Background: an optimization exercise with open tools, aiming at small area and a short achievable clock period. Do not read the settings as production practice. RTL that was checked went through simulation tests only; none was proved equivalent to the original. Not every run is shown, and edits may drop behaviour that the tests do not exercise. No functional check of the RTL was part of runs 6 and 7.

==> design/flow/design.v <==
`default_nettype none
module conv_1_control #(
    parameter
        AXI_HP_BIT   = 64,
        ADDR_WIDTH   = 14,
        DATA_WIDTH   = 16,
        ROW_WIDTH    = 10,
        COLUMN_WIDTH = 9,
        MAC_WIDTH    = DATA_WIDTH + DATA_WIDTH,
        OUT_WIDTH    = MAC_WIDTH + 4
)(
    input  wire                                            clk,
    input  wire                                            reset,
    input  wire                                            sudo_reset,
    input  wire                                            conv1_en,
    output reg                                             conv1_done,
    input wire  [9:0]                                      in_row,      
    input wire  [9:0]                                      in_column,   
    input wire  [11:0]                                     input_channel,   
    input wire  [11:0]                                     output_channel,   
    output reg                                             in_rd_en,
    output reg  [ADDR_WIDTH:0]                             in_rd_addr,
    input  wire [AXI_HP_BIT-1:0]                           in_rd_data,
    output reg                                             we_rd_en,
    output reg  [ADDR_WIDTH-1:0]                           we_rd_addr,
    input  wire [AXI_HP_BIT-1:0]                           we_rd_data,
    output reg                                             out_wr_en,
    output reg [ADDR_WIDTH-1:0]                            out_wr_addr,
    output reg [AXI_HP_BIT-1:0]                            out_wr_data
);
    localparam IDLE          = 0,
               LOAD_WEIGHT   = 1,
               LOAD_DATA     = 2,
               LAST_ADD      = 8,
               CONVOLUTION   = 3,
               STORE         = 4,
               DELETE        = 7,
               NEXT          = 5,
               DONE          = 6;
    reg [3:0] state, n_state;
    reg [63:0] buffer [0:3];
    reg [12:0] channel_cnt, weight_cnt, output_cnt;
    reg [10:0] input_cnt;
    reg [3:0] add_cnt;
    reg [5:0] next_channel;
    reg [14:0] next_weight;
    reg [10:0] out_channel_cnt;
    reg [3:0] wait_cnt;
    always@(posedge clk or negedge reset)begin
        if(!reset)begin
            state <= IDLE;
        end
        else if(sudo_reset)begin
            state <= IDLE;
        end
        else
            state <= n_state;
    end
    always@(*)begin
        n_state = state;
        conv1_done = 0;
        case(state)
            IDLE: begin
                if(conv1_en)begin
                    n_state = LOAD_WEIGHT;
                end
            end
            LOAD_WEIGHT: begin
                n_state = LOAD_DATA;
            end
            LOAD_DATA: begin
                n_state = CONVOLUTION;
            end
            CONVOLUTION: begin
                if(channel_cnt == input_channel - 1)begin
                    n_state = STORE;
                end else if(add_cnt == 3)begin
                    n_state = LAST_ADD;
                end else begin
                    n_state = LOAD_DATA;
                end
            end
            LAST_ADD:begin
                n_state = LOAD_WEIGHT;
            end
            STORE: begin
                if(next_channel==(in_row*in_column/4-1))begin
                    n_state = NEXT;
                end else begin
                    n_state = DELETE;
                end  
            end
            DELETE:begin
                n_state = LOAD_WEIGHT;
            end
            NEXT:begin
                if(next_weight == (output_channel-1)*input_channel/4)begin
                    n_state = DONE;
                end else begin
                    n_state = LOAD_WEIGHT;
                end
            end
            DONE:begin
                conv1_done = 1;
                n_state = IDLE;
            end
            default: n_state = IDLE;
        endcase
    end
    always@(posedge clk or negedge reset)begin
        if(!reset)begin
            in_rd_en      <= 0;
            in_rd_addr    <= 0;  
            input_cnt     <= 0;
            we_rd_en      <= 0;
            we_rd_addr    <= 0;
            weight_cnt    <= 0;
            buffer[0]     <= 0;
            buffer[1]     <= 0;
            buffer[2]     <= 0;
            buffer[3]     <= 0;              
            channel_cnt   <= 0;
            out_wr_en     <= 0;
            out_wr_addr   <= 0;
            out_wr_data   <= 0;
            output_cnt    <= 0;
            next_channel  <= 0;
            next_weight   <= 0;
        end
        else if(sudo_reset)begin
            in_rd_en      <= 0;
            in_rd_addr    <= 0;  
            input_cnt     <= 0;
            we_rd_en      <= 0;
            we_rd_addr    <= 0;
            weight_cnt    <= 0;
            buffer[0]     <= 0;
            buffer[1]     <= 0;
            buffer[2]     <= 0;
            buffer[3]     <= 0;              
            channel_cnt   <= 0;
            out_wr_en     <= 0;
            out_wr_addr   <= 0;
            out_wr_data   <= 0;
            output_cnt    <= 0;
            next_channel  <= 0;
            next_weight   <= 0;
        end
        else if(state == IDLE)begin
            in_rd_en      <= 0;
            in_rd_addr    <= 0;  
            input_cnt     <= 0;
            we_rd_en      <= 0;
            we_rd_addr    <= 0;
            weight_cnt    <= 0;  
            buffer[0]     <= 0;
            buffer[1]     <= 0;
            buffer[2]     <= 0;
            buffer[3]     <= 0;              
            channel_cnt   <= 0;
            add_cnt       <= 0;
            out_wr_en     <= 0;
            out_wr_addr   <= 0;
            out_wr_data   <= 0;
            output_cnt    <= 0;
            next_channel  <= 0;
            next_weight   <= 0;
        end
        else if(state == LOAD_WEIGHT)begin
            in_rd_en      <= 0;
            in_rd_addr    <= 0;  
            input_cnt     <= input_cnt;
            we_rd_en      <= 1;
            we_rd_addr    <= next_weight + weight_cnt;  
            weight_cnt    <= weight_cnt;    
            buffer[0]     <= buffer[0];
            buffer[1]     <= buffer[1];
            buffer[2]     <= buffer[2];
            buffer[3]     <= buffer[3];    
            channel_cnt   <= channel_cnt;
            add_cnt       <= 0;
            out_wr_en     <= 0;
            out_wr_addr   <= 0;
            out_wr_data   <= 0;
            output_cnt    <= output_cnt;
        end
        else if(state == LOAD_DATA)begin
            in_rd_en      <= 1;
            in_rd_addr    <= input_cnt;  
            input_cnt     <= input_cnt;
            we_rd_en      <= 1;
            we_rd_addr    <= next_weight + weight_cnt;  
            weight_cnt    <= weight_cnt;    
            buffer[0]     <= buffer[0];
            buffer[1]     <= buffer[1];
            buffer[2]     <= buffer[2];
            buffer[3]     <= buffer[3];    
            channel_cnt   <= channel_cnt;
            add_cnt       <= add_cnt;
            out_wr_en     <= 0;
            out_wr_addr   <= 0;
            out_wr_data   <= 0;
            output_cnt    <= output_cnt;
        end
        else if(state == CONVOLUTION)begin
            in_rd_en      <= 0;
            in_rd_addr    <= 0;  
            input_cnt     <= input_cnt + in_row*in_column/4;
            we_rd_en      <= 0;
            we_rd_addr    <= next_weight + weight_cnt;  
            if(add_cnt == 0)begin
                buffer[0] <= $signed(buffer[0]) + $signed(in_rd_data[15:0])  * $signed(we_rd_data[15:0]);      
                buffer[1] <= $signed(buffer[1]) + $signed(in_rd_data[31:16]) * $signed(we_rd_data[15:0]);     
                buffer[2] <= $signed(buffer[2]) + $signed(in_rd_data[47:32]) * $signed(we_rd_data[15:0]);     
                buffer[3] <= $signed(buffer[3]) + $signed(in_rd_data[63:48]) * $signed(we_rd_data[15:0]);     
            end
            else if(add_cnt == 1)begin
                buffer[0] <= $signed(buffer[0]) + $signed(in_rd_data[15:0])  * $signed(we_rd_data[31:16]);      
                buffer[1] <= $signed(buffer[1]) + $signed(in_rd_data[31:16]) * $signed(we_rd_data[31:16]);     
                buffer[2] <= $signed(buffer[2]) + $signed(in_rd_data[47:32]) * $signed(we_rd_data[31:16]);     
                buffer[3] <= $signed(buffer[3]) + $signed(in_rd_data[63:48]) * $signed(we_rd_data[31:16]);     
            end
            else if(add_cnt == 2)begin
                buffer[0] <= $signed(buffer[0]) + $signed(in_rd_data[15:0])  * $signed(we_rd_data[47:32]);      
                buffer[1] <= $signed(buffer[1]) + $signed(in_rd_data[31:16]) * $signed(we_rd_data[47:32]);     
                buffer[2] <= $signed(buffer[2]) + $signed(in_rd_data[47:32]) * $signed(we_rd_data[47:32]);     
                buffer[3] <= $signed(buffer[3]) + $signed(in_rd_data[63:48]) * $signed(we_rd_data[47:32]);     
            end
            else if(add_cnt == 3)begin
                buffer[0] <= $signed(buffer[0]) + $signed(in_rd_data[15:0])  * $signed(we_rd_data[63:48]);      
                buffer[1] <= $signed(buffer[1]) + $signed(in_rd_data[31:16]) * $signed(we_rd_data[63:48]);     
                buffer[2] <= $signed(buffer[2]) + $signed(in_rd_data[47:32]) * $signed(we_rd_data[63:48]);     
                buffer[3] <= $signed(buffer[3]) + $signed(in_rd_data[63:48]) * $signed(we_rd_data[63:48]);     
            end
            if(add_cnt == 3)begin
                weight_cnt    <= weight_cnt + 1;  
            end
            add_cnt       <= add_cnt +1;
            channel_cnt   <= channel_cnt + 1;
            out_wr_en     <= 0;
            out_wr_addr   <= 0;
            out_wr_data   <= 0;
            output_cnt    <= output_cnt;
        end    
        else if(state == LAST_ADD)begin
                buffer[0] <= $signed(buffer[0]) + $signed(in_rd_data[15:0])  * $signed(we_rd_data[63:63]);      
                buffer[1] <= $signed(buffer[1]) + $signed(in_rd_data[31:16]) * $signed(we_rd_data[63:63]);     
                buffer[2] <= $signed(buffer[2]) + $signed(in_rd_data[47:32]) * $signed(we_rd_data[63:63]);     
                buffer[3] <= $signed(buffer[3]) + $signed(in_rd_data[63:48]) * $signed(we_rd_data[63:63]);     
        end
        else if(state == STORE)begin
            in_rd_en      <= 0;
            in_rd_addr    <= 0;  
            input_cnt     <= input_cnt%(in_row*in_column/4) + 1;
            we_rd_en      <= 0;
            we_rd_addr    <= next_weight;  
            weight_cnt    <= 0;  
            channel_cnt   <= 0;
            out_wr_en     <= 1;
            out_wr_addr   <= output_cnt;
            out_wr_data   <= {buffer[3][15:0],buffer[2][15:0],buffer[1][15:0],buffer[0][15:0]};
            output_cnt    <= output_cnt + 1;
            next_channel  <= next_channel + 1;
        end  
        else if(state == DELETE)begin
            buffer[0]     <= 0;
            buffer[1]     <= 0;
            buffer[2]     <= 0;
            buffer[3]     <= 0;        
        end    
        else if(state == NEXT)begin
            buffer[0]     <= 0;
            buffer[1]     <= 0;
            buffer[2]     <= 0;
            buffer[3]     <= 0;        
            next_channel  <= 0;
            next_weight <= next_weight + input_channel/4;
        end    
        else if(state == DONE)begin
            in_rd_en      <= 0;
            in_rd_addr    <= 0;  
            input_cnt     <= 0;
            we_rd_en      <= 0;
            we_rd_addr    <= 0;
            weight_cnt    <= 0;
            buffer[0]     <= 0;
            buffer[1]     <= 0;
            buffer[2]     <= 0;
            buffer[3]     <= 0;              
            channel_cnt   <= 0;
            out_wr_en     <= 0;
            out_wr_addr   <= 0;
            out_wr_data   <= 0;
            output_cnt    <= 0;
            next_channel  <= 0;
            next_weight   <= 0;
        end
    end
endmodule
==> design/flow/run.sh <==
#!/bin/bash
# synth_recipe.tcl (not shown) runs the flow's synth.tcl, then flattens the netlist and writes it again
# the make line also repeats each setting of config.mk as NAME=value (left out here)
make -C /OpenROAD-flow-scripts/flow DESIGN_CONFIG=/design/flow/config.mk WORK_HOME=/design/flow/orfs CLKGATE_MAP_FILE= SYNTH_SCRIPT=/design/flow/synth_recipe.tcl finish
==> design/flow/config.mk <==
export PLATFORM = sky130hd
export DESIGN_NAME = conv_1_control
export DESIGN_NICKNAME = conv_1_control
export VERILOG_FILES = /design/flow/design.v
export SDC_FILE = /design/flow/constraint.sdc
export NUM_CORES = 8
export LEC_CHECK = 0
export CAP_MARGIN = 30
export CORE_MARGIN = 2
export CORE_UTILIZATION = 40
export SLEW_MARGIN = 30
==> design/flow/constraint.sdc <==
create_clock -name core_clock -period 140.0 [get_ports {clk}]
set_input_delay 28.0000 -clock core_clock [delete_from_list [all_inputs] [get_ports {clk}]]
set_output_delay 28.0000 -clock core_clock [all_outputs]
set_load 0.01 [all_outputs]
==> results_dict.tcl, run 1 <==
set metrics [dict create \
    outcome "timing/DRC/antenna clean" \
    cts_buffer_depth 3 \
    synth_area_leader_cell "fa_1" \
    wl_met1_mm 165 \
    clk_share_pct 0.984 \
    ys_seq_area_share_pct 5.13 \
    wl_met3_mm 29.0 \
    largestClassByArea "multi-input gates" \
    netlist.area_leader.share_pct 28.3 \
    placed_area_mm2 0.128 \
    hold_viol 0 \
    yosysWarnings 2 \
    fin_tns_setup_ns 0 \
    synthMuxAreaShare_pct 1.39 \
    yosysMostFrequentCell "inv_1" \
    final-nonclk-buf-share_pct 3.28 \
    die_w_um 555 \
    crit_arrival_ns 131.90 \
    synth_compound_area_share_pct 12.6 \
    critPathBufInv 18 \
    layout_common_cells "inv_1, nand2_1, fa_1" \
    hold_class "flop to flop" \
    synthAdderAreaFrac_pct 45.7 \
    max_freq_ghz 0.00762 \
    dr.pass1.iters 5 \
    gp_congestion 0.921 \
    grt_util_all_layers_pct 25.2 \
    n_all_inverters 2597 \
    tritoncts "built" \
    largest_registers "buffer: 64 flops, out_wr_data: 64 flops, next_weight: 15 flops" \
    cts-buffers-inserted 39 \
    synth_cell_types 126 \
    ys_async_sr_fraction_pct 98.4 \
    ys_top_cells_by_area "fa_1, ha_1, inv_1" \
    die_h_um 555 \
    grt_pass1_vias 103000 \
    maxCapViolCount 0 \
    cts_hold_repair.buffers 0 \
    multi_input_area_share_pct 79.5 \
    htreeDepth 2 \
    cp.required_ns 140.58 \
    die_area_mm2 0.308 \
    drive_above_1_share_pct 4.53 \
    place_ws_ns 5.44 \
    multi_input_area_mm2 0.103 \
    synthTopCellsByCount "inv_1, nand2_1, fa_1" \
    synth_enable_flop_cells 4 \
    worstSetupStartpointType "input port" \
    drtIter0Drc 6945 \
    insertedDiodeCount 8 \
    r2r-end "input_cnt[10]" \
    synth_seq_cells 248 \
    grt_overflow 0 \
    cts_resized 0 \
]
**Run 1: met3 routing**

Scale bar: 200 µm.
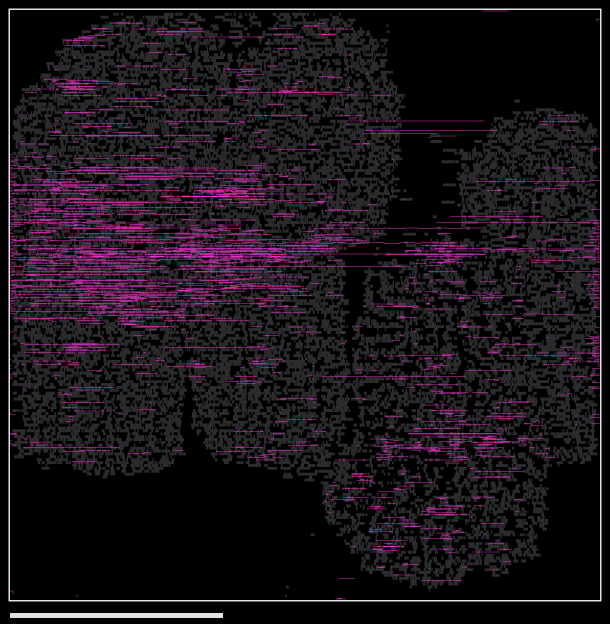
The longest straight run is 211 µm. The layer holds 7.5% of the routed length. 879 nets have wire on it.
routed vias: 100k
M3 GR Usage: 4.07%

**Run 1: placed cells, one color a class**

Scale bar: 200 µm.
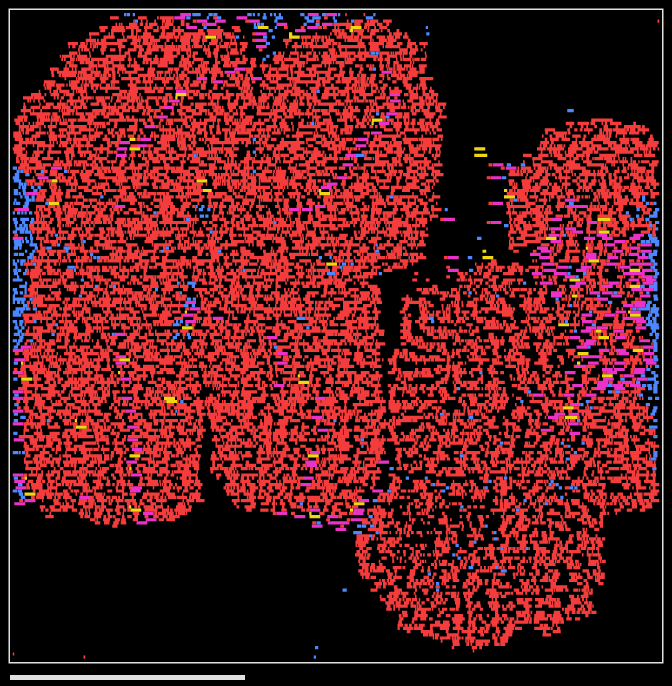
Red stands for all other logic, cells 13708. Yellow stands for clock drivers and dummy loads, cells 68. Magenta stands for flip-flops, cells 248. Blue stands for other buffers and delay cells, cells 510.
core region area: 0.302 mm²
Row Count: 202
post-layout util: 42.8%
design area: 0.129 mm²

**Run 1: placed standard cells**

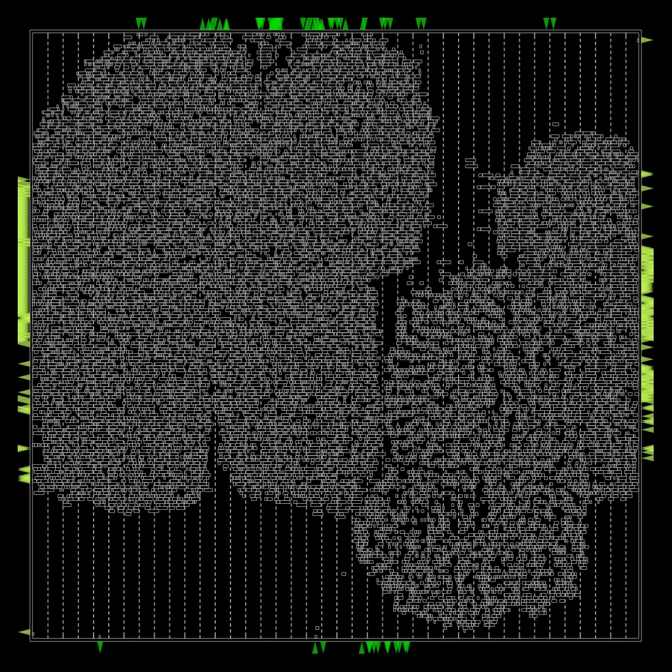
n_taps: 3978
FF+latch count: 248
Fill cells: 30.7k
Seq/total area: 4.81%
Final Non-Filler Cells: 18.5k

## Run 2: files that changed since run 1, shown whole
removed: design/flow/run.sh
==> design/flow/design.v <==
`default_nettype none
module conv_1_control #(
    parameter
        AXI_HP_BIT   = 64,
        ADDR_WIDTH   = 14,
        DATA_WIDTH   = 16,
        ROW_WIDTH    = 10,
        COLUMN_WIDTH = 9,
        MAC_WIDTH    = DATA_WIDTH + DATA_WIDTH,
        OUT_WIDTH    = MAC_WIDTH + 4
)(
    input  wire                    clk,
    input  wire                    reset,
    input  wire                    sudo_reset,
    input  wire                    conv1_en,
    output wire                    conv1_done,
    input  wire [9:0]              in_row,
    input  wire [9:0]              in_column,
    input  wire [11:0]             input_channel,
    input  wire [11:0]             output_channel,
    output wire                    in_rd_en,
    output wire [ADDR_WIDTH:0]     in_rd_addr,
    input  wire [AXI_HP_BIT-1:0]   in_rd_data,
    output reg                     we_rd_en,
    output wire [ADDR_WIDTH-1:0]   we_rd_addr,
    input  wire [AXI_HP_BIT-1:0]   we_rd_data,
    output reg                     out_wr_en,
    output wire [ADDR_WIDTH-1:0]   out_wr_addr,
    output wire [AXI_HP_BIT-1:0]   out_wr_data
);
    reg s_idle, s_lw, s_ld, s_conv, s_la, s_store, s_del, s_next, s_done;
    assign conv1_done = s_done;
    assign in_rd_en   = s_conv;
    reg [11:0] ic_q, oc_q;
    reg [11:0] cc;           
    reg [5:0]  nc;           
    reg [10:0] x;            
    reg [10:0] rn;           
    reg [13:0] wa;           
    reg [12:0] oa;           
    reg [17:0] u;            
    reg        u_ovf;
    reg [10:0] nn;           
    reg        n_big;        
    reg        f1;           
    reg        fin;          
    reg        g0;           
    reg [15:0] in_q0, in_q1, in_q2, in_q3;
    reg [15:0] wl_q;
    reg [15:0] acc0, acc1, acc2, acc3;
    assign in_rd_addr  = {4'b0000, x};
    assign we_rd_addr  = wa;
    assign out_wr_addr = {1'b0, oa};
    assign out_wr_data = {acc3, acc2, acc1, acc0};
    wire [12:0] cc_inc;      
    conv1_inc #(.W(12)) u_cc_inc (.a(cc), .ci(s_conv), .y(cc_inc));
    wire last  = (cc_inc == {1'b0, ic_q});
    wire a3    = (cc[1:0] == 2'd3);
    wire cc0   = (cc == 12'd0);
    wire [6:0] nc_inc;
    conv1_inc #(.W(6)) u_nc_inc (.a(nc), .ci(s_store), .y(nc_inc));
    wire ncmatch = (nc_inc == nn[6:0]) && (nn[10:7] == 4'd0) && !n_big;
    wire g0conv = s_conv & g0;
    wire store1 = s_store & g0;
    wire usub   = store1 | s_next;
    wire [17:0] ub;
    assign ub[1:0]   = ({2{g0conv}} & oc_q[1:0]) | ({2{store1}} & ~ic_q[1:0]) | {2{s_next}};
    assign ub[11:2]  = ({10{g0conv}} & oc_q[11:2]) | ({10{usub}} & ~ic_q[11:2]);
    assign ub[17:12] = {6{usub}};
    wire [18:0] usum;
    conv1_add #(.W(18)) u_uadd (.a(u), .b(ub), .ci(usub), .y(usum));
    wire umatch = !u_ovf && (u[16:2] == 15'd0);
    wire ic_zero = (ic_q == 12'd0);
    wire wa_inc  = s_conv & a3;
    wire [13:0] wb = {{4{s_del}}, {10{s_del}} & ~ic_q[11:2]};
    wire [13:0] wsum;
    wire        wc13;
    conv1_add #(.W(13)) u_wadd (.a(wa[12:0]), .b(wb[12:0]), .ci(s_del | wa_inc), .y({wc13, wsum[12:0]}));
    assign wsum[13] = wa[13] ^ wb[13] ^ (wc13 & ~ic_zero);
    wire [13:0] oa_inc;
    conv1_inc #(.W(13)) u_oa_inc (.a(oa), .ci(s_lw & out_wr_en), .y(oa_inc));
    wire [11:0] xsum;
    conv1_add #(.W(11)) u_xadd (.a(x), .b(nn), .ci(1'b0), .y(xsum));
    wire n_is1  = !n_big && (nn == 11'd1);
    wire bit10  = xsum[10] & ~n_is1;
    wire [10:0] ra_n = s_conv ? {10'h3ff, ~bit10} : rn;
    wire ba = s_conv ? xsum[9] : s_store ? x[7] : (s_del | s_next) ? x[5] : s_lw ? x[3] : x[1];
    wire bb = s_conv ? xsum[8] : s_store ? x[6] : (s_del | s_next) ? x[4] : s_lw ? x[2] : x[0];
    wire [10:0] rb_n, rc_n;
    conv1_divstep u_dsa (.rn(ra_n), .b(ba), .n(nn), .big(n_big), .rn_o(rb_n));
    conv1_divstep u_dsb (.rn(rb_n), .b(bb), .n(nn), .big(n_big), .rn_o(rc_n));
    wire [11:0] xnew;
    conv1_inc #(.W(11)) u_xinc (.a(~rc_n), .ci(1'b1), .y(xnew));
    wire [7:0] b_one, b_two, b_neg;
    genvar gi;
    generate
        for (gi = 0; gi < 8; gi = gi + 1) begin : g_booth
            wire bm1 = (gi == 0) ? 1'b0 : wl_q[2*gi-1];
            wire b0  = wl_q[2*gi];
            wire b1  = wl_q[2*gi+1];
            assign b_one[gi] = b0 ^ bm1;
            assign b_two[gi] = (b1 & ~b0 & ~bm1) | (~b1 & b0 & bm1);
            assign b_neg[gi] = b1;
        end
    endgenerate
    wire clr = f1 | (s_conv & cc0);
    wire [15:0] y0, y1, y2, y3;
    conv1_lane u_l0 (.a(in_q0), .one(b_one), .two(b_two), .neg(b_neg), .c(acc0 & {16{~clr}}), .y(y0));
    conv1_lane u_l1 (.a(in_q1), .one(b_one), .two(b_two), .neg(b_neg), .c(acc1 & {16{~clr}}), .y(y1));
    conv1_lane u_l2 (.a(in_q2), .one(b_one), .two(b_two), .neg(b_neg), .c(acc2 & {16{~clr}}), .y(y2));
    conv1_lane u_l3 (.a(in_q3), .one(b_one), .two(b_two), .neg(b_neg), .c(acc3 & {16{~clr}}), .y(y3));
    wire rc_big = (in_q0[6] & wl_q[9]) | (in_q0[7] & (wl_q[8] | wl_q[9])) |
                  (in_q0[8] & (wl_q[7] | wl_q[8] | wl_q[9])) |
                  (in_q0[9] & (wl_q[6] | wl_q[7] | wl_q[8] | wl_q[9])) |
                  (y0[15:13] != 3'd0);
    wire sl0 = s_conv & (cc[1:0] == 2'd0);
    wire sl1 = s_conv & (cc[1:0] == 2'd1);
    wire sl2 = s_conv & (cc[1:0] == 2'd2);
    wire sl3 = s_conv & a3;
    wire [15:0] wsel = ({16{sl0}} & we_rd_data[15:0])  | ({16{sl1}} & we_rd_data[31:16]) |
                       ({16{sl2}} & we_rd_data[47:32]) | ({16{sl3}} & we_rd_data[63:48]) |
                       ({16{s_la}} & {16{we_rd_data[63]}}) |
                       ({16{s_idle}} & {6'd0, in_column});
    always @(posedge clk or negedge reset) begin
        if (!reset) begin
            s_idle <= 1'b1; s_lw <= 1'b0; s_ld <= 1'b0; s_conv <= 1'b0; s_la <= 1'b0;
            s_store <= 1'b0; s_del <= 1'b0; s_next <= 1'b0; s_done <= 1'b0;
            we_rd_en <= 1'b0; out_wr_en <= 1'b0;
        end else if (sudo_reset) begin
            s_idle <= 1'b1; s_lw <= 1'b0; s_ld <= 1'b0; s_conv <= 1'b0; s_la <= 1'b0;
            s_store <= 1'b0; s_del <= 1'b0; s_next <= 1'b0; s_done <= 1'b0;
            we_rd_en <= 1'b0; out_wr_en <= 1'b0;
        end else begin
            s_idle  <= (s_idle & ~conv1_en) | s_done;
            s_lw    <= (s_idle & conv1_en) | s_la | s_del | (s_next & ~umatch);
            s_ld    <= s_lw | (s_conv & ~last & ~a3);
            s_conv  <= s_ld;
            s_la    <= s_conv & ~last & a3;
            s_store <= s_conv & last;
            s_del   <= s_store & ~ncmatch;
            s_next  <= s_store & ncmatch;
            s_done  <= s_next & umatch;
            we_rd_en  <= s_lw | s_ld;
            out_wr_en <= s_store | s_del | s_next;
        end
    end
    always @(posedge clk) begin
        ic_q  <= input_channel;
        oc_q  <= output_channel;
        f1    <= s_idle;
        fin   <= s_lw & out_wr_en;
        g0    <= s_idle | (g0 & ~s_store);
        cc    <= (s_idle | s_store) ? 12'd0 : cc_inc[11:0];
        nc    <= (s_idle | s_next)  ? 6'd0  : nc_inc[5:0];
        oa    <= s_idle ? 13'd0 : oa_inc[12:0];
        wa    <= s_idle ? 14'd0 : wsum;
        u     <= s_idle ? 18'd0 : usum[17:0];
        u_ovf <= s_idle ? 1'b0  : (u_ovf | (g0conv & usum[18]) | (store1 & usum[17]));
        if (s_idle)             x <= 11'd0;
        else if (s_conv)        x <= xsum[10:0];
        else if (s_ld & fin)    x <= xnew[10:0];
        rn <= rc_n;
        if (f1) begin
            nn    <= y0[12:2];
            n_big <= rc_big;
        end
        in_q0 <= s_idle ? {6'd0, in_row} : in_rd_data[15:0];
        in_q1 <= in_rd_data[31:16];
        in_q2 <= in_rd_data[47:32];
        in_q3 <= in_rd_data[63:48];
        wl_q  <= wsel;
        acc0  <= y0;
        acc1  <= y1;
        acc2  <= y2;
        acc3  <= y3;
    end
endmodule
module conv1_divstep (
    input  wire [10:0] rn,
    input  wire        b,
    input  wire [10:0] n,
    input  wire        big,
    output wire [10:0] rn_o
);
    wire [11:0] tn = {rn, ~b};
    wire [12:0] s;
    conv1_add #(.W(12)) u_add (.a(tn), .b({1'b0, n}), .ci(1'b0), .y(s));
    wire keep = s[12] | big;
    assign rn_o = keep ? tn[10:0] : s[10:0];
endmodule
module conv1_add #(parameter W = 8) (
    input  wire [W-1:0] a,
    input  wire [W-1:0] b,
    input  wire         ci,
    output wire [W:0]   y
);
    wire [W:0] c;
    assign c[0] = ci;
    genvar i;
    generate
        for (i = 0; i < W; i = i + 1) begin : g
            conv1_fa u (.a(a[i]), .b(b[i]), .c(c[i]), .s(y[i]), .co(c[i+1]));
        end
    endgenerate
    assign y[W] = c[W];
endmodule
module conv1_inc #(parameter W = 8) (
    input  wire [W-1:0] a,
    input  wire         ci,
    output wire [W:0]   y
);
    wire [W:0] c;
    assign c[0] = ci;
    genvar i;
    generate
        for (i = 0; i < W; i = i + 1) begin : g
            conv1_ha u (.a(a[i]), .b(c[i]), .s(y[i]), .co(c[i+1]));
        end
    endgenerate
    assign y[W] = c[W];
endmodule
module conv1_fa (
    input  wire a,
    input  wire b,
    input  wire c,
    output wire s,
    output wire co
);
    assign s  = a ^ b ^ c;
    assign co = (a & b) | (a & c) | (b & c);
endmodule
module conv1_ha (
    input  wire a,
    input  wire b,
    output wire s,
    output wire co
);
    assign s  = a ^ b;
    assign co = a & b;
endmodule
module conv1_lane (
    input  wire [15:0] a,
    input  wire [7:0]  one,
    input  wire [7:0]  two,
    input  wire [7:0]  neg,
    input  wire [15:0] c,
    output wire [15:0] y
);
    wire w1, w2, w3, w4, w5, w6, w7, w8, w9, w10, w11, w12, w13, w14, w15, w16;
    wire w17, w18, w19, w20, w21, w22, w23, w24, w25, w26, w27, w28, w29, w30, w31, w32;
    wire w33, w34, w35, w36, w37, w38, w39, w40, w41, w42, w43, w44, w45, w46, w47, w48;
    wire w49, w50, w51, w52, w53, w54, w55, w56, w57, w58, w59, w60, w61, w62, w63, w64;
    wire w65, w66, w67, w68, w69, w70, w71, w72, w73, w74, w75, w76, w77, w78, w79, w80;
    wire w81, w82, w83, w84, w85, w86, w87, w88, w89, w90, w91, w92, w93, w94, w95, w96;
    wire w97, w98, w99, w100, w101, w102, w103, w104, w105, w106, w107, w108, w109, w110, w111, w112;
    wire w113, w114, w115, w116, w117, w118, w119, w120, w121, w122, w123, w124, w125, w126, w127, w128;
    wire w129, w130, w131, w132, w133, w134, w135, w136, w137, w138, w139, w140, w141, w142, w143, w144;
    wire w145, w146, w147, w148, w149, w150, w151, w152, w153, w154, w155, w156, w157, w158, w159, w160;
    wire w161, w162, w163, w164, w165, w166, w167, w168, w169, w170, w171, w172, w173, w174, w175, w176;
    wire w177, w178, w179, w180, w181, w182, w183, w184, w185, w186, w187, w188, w189, w190, w191, w192;
    wire w193, w194, w195, w196, w197, w198, w199, w200, w201, w202, w203, w204, w205, w206, w207, w208;
    wire w209;
    assign w1 = (one[0] & a[0]) ^ neg[0];
    assign w2 = ((one[0] & a[1]) | (two[0] & a[0])) ^ neg[0];
    assign w3 = ((one[0] & a[2]) | (two[0] & a[1])) ^ neg[0];
    assign w4 = ((one[0] & a[3]) | (two[0] & a[2])) ^ neg[0];
    assign w5 = ((one[0] & a[4]) | (two[0] & a[3])) ^ neg[0];
    assign w6 = ((one[0] & a[5]) | (two[0] & a[4])) ^ neg[0];
    assign w7 = ((one[0] & a[6]) | (two[0] & a[5])) ^ neg[0];
    assign w8 = ((one[0] & a[7]) | (two[0] & a[6])) ^ neg[0];
    assign w9 = ((one[0] & a[8]) | (two[0] & a[7])) ^ neg[0];
    assign w10 = ((one[0] & a[9]) | (two[0] & a[8])) ^ neg[0];
    assign w11 = ((one[0] & a[10]) | (two[0] & a[9])) ^ neg[0];
    assign w12 = ((one[0] & a[11]) | (two[0] & a[10])) ^ neg[0];
    assign w13 = ((one[0] & a[12]) | (two[0] & a[11])) ^ neg[0];
    assign w14 = ((one[0] & a[13]) | (two[0] & a[12])) ^ neg[0];
    assign w15 = ((one[0] & a[14]) | (two[0] & a[13])) ^ neg[0];
    assign w16 = ((one[0] & a[15]) | (two[0] & a[14])) ^ neg[0];
    assign w17 = (one[1] & a[0]) ^ neg[1];
    assign w18 = ((one[1] & a[1]) | (two[1] & a[0])) ^ neg[1];
    assign w19 = ((one[1] & a[2]) | (two[1] & a[1])) ^ neg[1];
    assign w20 = ((one[1] & a[3]) | (two[1] & a[2])) ^ neg[1];
    assign w21 = ((one[1] & a[4]) | (two[1] & a[3])) ^ neg[1];
    assign w22 = ((one[1] & a[5]) | (two[1] & a[4])) ^ neg[1];
    assign w23 = ((one[1] & a[6]) | (two[1] & a[5])) ^ neg[1];
    assign w24 = ((one[1] & a[7]) | (two[1] & a[6])) ^ neg[1];
    assign w25 = ((one[1] & a[8]) | (two[1] & a[7])) ^ neg[1];
    assign w26 = ((one[1] & a[9]) | (two[1] & a[8])) ^ neg[1];
    assign w27 = ((one[1] & a[10]) | (two[1] & a[9])) ^ neg[1];
    assign w28 = ((one[1] & a[11]) | (two[1] & a[10])) ^ neg[1];
    assign w29 = ((one[1] & a[12]) | (two[1] & a[11])) ^ neg[1];
    assign w30 = ((one[1] & a[13]) | (two[1] & a[12])) ^ neg[1];
    assign w31 = (one[2] & a[0]) ^ neg[2];
    assign w32 = ((one[2] & a[1]) | (two[2] & a[0])) ^ neg[2];
    assign w33 = ((one[2] & a[2]) | (two[2] & a[1])) ^ neg[2];
    assign w34 = ((one[2] & a[3]) | (two[2] & a[2])) ^ neg[2];
    assign w35 = ((one[2] & a[4]) | (two[2] & a[3])) ^ neg[2];
    assign w36 = ((one[2] & a[5]) | (two[2] & a[4])) ^ neg[2];
    assign w37 = ((one[2] & a[6]) | (two[2] & a[5])) ^ neg[2];
    assign w38 = ((one[2] & a[7]) | (two[2] & a[6])) ^ neg[2];
    assign w39 = ((one[2] & a[8]) | (two[2] & a[7])) ^ neg[2];
    assign w40 = ((one[2] & a[9]) | (two[2] & a[8])) ^ neg[2];
    assign w41 = ((one[2] & a[10]) | (two[2] & a[9])) ^ neg[2];
    assign w42 = ((one[2] & a[11]) | (two[2] & a[10])) ^ neg[2];
    assign w43 = (one[3] & a[0]) ^ neg[3];
    assign w44 = ((one[3] & a[1]) | (two[3] & a[0])) ^ neg[3];
    assign w45 = ((one[3] & a[2]) | (two[3] & a[1])) ^ neg[3];
    assign w46 = ((one[3] & a[3]) | (two[3] & a[2])) ^ neg[3];
    assign w47 = ((one[3] & a[4]) | (two[3] & a[3])) ^ neg[3];
    assign w48 = ((one[3] & a[5]) | (two[3] & a[4])) ^ neg[3];
    assign w49 = ((one[3] & a[6]) | (two[3] & a[5])) ^ neg[3];
    assign w50 = ((one[3] & a[7]) | (two[3] & a[6])) ^ neg[3];
    assign w51 = ((one[3] & a[8]) | (two[3] & a[7])) ^ neg[3];
    assign w52 = ((one[3] & a[9]) | (two[3] & a[8])) ^ neg[3];
    assign w53 = (one[4] & a[0]) ^ neg[4];
    assign w54 = ((one[4] & a[1]) | (two[4] & a[0])) ^ neg[4];
    assign w55 = ((one[4] & a[2]) | (two[4] & a[1])) ^ neg[4];
    assign w56 = ((one[4] & a[3]) | (two[4] & a[2])) ^ neg[4];
    assign w57 = ((one[4] & a[4]) | (two[4] & a[3])) ^ neg[4];
    assign w58 = ((one[4] & a[5]) | (two[4] & a[4])) ^ neg[4];
    assign w59 = ((one[4] & a[6]) | (two[4] & a[5])) ^ neg[4];
    assign w60 = ((one[4] & a[7]) | (two[4] & a[6])) ^ neg[4];
    assign w61 = (one[5] & a[0]) ^ neg[5];
    assign w62 = ((one[5] & a[1]) | (two[5] & a[0])) ^ neg[5];
    assign w63 = ((one[5] & a[2]) | (two[5] & a[1])) ^ neg[5];
    assign w64 = ((one[5] & a[3]) | (two[5] & a[2])) ^ neg[5];
    assign w65 = ((one[5] & a[4]) | (two[5] & a[3])) ^ neg[5];
    assign w66 = ((one[5] & a[5]) | (two[5] & a[4])) ^ neg[5];
    assign w67 = (one[6] & a[0]) ^ neg[6];
    assign w68 = ((one[6] & a[1]) | (two[6] & a[0])) ^ neg[6];
    assign w69 = ((one[6] & a[2]) | (two[6] & a[1])) ^ neg[6];
    assign w70 = ((one[6] & a[3]) | (two[6] & a[2])) ^ neg[6];
    assign w71 = (one[7] & a[0]) ^ neg[7];
    assign w72 = ((one[7] & a[1]) | (two[7] & a[0])) ^ neg[7];
    conv1_fa u74 (.a(w1), .b(neg[0]), .c(c[0]), .s(w73), .co(w74));
    conv1_fa u76 (.a(w3), .b(w17), .c(neg[1]), .s(w75), .co(w76));
    conv1_fa u78 (.a(w4), .b(w18), .c(c[3]), .s(w77), .co(w78));
    conv1_fa u80 (.a(w5), .b(w19), .c(w31), .s(w79), .co(w80));
    conv1_fa u82 (.a(w6), .b(w20), .c(w32), .s(w81), .co(w82));
    conv1_fa u84 (.a(w7), .b(w21), .c(w33), .s(w83), .co(w84));
    conv1_fa u86 (.a(w43), .b(neg[3]), .c(c[6]), .s(w85), .co(w86));
    conv1_fa u88 (.a(w8), .b(w22), .c(w34), .s(w87), .co(w88));
    conv1_fa u90 (.a(w9), .b(w23), .c(w35), .s(w89), .co(w90));
    conv1_fa u92 (.a(w45), .b(w53), .c(neg[4]), .s(w91), .co(w92));
    conv1_fa u94 (.a(w10), .b(w24), .c(w36), .s(w93), .co(w94));
    conv1_fa u96 (.a(w46), .b(w54), .c(c[9]), .s(w95), .co(w96));
    conv1_fa u98 (.a(w11), .b(w25), .c(w37), .s(w97), .co(w98));
    conv1_fa u100 (.a(w47), .b(w55), .c(w61), .s(w99), .co(w100));
    conv1_fa u102 (.a(w12), .b(w26), .c(w38), .s(w101), .co(w102));
    conv1_fa u104 (.a(w48), .b(w56), .c(w62), .s(w103), .co(w104));
    conv1_fa u106 (.a(w13), .b(w27), .c(w39), .s(w105), .co(w106));
    conv1_fa u108 (.a(w49), .b(w57), .c(w63), .s(w107), .co(w108));
    conv1_fa u110 (.a(w67), .b(neg[6]), .c(c[12]), .s(w109), .co(w110));
    conv1_fa u112 (.a(w14), .b(w28), .c(w40), .s(w111), .co(w112));
    conv1_fa u114 (.a(w50), .b(w58), .c(w64), .s(w113), .co(w114));
    conv1_fa u116 (.a(w15), .b(w29), .c(w41), .s(w115), .co(w116));
    conv1_fa u118 (.a(w51), .b(w59), .c(w65), .s(w117), .co(w118));
    conv1_fa u120 (.a(w69), .b(w71), .c(neg[7]), .s(w119), .co(w120));
    assign w121 = w16 ^ w30 ^ w42;
    assign w122 = w52 ^ w60 ^ w66;
    assign w123 = w70 ^ w72 ^ c[15];
    conv1_fa u125 (.a(w74), .b(w2), .c(c[1]), .s(w124), .co(w125));
    conv1_fa u127 (.a(w78), .b(w79), .c(neg[2]), .s(w126), .co(w127));
    conv1_fa u129 (.a(w80), .b(w81), .c(c[5]), .s(w128), .co(w129));
    conv1_fa u131 (.a(w82), .b(w83), .c(w85), .s(w130), .co(w131));
    conv1_fa u133 (.a(w84), .b(w86), .c(w87), .s(w132), .co(w133));
    conv1_fa u135 (.a(w88), .b(w89), .c(w91), .s(w134), .co(w135));
    conv1_fa u137 (.a(w90), .b(w92), .c(w93), .s(w136), .co(w137));
    conv1_fa u139 (.a(w94), .b(w96), .c(w97), .s(w138), .co(w139));
    conv1_fa u141 (.a(w99), .b(neg[5]), .c(c[10]), .s(w140), .co(w141));
    conv1_fa u143 (.a(w98), .b(w100), .c(w101), .s(w142), .co(w143));
    conv1_fa u145 (.a(w102), .b(w104), .c(w105), .s(w144), .co(w145));
    conv1_fa u147 (.a(w106), .b(w108), .c(w110), .s(w146), .co(w147));
    conv1_fa u149 (.a(w111), .b(w113), .c(w68), .s(w148), .co(w149));
    conv1_fa u151 (.a(w112), .b(w114), .c(w115), .s(w150), .co(w151));
    conv1_fa u153 (.a(w117), .b(w119), .c(c[14]), .s(w152), .co(w153));
    assign w154 = w116 ^ w118 ^ w120;
    assign w155 = w121 ^ w122 ^ w123;
    conv1_fa u157 (.a(w125), .b(w75), .c(c[2]), .s(w156), .co(w157));
    conv1_fa u159 (.a(w131), .b(w132), .c(w44), .s(w158), .co(w159));
    conv1_fa u161 (.a(w133), .b(w134), .c(c[8]), .s(w160), .co(w161));
    conv1_fa u163 (.a(w135), .b(w136), .c(w95), .s(w162), .co(w163));
    conv1_fa u165 (.a(w137), .b(w138), .c(w140), .s(w164), .co(w165));
    conv1_fa u167 (.a(w139), .b(w141), .c(w142), .s(w166), .co(w167));
    conv1_fa u169 (.a(w143), .b(w144), .c(w107), .s(w168), .co(w169));
    conv1_fa u171 (.a(w145), .b(w146), .c(w148), .s(w170), .co(w171));
    conv1_fa u173 (.a(w147), .b(w149), .c(w150), .s(w172), .co(w173));
    assign w174 = w151 ^ w153 ^ w154;
    conv1_fa u176 (.a(w157), .b(w76), .c(w77), .s(w175), .co(w176));
    conv1_fa u178 (.a(w165), .b(w166), .c(w103), .s(w177), .co(w178));
    conv1_fa u180 (.a(w167), .b(w168), .c(w109), .s(w179), .co(w180));
    conv1_fa u182 (.a(w169), .b(w170), .c(c[13]), .s(w181), .co(w182));
    conv1_fa u184 (.a(w171), .b(w172), .c(w152), .s(w183), .co(w184));
    assign w185 = w173 ^ w174 ^ w155;
    conv1_fa u187 (.a(w176), .b(w126), .c(c[4]), .s(w186), .co(w187));
    conv1_fa u189 (.a(w187), .b(w127), .c(w128), .s(w188), .co(w189));
    conv1_fa u191 (.a(w189), .b(w129), .c(w130), .s(w190), .co(w191));
    conv1_fa u193 (.a(w191), .b(w158), .c(c[7]), .s(w192), .co(w193));
    conv1_fa u195 (.a(w193), .b(w159), .c(w160), .s(w194), .co(w195));
    conv1_fa u197 (.a(w195), .b(w161), .c(w162), .s(w196), .co(w197));
    conv1_fa u199 (.a(w197), .b(w163), .c(w164), .s(w198), .co(w199));
    conv1_fa u201 (.a(w199), .b(w177), .c(c[11]), .s(w200), .co(w201));
    conv1_fa u203 (.a(w201), .b(w178), .c(w179), .s(w202), .co(w203));
    conv1_fa u205 (.a(w203), .b(w180), .c(w181), .s(w204), .co(w205));
    conv1_fa u207 (.a(w205), .b(w182), .c(w183), .s(w206), .co(w207));
    assign w208 = w207 ^ w184 ^ w185;
    assign w209 = w208;
    assign y = {w209, w206, w204, w202, w200, w198, w196, w194, w192, w190, w188, w186, w175, w156, w124, w73};
endmodule
==> design/flow/flow/run.sh <==
#!/bin/bash
set -euo pipefail
cat >> config.mk <<'EOC'
export BUFFER_PORTS_ARGS = -buffer_cell sky130_fd_sc_hd__buf_1
export CTS_ARGS = -sink_clustering_enable -repair_clock_nets -dont_use_dummy_load -buf_list {sky130_fd_sc_hd__clkbuf_4 sky130_fd_sc_hd__clkbuf_8}
EOC
bash standard.sh > standard.log 2>&1
==> design/flow/standard.sh <==
#!/bin/bash
# synth_recipe.tcl (not shown) runs the flow's synth.tcl, then flattens the netlist and writes it again
# the make line also repeats each setting of config.mk as NAME=value (left out here)
make -C /OpenROAD-flow-scripts/flow DESIGN_CONFIG=/design/flow/config.mk WORK_HOME=/design/flow/orfs CLKGATE_MAP_FILE= SYNTH_SCRIPT=/design/flow/synth_recipe.tcl "${@:-finish}"
==> design/flow/config.mk <==
export PLATFORM = sky130hd
export DESIGN_NAME = conv_1_control
export DESIGN_NICKNAME = conv_1_control
export VERILOG_FILES = /design/flow/design.v
export SDC_FILE = /design/flow/constraint.sdc
export NUM_CORES = 8
export LEC_CHECK = 0
export CAP_MARGIN = 30
export CORE_MARGIN = 2
export CORE_UTILIZATION = 40
export SLEW_MARGIN = 30
export SYNTH_HIERARCHICAL = 1
export BUFFER_PORTS_ARGS = -buffer_cell sky130_fd_sc_hd__buf_1
export CTS_ARGS = -sink_clustering_enable -repair_clock_nets -dont_use_dummy_load -buf_list {sky130_fd_sc_hd__clkbuf_4 sky130_fd_sc_hd__clkbuf_8}
==> run 2 against run 1 <==
Net effect: wire length down 84%; highest routed layer is now met4; die area down 81%; final area is 81% lower; clock skew up 0.0061 ns; fmax grew to 4.5 times the previous value.
==> results_dict.tcl, run 2 <==
set metrics [dict create \
    outcome "timing/DRC/antenna clean" \
    cts-buffers-inserted 53 \
    critPathBufInv 1 \
    hold_end "u_ovf" \
    vias 15300 \
    maxCapViolCount 0 \
    insertedDiodeCount 3 \
    grt_use_met3_pct 4.05 \
    dr.pass1.iters 6 \
    cp.required_ns 112.00 \
    place_ws_ns 111.03 \
    hold_class "flop to flop" \
    wl_met3_mm 4.19 \
    drtIter0Drc 901 \
    htreeDepth 2 \
    cts_buffer_depth 3 \
    final-nonclk-buf-share_pct 5.18 \
    grt_util_all_layers_pct 20.9 \
    nFlopsAndLatches 280 \
    layout.cells.non_filler 2880 \
    timing.final.ws_setup_ns 110.77 \
    wl_met2_mm 29.7 \
    fillers 5307 \
    multi_input_area_mm2 0.0156 \
    tritoncts "built" \
    n_all_inverters 19 \
    fin_tns_setup_ns 0 \
    multi_input_area_share_pct 63.9 \
    gp_congestion 0.877 \
    max_freq_ghz 0.0342 \
    nClkBuffers 53 \
    yosysWarnings 7 \
    grt_most_used_layer "met2" \
    wl_met1_mm 25.5 \
    clk_latency_ns 0.64 \
    hold_viol 0 \
    die_h_um 242 \
    largestClassByArea "multi-input gates" \
    grt_pass1_vias 16700 \
    r2r-end "x[10]" \
    worstSetupStartpointType "flop" \
    die_area_mm2 0.0585 \
    grt_overflow 0 \
    clk_share_pct 2.99 \
    crit_arrival_ns 1.23 \
    cts_resized 0 \
    cts_hold_repair.buffers 0 \
]
**Run 2: met3 routing**

Scale bar: 50 µm.
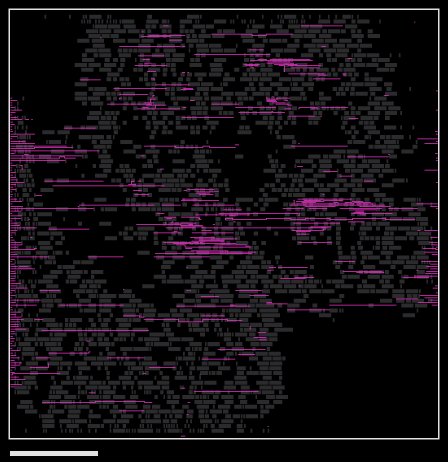
The longest straight run is 70.8 µm. The wires run mostly horizontal. 276 nets have wire on it.

**Run 2: placed standard cells**

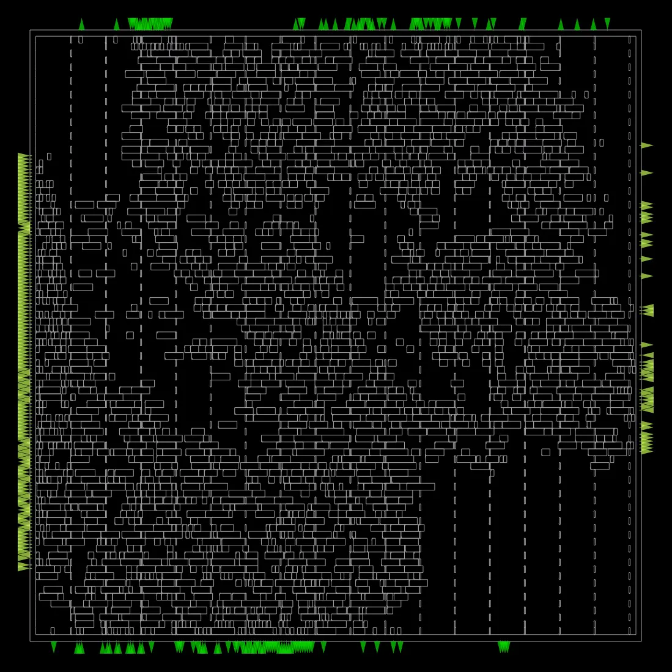
post-layout util: 43.5%
n_taps: 756
Row Count: 87
Seq/total area: 23.8%
core region area: 0.0562 mm²

**Run 2: metal 1**

Supply wires on this layer in gray.
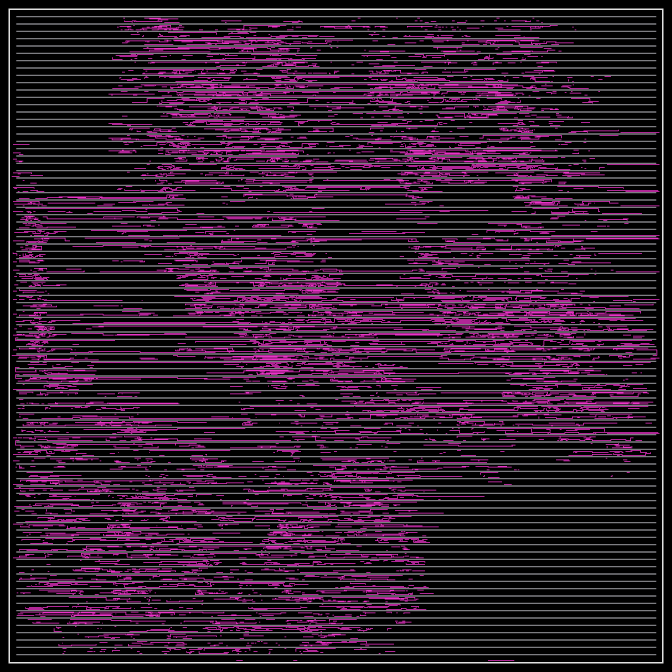
The wires run mostly horizontal. The layer carries 25.5 mm of wire. The layer holds 42% of the routed length. 2360 nets have wire on it.

**Run 2: cells by drive strength**

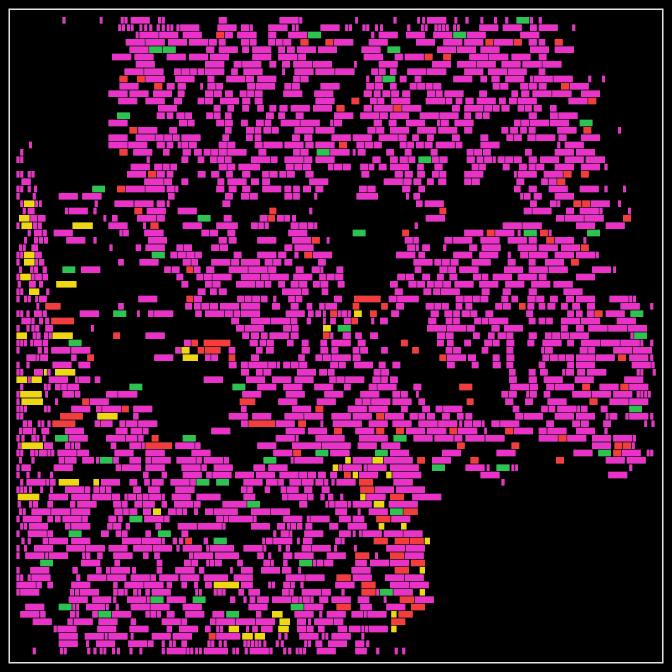
Magenta stands for drive 1 or less, cells 1901, share 90%. Yellow stands for drive 2, cells 48, share 2.3%. Red stands for drive 3 to 4, cells 119, share 5.6%. Green stands for drive 6 and up, cells 53, share 2.5%.

==> inputs of run 3 (changes only) <==
==> design/flow/run.sh (new file) <==
#!/bin/bash
# synth_recipe.tcl (not shown) runs the flow's synth.tcl, then flattens the netlist and writes it again
# the make line also repeats each setting of config.mk as NAME=value (left out here)
make -C /OpenROAD-flow-scripts/flow DESIGN_CONFIG=/design/flow/config.mk WORK_HOME=/design/flow/orfs CLKGATE_MAP_FILE= SYNTH_SCRIPT=/design/flow/synth_recipe.tcl finish
==> design/flow/config.mk (replaced) <==
export PLATFORM = sky130hd
export DESIGN_NAME = conv_1_control
export DESIGN_NICKNAME = conv_1_control
export VERILOG_FILES = /design/flow/design.v
export SDC_FILE = /design/flow/constraint.sdc
export NUM_CORES = 8
export LEC_CHECK = 0
export CAP_MARGIN = 30
export CORE_MARGIN = 2
export CORE_UTILIZATION = 40
export SLEW_MARGIN = 30
export SYNTH_HIERARCHICAL = 1
removed: design/flow/flow/run.sh
removed: design/flow/standard.sh
**Run 3: placed standard cells**

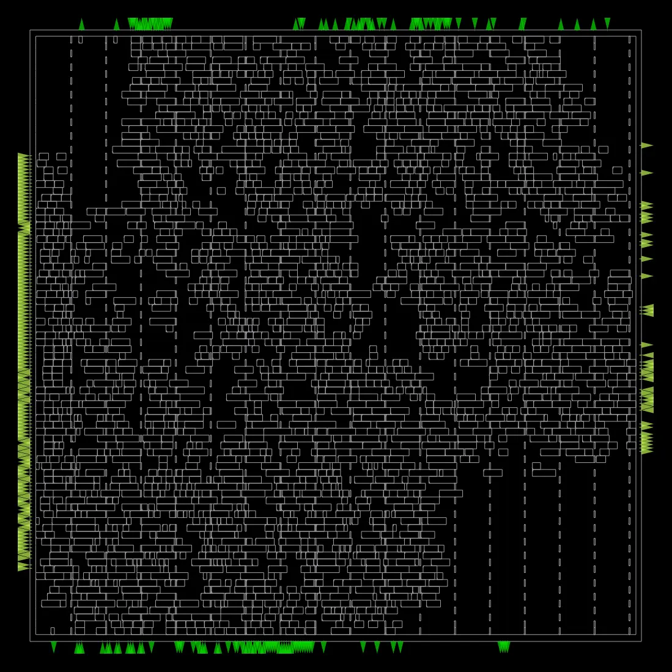
FF+latch count: 280
Seq/total area: 21.6%
post-layout util: 47.8%

**Run 3: cells by drive strength**

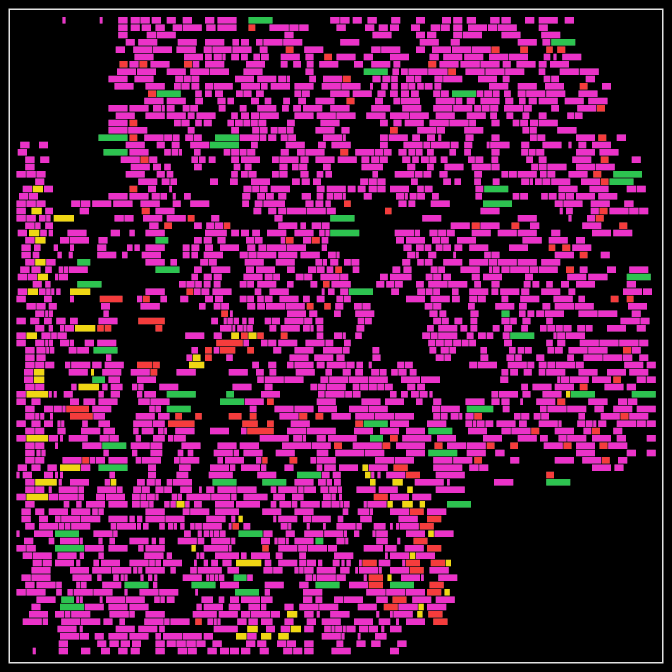
Yellow stands for drive 2, cells 51, share 2.4%. Green stands for drive 6 and up, cells 55, share 2.6%. Red stands for drive 3 to 4, cells 128, share 6.0%. Magenta stands for drive 1 or less, cells 1905, share 89%.

==> run 3 against run 2 <==
Net effect: sequential share of layout area is 2.2 points lower; utilization is 4.3 points higher; final area is 9.9% higher; non-clock buffer count is 5 higher.
==> results_dict.tcl, run 3 <==
set metrics [dict create \
    timing.final.ws_setup_ns 110.40 \
    nWellTaps 756 \
    max_freq_ghz 0.0338 \
    outcome "timing/DRC/antenna clean" \
    fin_tns_setup_ns 0 \
    cts_buffer_depth 3 \
    drtIter0Drc 942 \
    yosysWarnings 7 \
    largestClassByArea "multi-input gates" \
    hold_class "flop to flop" \
    tritoncts "built" \
    die_area_mm2 0.0585 \
    htreeDepth 2 \
    grt_util_all_layers_pct 21.4 \
    core_area_mm2 0.0562 \
    clk_share_pct 5.03 \
    fillers 5110 \
    r2r-end "x[10]" \
    layout.cells.non_filler 2895 \
    grt_pass1_vias 16900 \
    die_h_um 242 \
    cp.required_ns 112.00 \
    hold_viol 0 \
    wl_met1_mm 26.5 \
    place_ws_ns 110.69 \
    dr.pass1.iters 6 \
    crit_arrival_ns 1.60 \
    multi_input_area_mm2 0.0156 \
    worstSetupStartpointType "flop" \
    cts_hold_repair.buffers 0 \
    wl_met3_mm 4.01 \
    cts_resized 0 \
    cts-buffers-inserted 36 \
    gp_congestion 0.824 \
    placementRows 87 \
    grt_use_met3_pct 4.33 \
    maxCapViolCount 0 \
    multi_input_area_share_pct 58.1 \
]
**Run 3: metal 1**

Supply wires on this layer in gray.
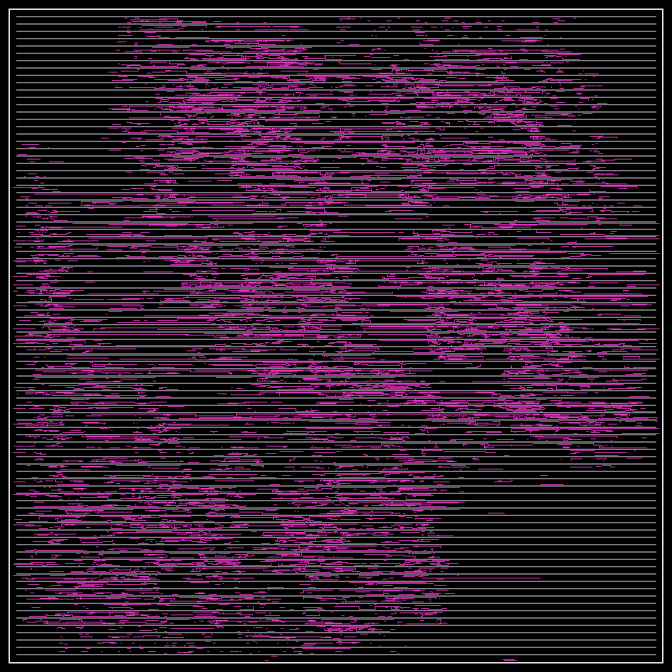
The longest straight run is 72.7 µm. The layer carries 26.5 mm of wire. The layer holds 43% of the routed length. 2360 nets have wire on it.
Total Wirelength: 62.0 mm
met1 track demand over resource: 28.3%
routed vias: 15.3k

**Run 3: placed cells, one color a class**

Scale bar: 50 µm.
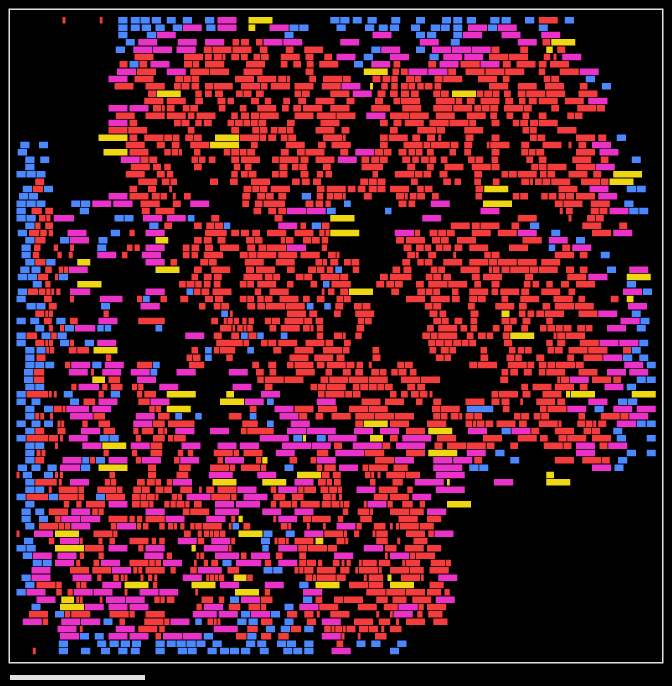
Magenta stands for flip-flops, cells 280. Yellow stands for clock drivers and dummy loads, cells 66. Red stands for all other logic, cells 1479. Blue stands for other buffers and delay cells, cells 314.

==> inputs of run 4 (changes only) <==
==> design/flow/flow/run.sh (new file) <==
#!/bin/bash
set -euo pipefail
cat >> config.mk <<'EOC'
export BUFFER_PORTS_ARGS = -buffer_cell sky130_fd_sc_hd__buf_1
export CTS_ARGS = -sink_clustering_enable -repair_clock_nets -dont_use_dummy_load -buf_list {sky130_fd_sc_hd__clkbuf_4 sky130_fd_sc_hd__clkbuf_8} -sink_clustering_size 18 -sink_clustering_max_diameter 60
EOC
bash standard.sh > standard.log 2>&1
==> design/flow/standard.sh (new file) <==
#!/bin/bash
# synth_recipe.tcl (not shown) runs the flow's synth.tcl, then flattens the netlist and writes it again
# the make line also repeats each setting of config.mk as NAME=value (left out here)
make -C /OpenROAD-flow-scripts/flow DESIGN_CONFIG=/design/flow/config.mk WORK_HOME=/design/flow/orfs CLKGATE_MAP_FILE= SYNTH_SCRIPT=/design/flow/synth_recipe.tcl "${@:-finish}"
--- a/design/flow/config.mk
+++ b/design/flow/config.mk
@@ -10,3 +10,5 @@
 export CORE_UTILIZATION = 40
 export SLEW_MARGIN = 30
 export SYNTH_HIERARCHICAL = 1
+export BUFFER_PORTS_ARGS = -buffer_cell sky130_fd_sc_hd__buf_1
+export CTS_ARGS = -sink_clustering_enable -repair_clock_nets -dont_use_dummy_load -buf_list {sky130_fd_sc_hd__clkbuf_4 sky130_fd_sc_hd__clkbuf_8} -sink_clustering_size 18 -sink_clustering_max_diameter 60
removed: design/flow/run.sh
**Run 4: metal 1**

Supply wires on this layer in gray.
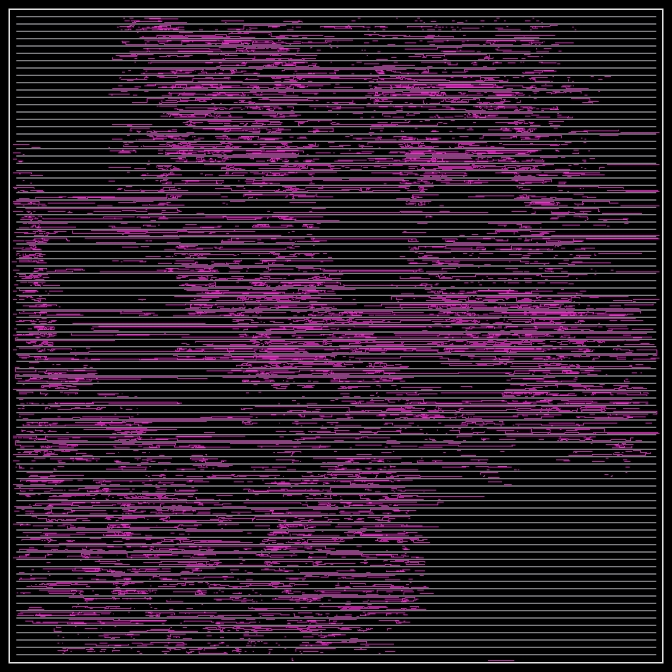
The longest straight run is 82.8 µm. The wires run mostly horizontal. 2346 nets have wire on it. The layer holds 42% of the routed length. The layer carries 25.6 mm of wire.
routed vias: 15.2k
Total Wirelength: 60.5 mm
met1 track demand over resource: 27.2%

**Run 4: cells by drive strength**

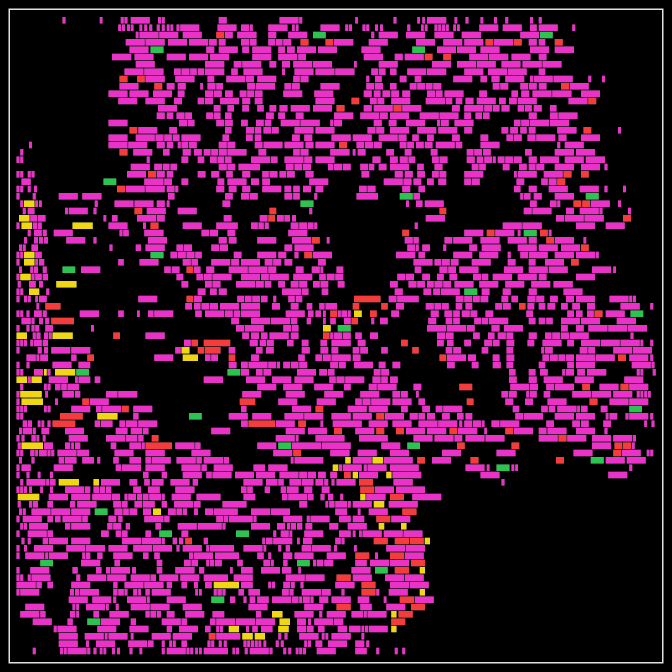
Magenta stands for drive 1 or less, cells 1901, share 91%. Yellow stands for drive 2, cells 48, share 2.3%. Red stands for drive 3 to 4, cells 119, share 5.7%. Green stands for drive 6 and up, cells 30, share 1.4%.

**Run 4: placed cells, one color a class**

Scale bar: 50 µm.
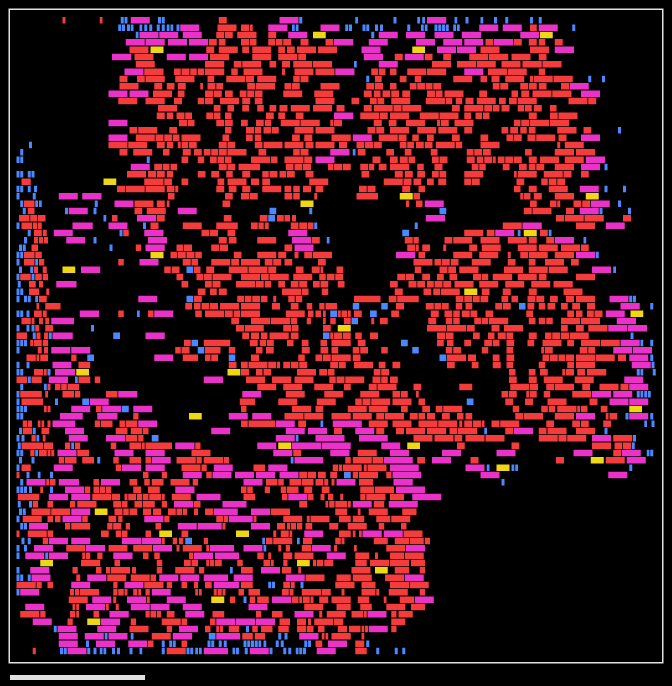
Blue stands for other buffers and delay cells, cells 309. Magenta stands for flip-flops, cells 280. Red stands for all other logic, cells 1479. Yellow stands for cells driving clock nets, cells 30.

**Run 4: placed standard cells**

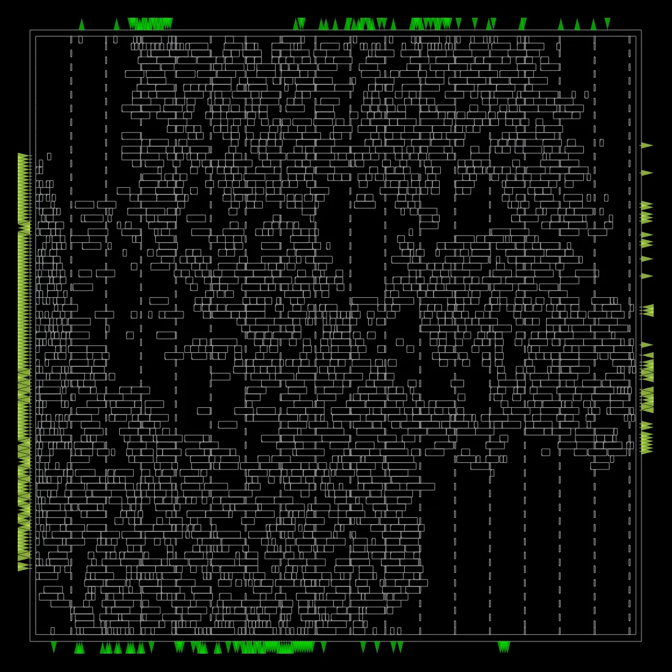
Final Non-Filler Cells: 2856
post-layout util: 42.9%
Fill cells: 5339

==> run 4 against run 3 <==
Net effect: synthesized area did not move; sequential share of layout area is 2.5 points higher; sequential cell count unchanged; setup slack gained 0.28 ns; fmax grew 0.96%; final area decreased by 10%; non-clock buffer count down 5; die area did not move; critical path type unchanged; largest cell class unchanged.
==> results_dict.tcl, run 4 <==
set metrics [dict create \
    outcome "timing/DRC/antenna clean" \
    tritoncts "built" \
    r2r-end "x[10]" \
    synth_area_mm2 0.0226 \
    cts_buffer_depth 3 \
    gp_congestion 0.877 \
    largestClassByArea "multi-input gates" \
    port_buffers 281 \
    hold_class "flop to flop" \
    grt_pass1_vias 16500 \
    hold_viol 0 \
    layout_common_cells "xnor2_1, fa_1, buf_1" \
    grt_util_all_layers_pct 20.6 \
    timing.final.ws_setup_ns 110.68 \
    design_area_mm2 0.0241 \
    viasPerCell 5.32 \
    placementRows 87 \
    end_kind "output port" \
    die_area_mm2 0.0585 \
    cts_resized 0 \
    fin_tns_setup_ns 0 \
    cts_hold_repair.buffers 0 \
    crit_family "flip-flops" \
    worstSetupStartpointType "flop" \
    maxCapViolCount 0 \
    core_area_mm2 0.0562 \
    multi_input_area_mm2 0.0156 \
    max_freq_ghz 0.0341 \
    cp.required_ns 112.00 \
    grt_use_met3_pct 3.19 \
    n_all_inverters 19 \
    die_h_um 242 \
    htreeDepth 1 \
    cts-buffers-inserted 30 \
    multi_input_area_share_pct 64.7 \
    place_ws_ns 111.03 \
    insertedDiodeCount 2 \
    wl_met3_mm 3.46 \
    wl_met1_mm 25.6 \
    nWellTaps 756 \
    yosysWarnings 7 \
    hold_end "u_ovf" \
    dr.pass1.iters 6 \
    nFlopsAndLatches 280 \
    drtIter0Drc 983 \
    clk_share_pct 1.71 \
    grt_max_degree 59 \
    num-multi-input-gates 1460 \
    holdPathStages 2 \
    seq_share_pct 24.1 \
    crit_arrival_ns 1.32 \
    drive_above_1_share_pct 9.39 \
]
==> inputs of run 5 (changes only) <==
==> design/flow/flow/run.sh (replaced) <==
#!/bin/bash
set -euo pipefail
cat >> config.mk <<'EOC'
export BUFFER_PORTS_ARGS = -buffer_cell sky130_fd_sc_hd__buf_1
export CTS_ARGS = -sink_clustering_enable -repair_clock_nets -dont_use_dummy_load -buf_list {sky130_fd_sc_hd__clkbuf_8 sky130_fd_sc_hd__clkbuf_16} -sink_clustering_size 24 -sink_clustering_max_diameter 80
EOC
bash standard.sh > standard.log 2>&1
--- a/design/flow/config.mk
+++ b/design/flow/config.mk
@@ -11,4 +11,4 @@
 export SLEW_MARGIN = 30
 export SYNTH_HIERARCHICAL = 1
 export BUFFER_PORTS_ARGS = -buffer_cell sky130_fd_sc_hd__buf_1
-export CTS_ARGS = -sink_clustering_enable -repair_clock_nets -dont_use_dummy_load -buf_list {sky130_fd_sc_hd__clkbuf_4 sky130_fd_sc_hd__clkbuf_8} -sink_clustering_size 18 -sink_clustering_max_diameter 60
+export CTS_ARGS = -sink_clustering_enable -repair_clock_nets -dont_use_dummy_load -buf_list {sky130_fd_sc_hd__clkbuf_8 sky130_fd_sc_hd__clkbuf_16} -sink_clustering_size 24 -sink_clustering_max_diameter 80
**Run 5: met3 routing**

Scale bar: 50 µm.
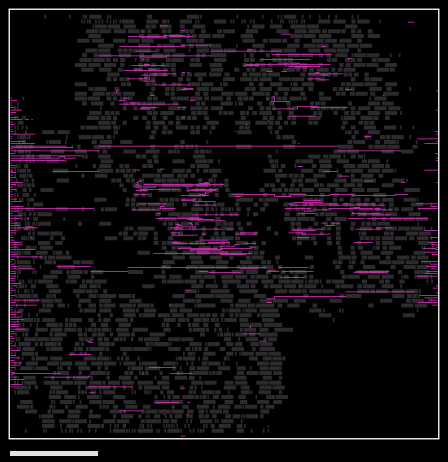
The wires run mostly horizontal. The layer holds 6.0% of the routed length. 269 nets have wire on it. The longest straight run is 135 µm.

**Run 5: placed cells, one color a class**

Scale bar: 50 µm.
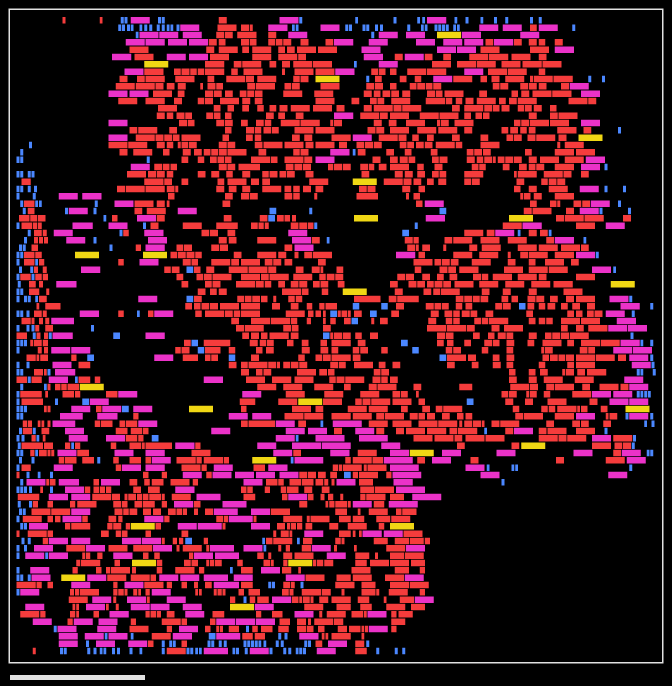
Magenta stands for flip-flops, cells 280. Blue stands for other buffers and delay cells, cells 309. Red stands for all other logic, cells 1479. Yellow stands for cells driving clock nets, cells 24.
post-layout util: 43.2%
Seq/total area: 23.9%
design area: 0.0243 mm²

==> run 5 against run 4 <==
Net effect: first-iteration DRC count fell by 5.6%; setup slack improved by 0.13 ns; sequential share of layout area fell by 0.19 points; register-to-register slack got worse by 0.04 ns; critical path type unchanged.
==> results_dict.tcl, run 5 <==
set metrics [dict create \
    cts_hold_repair.buffers 0 \
    wl_met3_mm 3.61 \
    layout_common_cells "xnor2_1, fa_1, buf_1" \
    crit_family "flip-flops" \
    cts-buffers-inserted 24 \
    gp_congestion 0.877 \
    clk_share_pct 2.47 \
    nFlopsAndLatches 280 \
    drtIter0Drc 928 \
    hold_class "flop to flop" \
    htreeDepth 1 \
    cts_buffer_depth 3 \
    die_h_um 242 \
    cts_resized 0 \
    multi_input_area_mm2 0.0156 \
    wl_met1_mm 25.6 \
    worstSetupStartpointType "flop" \
    place_ws_ns 111.03 \
    maxCapViolCount 0 \
    largestClassByArea "multi-input gates" \
    hold_end "u_ovf" \
    outcome "timing/DRC/antenna clean" \
    num-multi-input-gates 1460 \
    grt_use_met3_pct 3.10 \
    hold_viol 0 \
    port_buffers 281 \
    placementRows 87 \
    grt_util_all_layers_pct 20.5 \
]
**Run 5: placed standard cells**

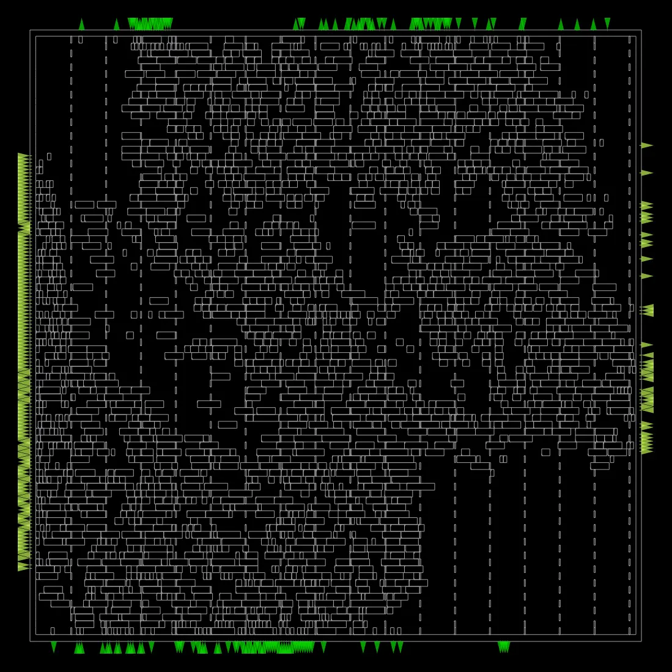
Final Non-Filler Cells: 2850
Fill cells: 5309

**Run 5: metal 1**

Supply wires on this layer in gray.
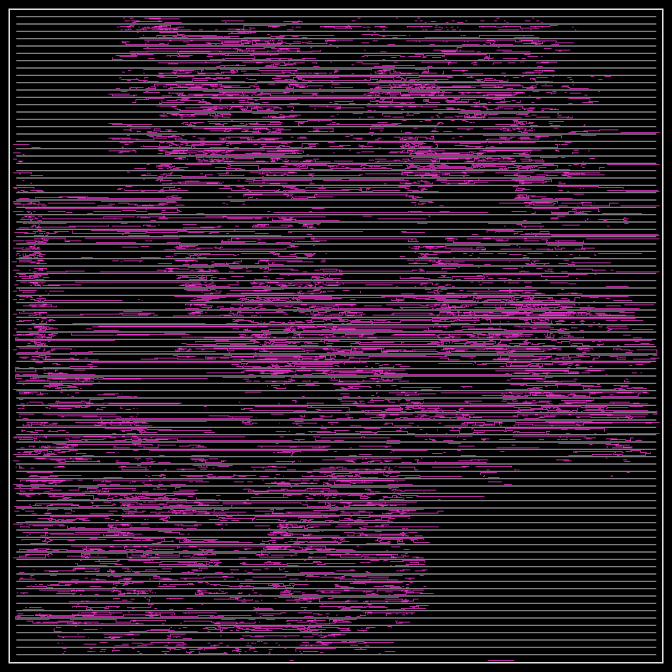
The wires run mostly horizontal. The layer holds 43% of the routed length. The longest straight run is 80.0 µm.
routed vias: 15.1k
Total Wirelength: 60.2 mm
met1 track demand over resource: 27.3%

**Run 5: cells by drive strength**

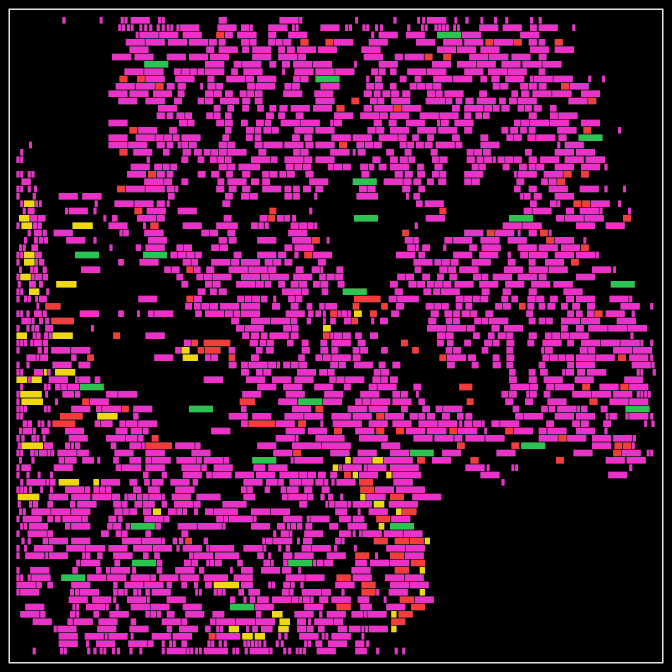

==> inputs of run 6 (changes only) <==
--- a/design/flow/design.v
+++ b/design/flow/design.v
@@ -80,7 +80,9 @@
     wire [13:0] oa_inc;
     conv1_inc #(.W(13)) u_oa_inc (.a(oa), .ci(s_lw & out_wr_en), .y(oa_inc));
     wire [11:0] xsum;
-    conv1_add #(.W(11)) u_xadd (.a(x), .b(nn), .ci(1'b0), .y(xsum));
+    wire        xc1;
+    conv1_ha u_xh0 (.a(x[0]), .b(nn[0]), .s(xsum[0]), .co(xc1));
+    conv1_add #(.W(10)) u_xadd (.a(x[10:1]), .b(nn[10:1]), .ci(xc1), .y(xsum[11:1]));
     wire n_is1  = !n_big && (nn == 11'd1);
     wire bit10  = xsum[10] & ~n_is1;
     wire [10:0] ra_n = s_conv ? {10'h3ff, ~bit10} : rn;
@@ -89,8 +91,7 @@
     wire [10:0] rb_n, rc_n;
     conv1_divstep u_dsa (.rn(ra_n), .b(ba), .n(nn), .big(n_big), .rn_o(rb_n));
     conv1_divstep u_dsb (.rn(rb_n), .b(bb), .n(nn), .big(n_big), .rn_o(rc_n));
-    wire [11:0] xnew;
-    conv1_inc #(.W(11)) u_xinc (.a(~rc_n), .ci(1'b1), .y(xnew));
+    wire [10:0] xnew = 11'd0 - rc_n;
     wire [7:0] b_one, b_two, b_neg;
     genvar gi;
     generate
@@ -183,9 +184,11 @@
     output wire [10:0] rn_o
 );
     wire [11:0] tn = {rn, ~b};
-    wire [12:0] s;
-    conv1_add #(.W(12)) u_add (.a(tn), .b({1'b0, n}), .ci(1'b0), .y(s));
-    wire keep = s[12] | big;
+    wire [11:0] s;
+    wire        c1;
+    conv1_ha u_h0 (.a(tn[0]), .b(n[0]), .s(s[0]), .co(c1));
+    conv1_add #(.W(10)) u_add (.a(tn[10:1]), .b(n[10:1]), .ci(c1), .y(s[11:1]));
+    wire keep = (tn[11] & s[11]) | big;
     assign rn_o = keep ? tn[10:0] : s[10:0];
 endmodule
 module conv1_add #(parameter W = 8) (
**Run 6: cells by drive strength**

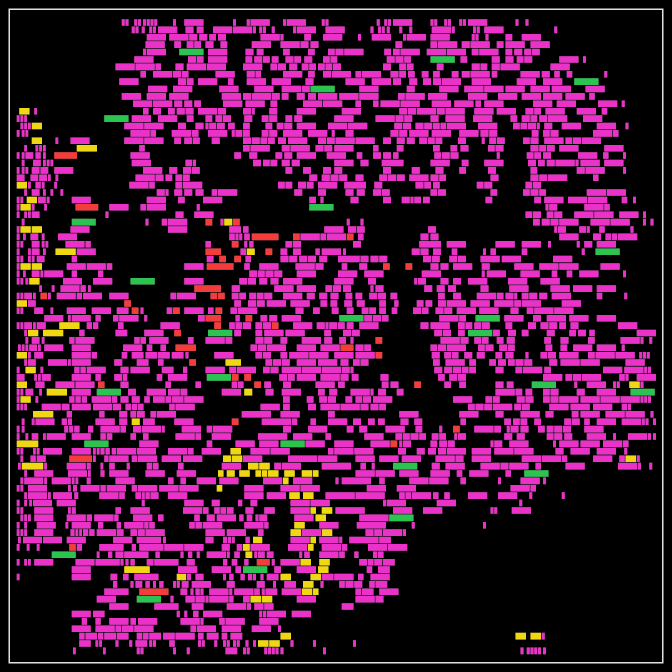
Red stands for drive 3 to 4, cells 45, share 2.2%. Green stands for drive 6 and up, cells 25, share 1.2%. Yellow stands for drive 2, cells 78, share 3.7%. Magenta stands for drive 1 or less, cells 1943, share 93%.

**Run 6: met3 routing**

Scale bar: 50 µm.
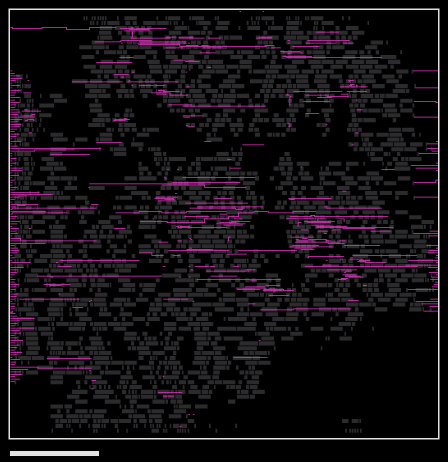
The layer carries 4070 µm of wire. The layer holds 6.6% of the routed length. 301 nets have wire on it.
M3 GR Usage: 4.01%
Total Wirelength: 61.6 mm

==> run 6 against run 5 <==
Net effect: still clean on timing, DRC and antenna; utilization up 0.39 points; sequential share of layout area up 0.27 points; via count up 1.6%; cell count down 0.35%; sequential cell count unchanged; setup slack worse by 0.43 ns; global-route usage up 1.1 points; first-iteration DRC count up 31%; fmax down 1.5%.
==> results_dict.tcl, run 6 <==
set metrics [dict create \
    place_ws_ns 110.97 \
    gp_congestion 0.876 \
    cts-buffers-inserted 25 \
    regMostFlops "u" \
    crit_cells 1 \
    nFlopsAndLatches 280 \
    maxCapViolCount 0 \
    drtIter0Drc 1217 \
    cts_buffer_depth 3 \
    path_clk_slew_ns 0.09 \
    holdPathStages 2 \
    layout.cells.non_filler 2840 \
    hold_viol 0 \
    fillers 5245 \
    port_buffers 281 \
    cts_hold_repair.buffers 0 \
    htreeDepth 1 \
    largestClassByArea "multi-input gates" \
    drv_slew 0 \
    path_cells "buf_1" \
    wl_met3_mm 4.07 \
    drc 0 \
    multi_input_area_mm2 0.0153 \
    layout_common_cells "xnor2_1, fa_1, buf_1" \
    cp.required_ns 112.00 \
    worstSetupStartpointType "flop" \
    cts_resized 0 \
    wire_per_inst_um 21.7 \
    grt_most_used_layer "met2" \
    setup_viol 0 \
    die_h_um 240 \
    clk_share_pct 2.60 \
    hold_class "flop to flop" \
    wl_met1_mm 25.7 \
    crit_family "flip-flops" \
    grt_util_all_layers_pct 21.6 \
    outcome "timing/DRC/antenna clean" \
    hold_end "u_ovf" \
    cts_sinks 280 \
    top_layer_used "met5" \
    fin_tns_setup_ns 0 \
    grt_pass1_vias 16500 \
    num-multi-input-gates 1458 \
    rrSetupSlack_ns 123.37 \
    slew_headroom_pct 48.8 \
]
**Run 6: metal 1**

Supply wires on this layer in gray.
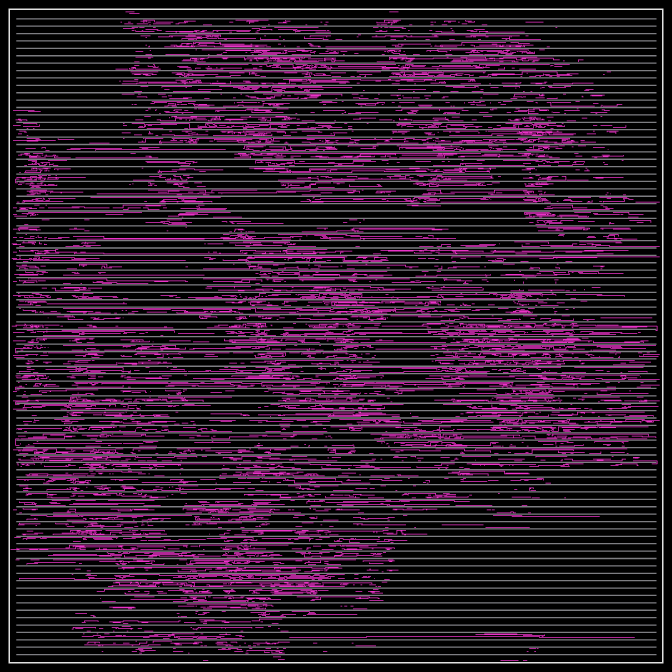
The wires run mostly horizontal. 2292 nets have wire on it.
met1 track demand over resource: 28.1%
routed vias: 15.4k

**Run 6: placed cells, one color a class**

Scale bar: 50 µm.
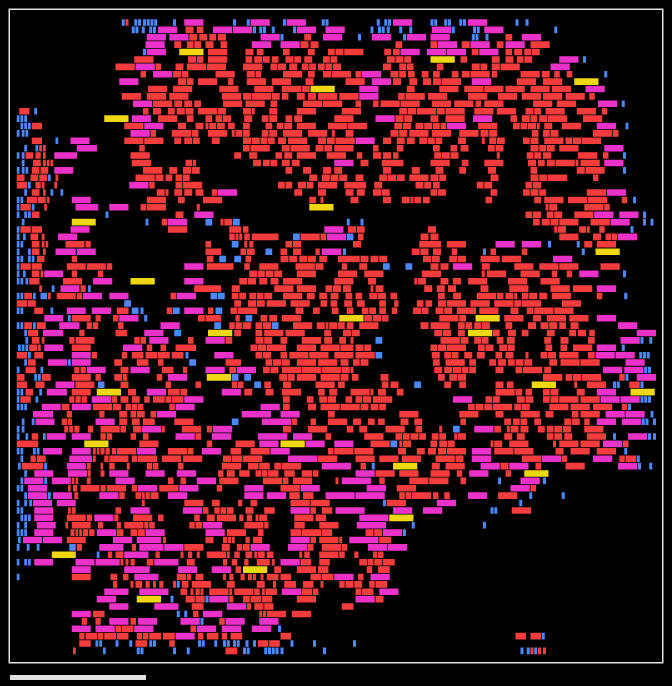
Yellow stands for cells driving clock nets, cells 25. Magenta stands for flip-flops, cells 280. Red stands for all other logic, cells 1472. Blue stands for other buffers and delay cells, cells 314.
Row Count: 86
design area: 0.0240 mm²
Seq/total area: 24.2%
post-layout util: 43.6%
core region area: 0.0551 mm²

==> inputs of run 7 (changes only) <==
==> design/flow/flow/run.sh (replaced) <==
#!/bin/bash
set -euo pipefail
cat >> config.mk <<'EOC'
export BUFFER_PORTS_ARGS = -buffer_cell sky130_fd_sc_hd__buf_1
export CTS_ARGS = -sink_clustering_enable -repair_clock_nets -dont_use_dummy_load -buf_list {sky130_fd_sc_hd__clkbuf_8 sky130_fd_sc_hd__clkbuf_16} -sink_clustering_size 24 -sink_clustering_max_diameter 80
export RECOVER_POWER = 100
EOC
bash standard.sh > standard.log 2>&1
--- a/design/flow/config.mk
+++ b/design/flow/config.mk
@@ -12,3 +12,4 @@
 export SYNTH_HIERARCHICAL = 1
 export BUFFER_PORTS_ARGS = -buffer_cell sky130_fd_sc_hd__buf_1
 export CTS_ARGS = -sink_clustering_enable -repair_clock_nets -dont_use_dummy_load -buf_list {sky130_fd_sc_hd__clkbuf_8 sky130_fd_sc_hd__clkbuf_16} -sink_clustering_size 24 -sink_clustering_max_diameter 80
+export RECOVER_POWER = 100
==> run 7 against run 6 <==
Net effect: the layout now fails its checks (capacitance limit, slew limit); synthesized area is the same; synthesized cell count is the same; die area is the same; wire length is essentially flat; highest routed layer unchanged.
==> results_dict.tcl, run 7 <==
set metrics [dict create \
    htreeDepth 1 \
    layout_common_cells "xnor2_1, fa_1, buf_1" \
    grt_util_all_layers_pct 21.6 \
    wire_per_inst_um 21.7 \
    cts-buffers-inserted 25 \
    path_cells "buf_1" \
    crit_family "flip-flops" \
    slew_headroom_pct -70.5 \
    clk_share_pct 2.61 \
    hold_end "u_ovf" \
    grtUsageMet1_pct 28.1 \
    worstSetupStartpointType "flop" \
    setup_viol 0 \
    drtIter0Drc 1243 \
    outcome "finished with violations" \
    wl_met2_mm 29.7 \
    wl_met1_mm 25.3 \
    seq_share_pct 24.2 \
    hold_viol 0 \
    cts_buffer_depth 3 \
    rrSetupSlack_ns 122.69 \
    port_buffers 281 \
    gp_congestion 0.876 \
    check.faults "capacitance limit, slew limit" \
    drc 0 \
    grt_most_used_layer "met2" \
    largestClassByArea "multi-input gates" \
    crit_start "s_conv" \
    grt_use_met3_pct 4.01 \
    path_clk_slew_ns 0.09 \
    core_area_mm2 0.0551 \
    wl_met3_mm 4.56 \
    hold_class "flop to flop" \
    place_ws_ns 110.97 \
    top_layer_used "met5" \
    nFlopsAndLatches 280 \
    holdPathStages 2 \
    cts_hold_repair.buffers 0 \
    placementRows 86 \
    cts_sinks 280 \
    crit_cells 1 \
    cts_resized 0 \
    placed_area_mm2 0.0234 \
    maxCapViolCount 3 \
    drv_slew 144 \
    grt_pass1_vias 16500 \
    fin_tns_setup_ns 0 \
    die_h_um 240 \
    multi_input_area_mm2 0.0153 \
]
**Run 7: metal 1**

Supply wires on this layer in gray.
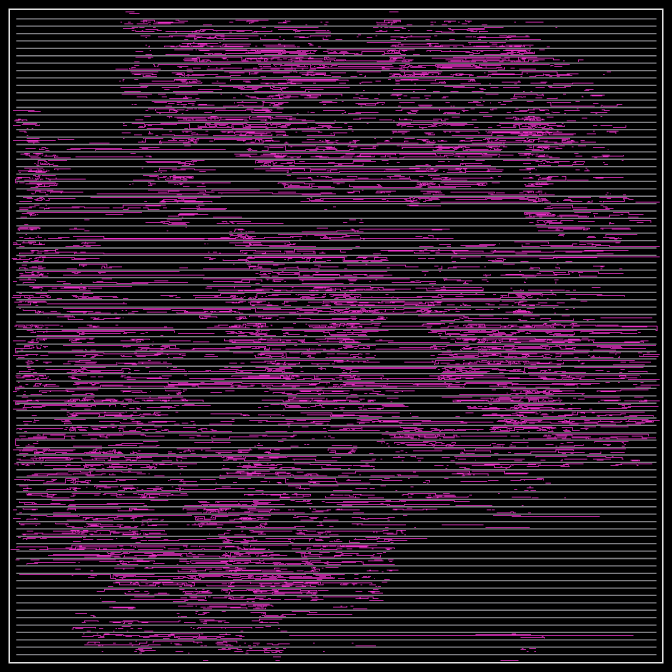
The wires run mostly horizontal. The layer holds 41% of the routed length. 2276 nets have wire on it. The longest straight run is 127 µm.

**Run 7: cells by drive strength**

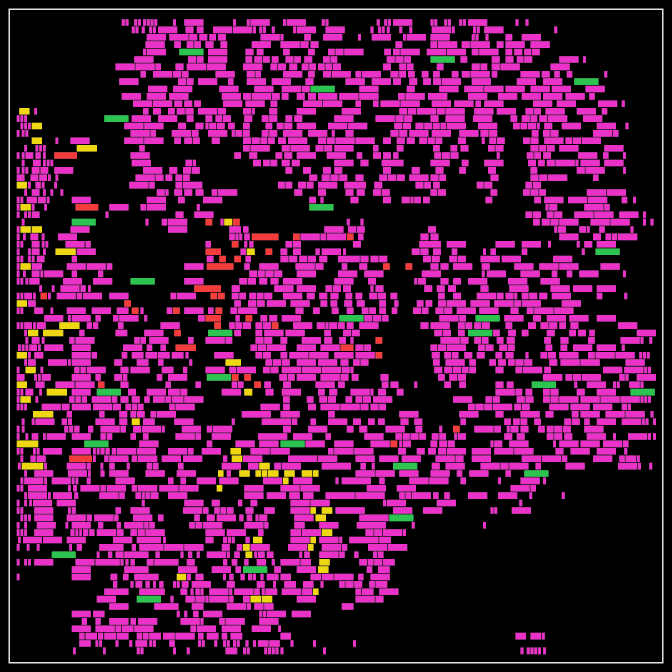
Magenta stands for drive 1 or less, cells 1972, share 94%. Yellow stands for drive 2, cells 55, share 2.6%. Red stands for drive 3 to 4, cells 39, share 1.9%. Green stands for drive 6 and up, cells 25, share 1.2%.
design area: 0.0240 mm²
worst setup margin: 110.01 ns
synth-to-layout area growth: 7.80%
Non-CTS buffers: 314

**Run 7: met3 routing**

Scale bar: 50 µm.
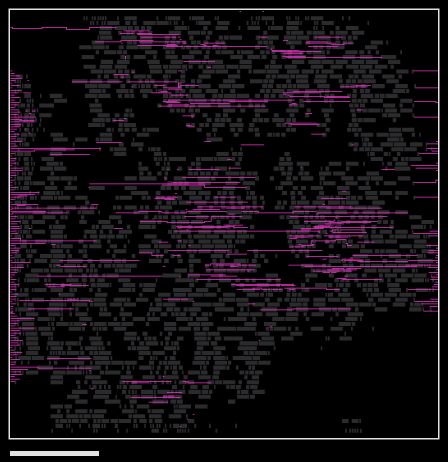
The layer holds 7.4% of the routed length. The longest straight run is 81.2 µm. 307 nets have wire on it. The wires run mostly horizontal.
Total Wirelength: 61.6 mm
routed vias: 15.4k

**Run 7: placed standard cells**

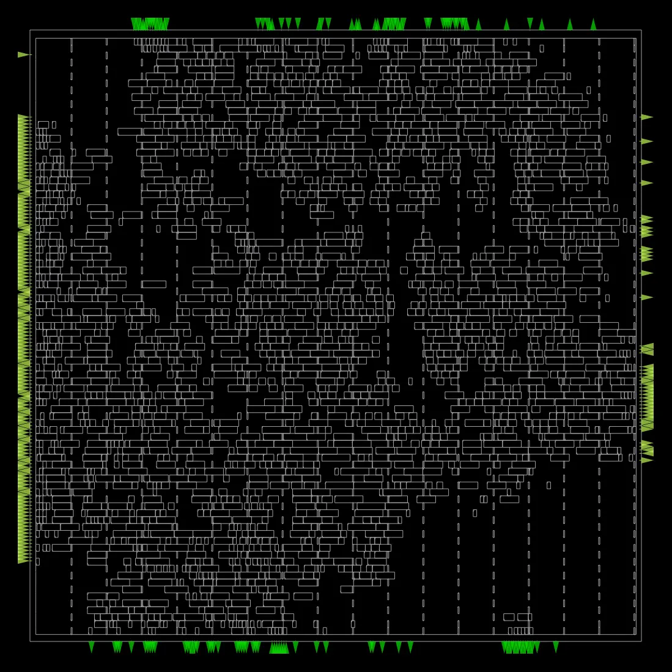
Final Non-Filler Cells: 2839
Fill cells: 5248

==> inputs of run 8 (changes only) <==
--- a/design/flow/design.v
+++ b/design/flow/design.v
@@ -18,7 +18,7 @@
     input  wire [9:0]              in_column,
     input  wire [11:0]             input_channel,
     input  wire [11:0]             output_channel,
-    output wire                    in_rd_en,
+    output reg                     in_rd_en,
     output wire [ADDR_WIDTH:0]     in_rd_addr,
     input  wire [AXI_HP_BIT-1:0]   in_rd_data,
     output reg                     we_rd_en,
@@ -28,9 +28,10 @@
     output wire [ADDR_WIDTH-1:0]   out_wr_addr,
     output wire [AXI_HP_BIT-1:0]   out_wr_data
 );
-    reg s_idle, s_lw, s_ld, s_conv, s_la, s_store, s_del, s_next, s_done;
+    reg s_idle, s_lw, s_ld, s_la, s_store, s_del, s_next, s_done;
     assign conv1_done = s_done;
-    assign in_rd_en   = s_conv;
+    wire s_conv;
+    assign s_conv = we_rd_en & ~s_ld;
     reg [11:0] ic_q, oc_q;
     reg [11:0] cc;           
     reg [5:0]  nc;           
@@ -124,18 +125,18 @@
                        ({16{s_idle}} & {6'd0, in_column});
     always @(posedge clk or negedge reset) begin
         if (!reset) begin
-            s_idle <= 1'b1; s_lw <= 1'b0; s_ld <= 1'b0; s_conv <= 1'b0; s_la <= 1'b0;
+            s_idle <= 1'b1; s_lw <= 1'b0; s_ld <= 1'b0; in_rd_en <= 1'b0; s_la <= 1'b0;
             s_store <= 1'b0; s_del <= 1'b0; s_next <= 1'b0; s_done <= 1'b0;
             we_rd_en <= 1'b0; out_wr_en <= 1'b0;
         end else if (sudo_reset) begin
-            s_idle <= 1'b1; s_lw <= 1'b0; s_ld <= 1'b0; s_conv <= 1'b0; s_la <= 1'b0;
+            s_idle <= 1'b1; s_lw <= 1'b0; s_ld <= 1'b0; in_rd_en <= 1'b0; s_la <= 1'b0;
             s_store <= 1'b0; s_del <= 1'b0; s_next <= 1'b0; s_done <= 1'b0;
             we_rd_en <= 1'b0; out_wr_en <= 1'b0;
         end else begin
             s_idle  <= (s_idle & ~conv1_en) | s_done;
             s_lw    <= (s_idle & conv1_en) | s_la | s_del | (s_next & ~umatch);
             s_ld    <= s_lw | (s_conv & ~last & ~a3);
-            s_conv  <= s_ld;
+            in_rd_en <= s_ld;
             s_la    <= s_conv & ~last & a3;
             s_store <= s_conv & last;
             s_del   <= s_store & ~ncmatch;
==> design/flow/flow/run.sh (replaced) <==
#!/bin/bash
set -euo pipefail
cat >> config.mk <<'EOC'
export BUFFER_PORTS_ARGS = -buffer_cell sky130_fd_sc_hd__buf_1
export CTS_ARGS = -sink_clustering_enable -repair_clock_nets -dont_use_dummy_load -buf_list {sky130_fd_sc_hd__clkbuf_8 sky130_fd_sc_hd__clkbuf_16} -sink_clustering_size 24 -sink_clustering_max_diameter 80
EOC
bash standard.sh > standard.log 2>&1
--- a/design/flow/config.mk
+++ b/design/flow/config.mk
@@ -7,9 +7,8 @@
 export LEC_CHECK = 0
 export CAP_MARGIN = 30
 export CORE_MARGIN = 2
-export CORE_UTILIZATION = 40
+export CORE_UTILIZATION = 65
 export SLEW_MARGIN = 30
 export SYNTH_HIERARCHICAL = 1
 export BUFFER_PORTS_ARGS = -buffer_cell sky130_fd_sc_hd__buf_1
 export CTS_ARGS = -sink_clustering_enable -repair_clock_nets -dont_use_dummy_load -buf_list {sky130_fd_sc_hd__clkbuf_8 sky130_fd_sc_hd__clkbuf_16} -sink_clustering_size 24 -sink_clustering_max_diameter 80
-export RECOVER_POWER = 100
==> run 8 against run 7 <==
Net effect: the run now finishes clean; sequential share of layout area increased by 0.54 points; register-to-register slack better by 1.0 ns; die area is 38% lower; fmax rose by 2.9%; wire length down 8.1%; critical endpoint is now in_rd_addr[1].
==> results_dict.tcl, run 8 <==
set metrics [dict create \
    outcome "timing/DRC/antenna clean" \
    wire_per_inst_um 22.4 \
    worstSetupStartpointType "flop" \
    num-nonclk-buffers 314 \
    cts_buffer_depth 3 \
    drv_slew 0 \
    drc 0 \
    fillers 2675 \
    crit_start "x[1]" \
    multi_input_area_mm2 0.0153 \
    cts-buffers-inserted 18 \
    core_area_mm2 0.0337 \
    wl_met3_mm 4.32 \
    rrSetupSlack_ns 123.71 \
    slew_headroom_pct 38.2 \
    htreeDepth 1 \
    grt_most_used_layer "met2" \
    setup_viol 0 \
    path_clk_slew_ns 0.09 \
    hold_viol 0 \
    hold_class "flop to flop" \
    gp_congestion 0.891 \
    wl_met2_mm 27.2 \
    fin_tns_setup_ns 0 \
    layout.cells.non_filler 2532 \
    die_h_um 189 \
    maxCapViolCount 0 \
    drtIter0Drc 1330 \
    placed_area_mm2 0.0230 \
    crit_cells 1 \
]
**Run 8: met3 routing**

Scale bar: 50 µm.
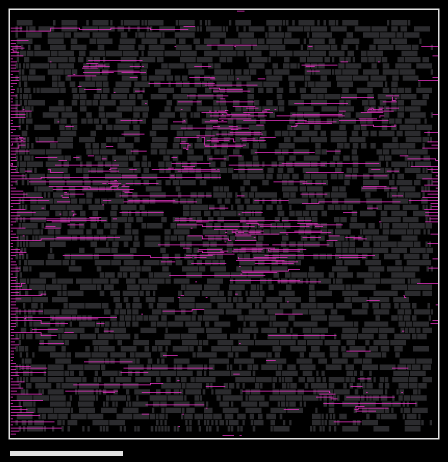
340 nets have wire on it. The layer holds 7.6% of the routed length. The layer carries 4320 µm of wire.
routed vias: 15.6k
Total Wirelength: 56.6 mm
M3 GR Usage: 4.65%

**Run 8: placed cells, one color a class**

Scale bar: 50 µm.
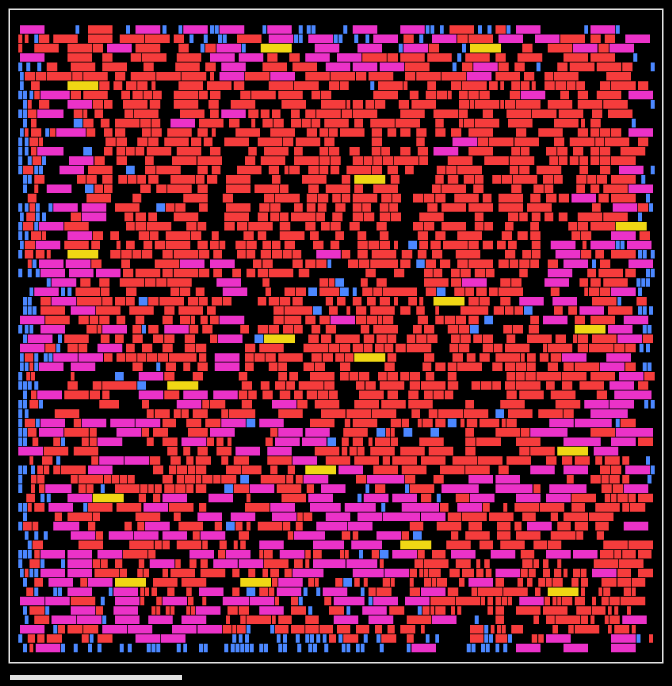
Blue stands for other buffers and delay cells, cells 314. Magenta stands for flip-flops, cells 280. Yellow stands for cells driving clock nets, cells 18. Red stands for all other logic, cells 1472.

**Run 8: cells by drive strength**

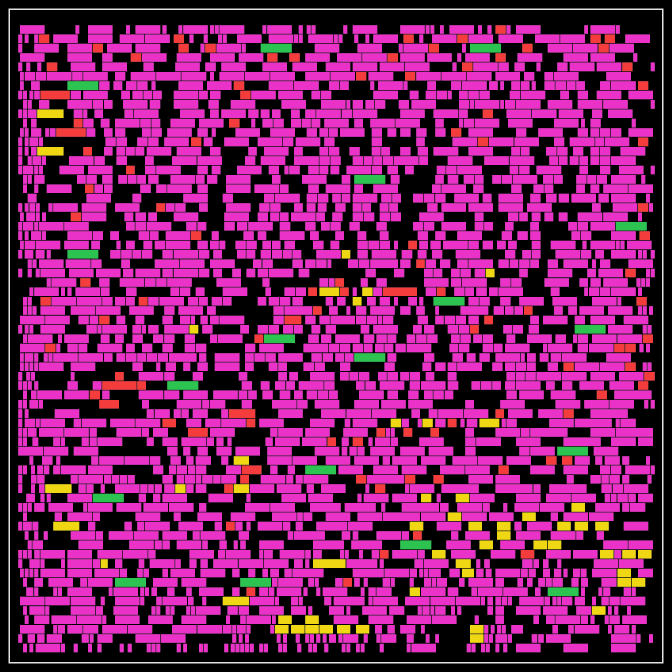
Yellow stands for drive 2, cells 55, share 2.6%. Magenta stands for drive 1 or less, cells 1907, share 92%. Red stands for drive 3 to 4, cells 104, share 5.0%. Green stands for drive 6 and up, cells 18, share 0.86%.
design area: 0.0234 mm²
worst setup margin: 110.85 ns
synth-to-layout area growth: 5.13%

**Run 8: metal 1**

Supply wires on this layer in gray.
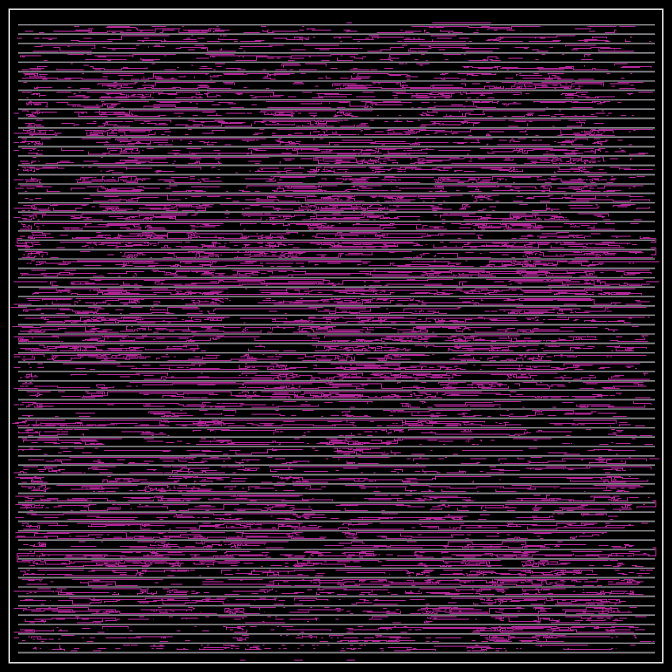
The layer carries 23.2 mm of wire. The layer holds 41% of the routed length.

==> inputs of run 9 (changes only) <==
==> design/flow/config.mk (replaced) <==
export PLATFORM = sky130hd
export DESIGN_NAME = conv_1_control
export DESIGN_NICKNAME = conv_1_control
export VERILOG_FILES = /design/flow/design.v
export SDC_FILE = /design/flow/constraint.sdc
export NUM_CORES = 8
export LEC_CHECK = 0
export CAP_MARGIN = 10
export CORE_MARGIN = 2
export CORE_UTILIZATION = 40
export SLEW_MARGIN = 10
export SYNTH_HIERARCHICAL = 1
export BUFFER_PORTS_ARGS = -buffer_cell sky130_fd_sc_hd__buf_1
export CTS_ARGS = -sink_clustering_enable -repair_clock_nets -dont_use_dummy_load -buf_list {sky130_fd_sc_hd__clkbuf_8 sky130_fd_sc_hd__clkbuf_16} -sink_clustering_size 24 -sink_clustering_max_diameter 80
==> run 9 against run 8 <==
Net effect: non-clock buffer count is 2 higher; sequential share of layout area is 0.57 points lower; still clean; setup slack worse by 0.046 ns; via count is 1.8% lower.
==> results_dict.tcl, run 9 <==
set metrics [dict create \
    drtIter0Drc 922 \
    fin_tns_setup_ns 0 \
    yosysWarnings 7 \
    critPathMaxFanout 3 \
    drv_slew 0 \
    rrSetupSlack_ns 123.59 \
    seqCellArea_mm2 0.00580 \
    grt_most_used_layer "met2" \
    dpl.cell_count 2816 \
    clk_share_pct 2.50 \
    multi_input_area_share_pct 63.8 \
    routed_wl_mm 60.6 \
    holdPathStages 2 \
    cpMaxStageDelayCell "dfxtp_1" \
    cts-buffers-inserted 24 \
    maxCapViolCount 0 \
    multi_input_area_mm2 0.0153 \
    grt_pass1_vias 16600 \
    drc 0 \
    area_delta_synth_final_pct 7.66 \
    setup_viol 0 \
    wire_per_inst_um 21.3 \
    die_h_um 240 \
    hold_class "flop to flop" \
    crit_start "x[9]" \
    nFlopsAndLatches 280 \
    path_clk_slew_ns 0.10 \
    largestClassByArea "multi-input gates" \
    num-nonclk-buffers 316 \
    vias 15300 \
    hold_end "u_ovf" \
    wl_met3_mm 3.61 \
    worstSetupStartpointType "flop" \
    max_stage_delay_ns 0.41 \
    nWellTaps 748 \
    gp_congestion 0.853 \
    grt_use_met3_pct 3.67 \
    htreeDepth 1 \
    crit_cells 1 \
    grt_util_all_layers_pct 21.4 \
    core_area_mm2 0.0551 \
    hold_viol 0 \
    cts_buffer_depth 3 \
    placed_area_mm2 0.0234 \
    slew_headroom_pct 19.5 \
    wl_met2_mm 28.8 \
    outcome "timing/DRC/antenna clean" \
]
**Run 9: cells by drive strength**

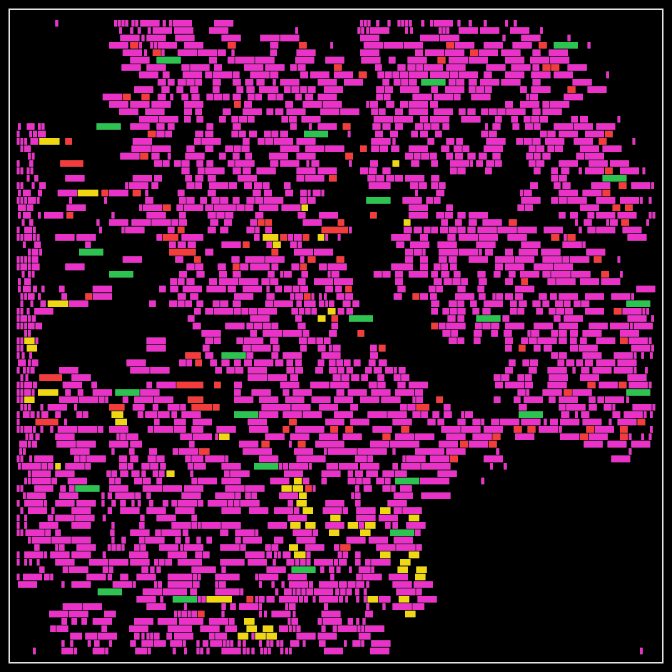
Red stands for drive 3 to 4, cells 109, share 5.2%. Magenta stands for drive 1 or less, cells 1906, share 91%. Yellow stands for drive 2, cells 53, share 2.5%. Green stands for drive 6 and up, cells 24, share 1.1%.
design area: 0.0240 mm²
worst setup margin: 110.81 ns

**Run 9: met3 routing**

Scale bar: 50 µm.
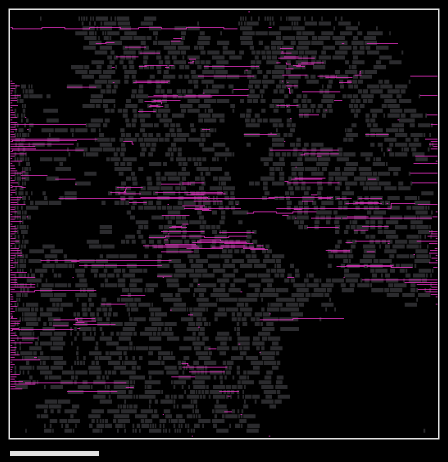
289 nets have wire on it. The longest straight run is 82.8 µm. The layer holds 6.0% of the routed length. The layer carries 3610 µm of wire.

**Run 9: placed standard cells**

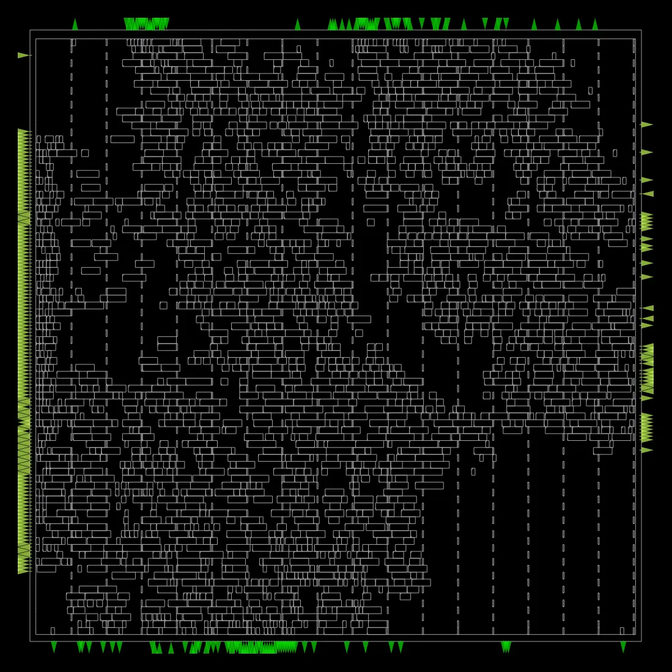
Fill cells: 5303
Final Non-Filler Cells: 2840

**Run 9: placed cells, one color a class**

Scale bar: 50 µm.
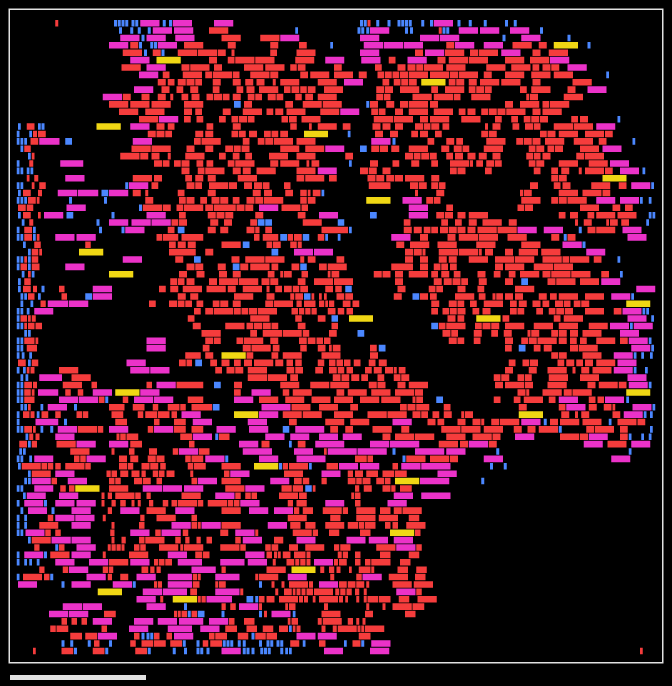
Blue stands for other buffers and delay cells, cells 316. Magenta stands for flip-flops, cells 280. Yellow stands for cells driving clock nets, cells 24. Red stands for all other logic, cells 1472.
post-layout util: 43.6%
Seq/total area: 24.1%

==> inputs of run 10 (changes only) <==
--- a/design/flow/config.mk
+++ b/design/flow/config.mk
@@ -7,7 +7,7 @@
 export LEC_CHECK = 0
 export CAP_MARGIN = 10
 export CORE_MARGIN = 2
-export CORE_UTILIZATION = 40
+export CORE_UTILIZATION = 75
 export SLEW_MARGIN = 10
 export SYNTH_HIERARCHICAL = 1
 export BUFFER_PORTS_ARGS = -buffer_cell sky130_fd_sc_hd__buf_1
==> run 10 against run 9 <==
Net effect: highest routed layer is now met4; die area is 46% lower; utilization is 36 points higher; global-route usage up 16 points; still clean on timing, DRC and antenna; non-clock buffer count shrank 6; synthesized cell count unchanged.
==> results_dict.tcl, run 10 <==
set metrics [dict create \
    wl_met3_mm 5.49 \
    setup_viol 0 \
    grt_most_used_layer "met2" \
    rrSetupSlack_ns 123.57 \
    nFlopsAndLatches 280 \
    seqCellArea_mm2 0.00580 \
    design_area_mm2 0.0233 \
    fillers 1933 \
    die_h_um 176 \
    largestClassByArea "multi-input gates" \
    fin_tns_setup_ns 0 \
    hold_viol 0 \
    cpMaxStageDelayCell "dfxtp_1" \
    multi_input_area_share_pct 65.6 \
    hold_class "flop to flop" \
    multi_input_area_mm2 0.0153 \
    crit_cells 1 \
    yosysWarnings 7 \
    holdPathStages 2 \
    dpl.cell_count 2452 \
    max_stage_delay_ns 0.46 \
    placed_area_mm2 0.0229 \
    wl_met2_mm 27.3 \
    clk_share_pct 1.82 \
    area_delta_synth_final_pct 4.70 \
    grt_util_all_layers_pct 37.3 \
    nWellTaps 390 \
    grt_pass1_vias 16700 \
    final_util_pct 79.2 \
    slew_headroom_pct 25.9 \
    cts_buffer_depth 3 \
    wire_per_inst_um 23.1 \
    timing.final.ws_setup_ns 110.82 \
    maxCapViolCount 0 \
    num-nonclk-buffers 310 \
    hold_end "s_idle" \
    outcome "timing/DRC/antenna clean" \
    critPathMaxFanout 4 \
    worstSetupStartpointType "flop" \
    drtIter0Drc 2046 \
    htreeDepth 1 \
]
**Run 10: placed standard cells**

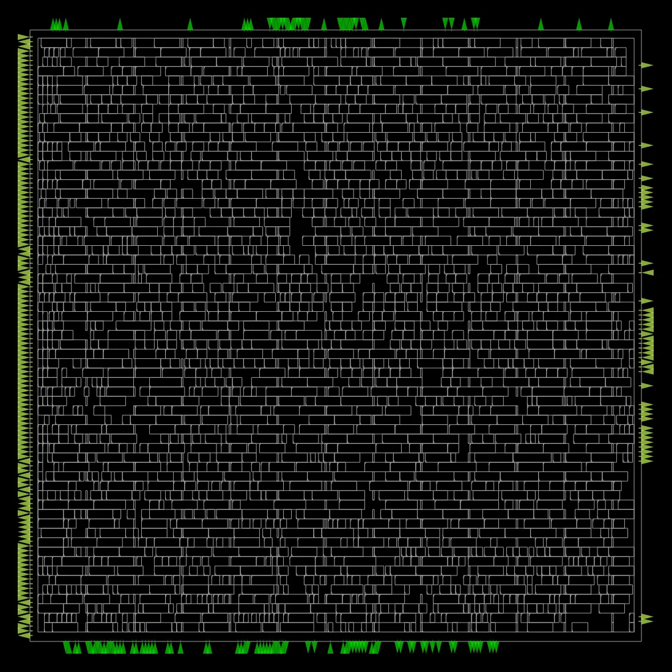
Seq/total area: 24.8%
Final Non-Filler Cells: 2473
Row Count: 63
core region area: 0.0295 mm²

**Run 10: met3 routing**

Scale bar: 50 µm.
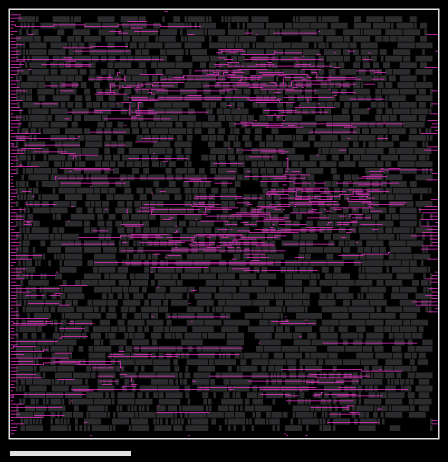
419 nets have wire on it. The layer carries 5490 µm of wire. The longest straight run is 110 µm. The layer holds 9.6% of the routed length.
Total Wirelength: 57.0 mm
M3 GR Usage: 6.07%

**Run 10: metal 1**

Supply wires on this layer in gray.
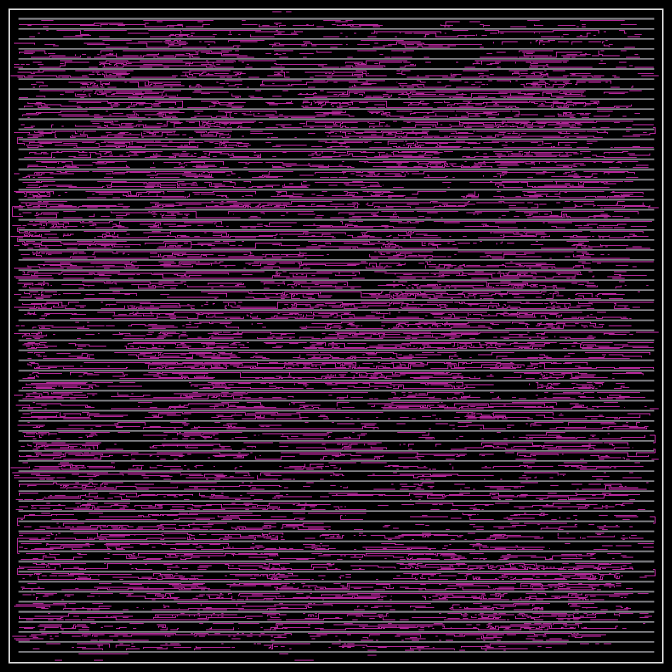
2335 nets have wire on it. The layer holds 38% of the routed length. The layer carries 21.9 mm of wire. The wires run mostly horizontal. The longest straight run is 66.7 µm.
met1 track demand over resource: 50.6%
routed vias: 16.0k

**Run 10: cells by drive strength**

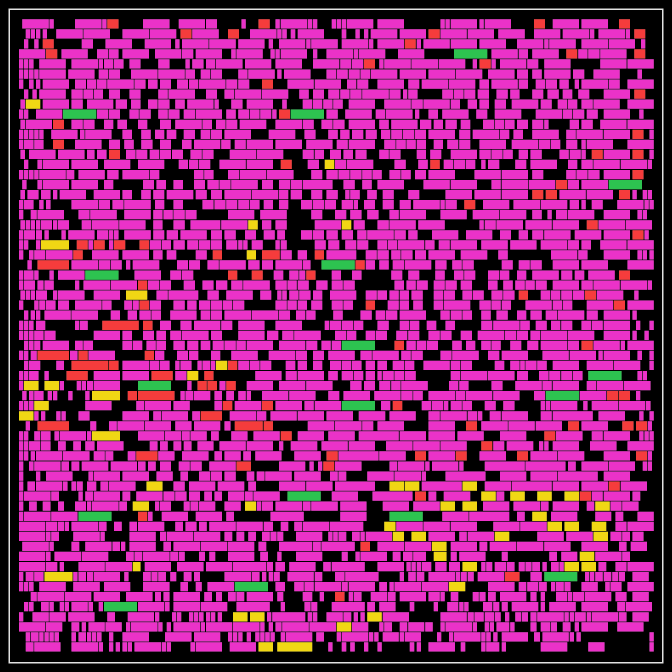
Magenta stands for drive 1 or less, cells 1907, share 92%. Yellow stands for drive 2, cells 52, share 2.5%. Red stands for drive 3 to 4, cells 103, share 5.0%. Green stands for drive 6 and up, cells 17, share 0.82%.


==> screenshots <==
Placed cells, one color a class.
Scale bar: 50 µm.
picture 1
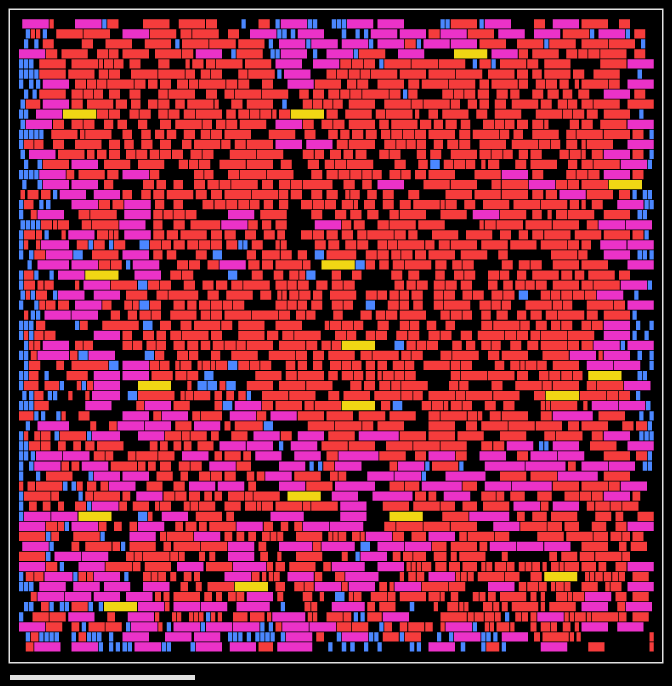
picture 2
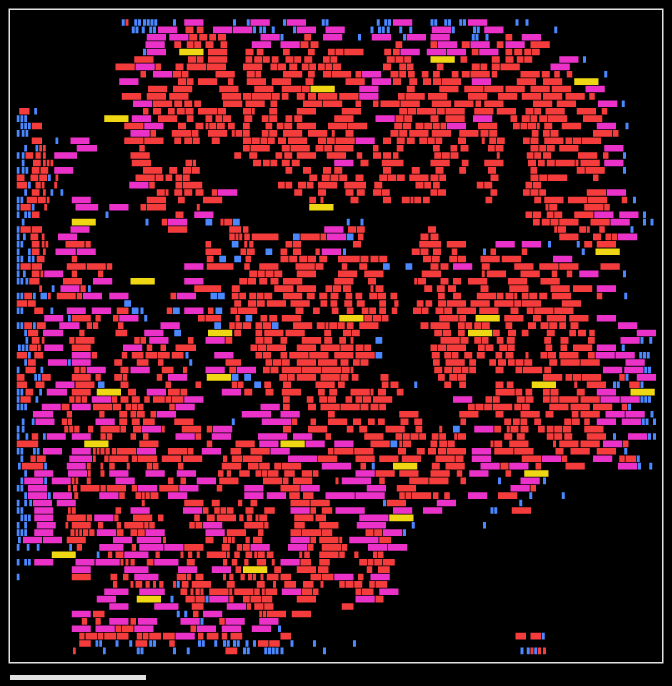
The one with the largest die is picture 2.
The one with the highest utilization is picture 1.
picture 1: run 10
picture 2: run 7

Key to picture 2:
Blue stands for other buffers and delay cells, cells 314. Yellow stands for cells driving clock nets, cells 25. Magenta stands for flip-flops, cells 280. Red stands for all other logic, cells 1472.

[re-timing with driven ports]
The results above use ideal ports. As a check the final layouts listed here were re-extracted and re-timed, cells and wires unchanged.
Step 1: set_driving_cell puts a clkbuf_16 on clk and a buf_2 on each other input, an assumption about the parent block.
Step 2 times the ports against the registers' clock, not the clock port: input delays grow and output delays shrink by t, the midpoint of the rising clock arrivals with the driver on.
Three values: no drivers, after step 1, after step 2; two values: the first two.
| run | t (ns) | setup slack, ns | worst setup path at the end | worst register clock-pin slew, ns | pins driven straight from the clock port |
|---|---|---|---|---|---|
| run 1 | 0.760 | 8.684 / 8.739 / 7.979 | input to register | 0.07 / 0.07 | 1 |
| run 2 | 0.662 | 110.771 / 110.714 / 111.003 | input to register | 0.06 / 0.06 | 1 |
| run 3 | 0.626 | 110.396 / 110.339 / 110.636 | input to register | 0.07 / 0.07 | 1 |
| run 4 | 0.708 | 110.676 / 110.619 / 111.059 | input to register | 0.12 / 0.12 | 1 |
| run 5 | 0.591 | 110.807 / 110.752 / 111.026 | input to register | 0.09 / 0.09 | 1 |
| run 6 | 0.609 | 110.375 / 110.315 / 110.924 | register to output | 0.09 / 0.09 | 1 |
| run 7 | 0.609 | 110.012 / 109.952 / 110.561 | register to output | 0.09 / 0.09 | 1 |
| run 8 | 0.569 | 110.854 / 110.795 / 110.904 | input to register | 0.09 / 0.09 | 1 |
| run 9 | 0.605 | 110.808 / 110.751 / 110.997 | input to register | 0.10 / 0.10 | 1 |
| run 10 | 0.567 | 110.821 / 110.767 / 110.973 | input to register | 0.10 / 0.10 | 1 |
For run 1, which loses most, drivers alone change the setup slack by +0.055 ns; drivers and shift together by -0.705 ns.
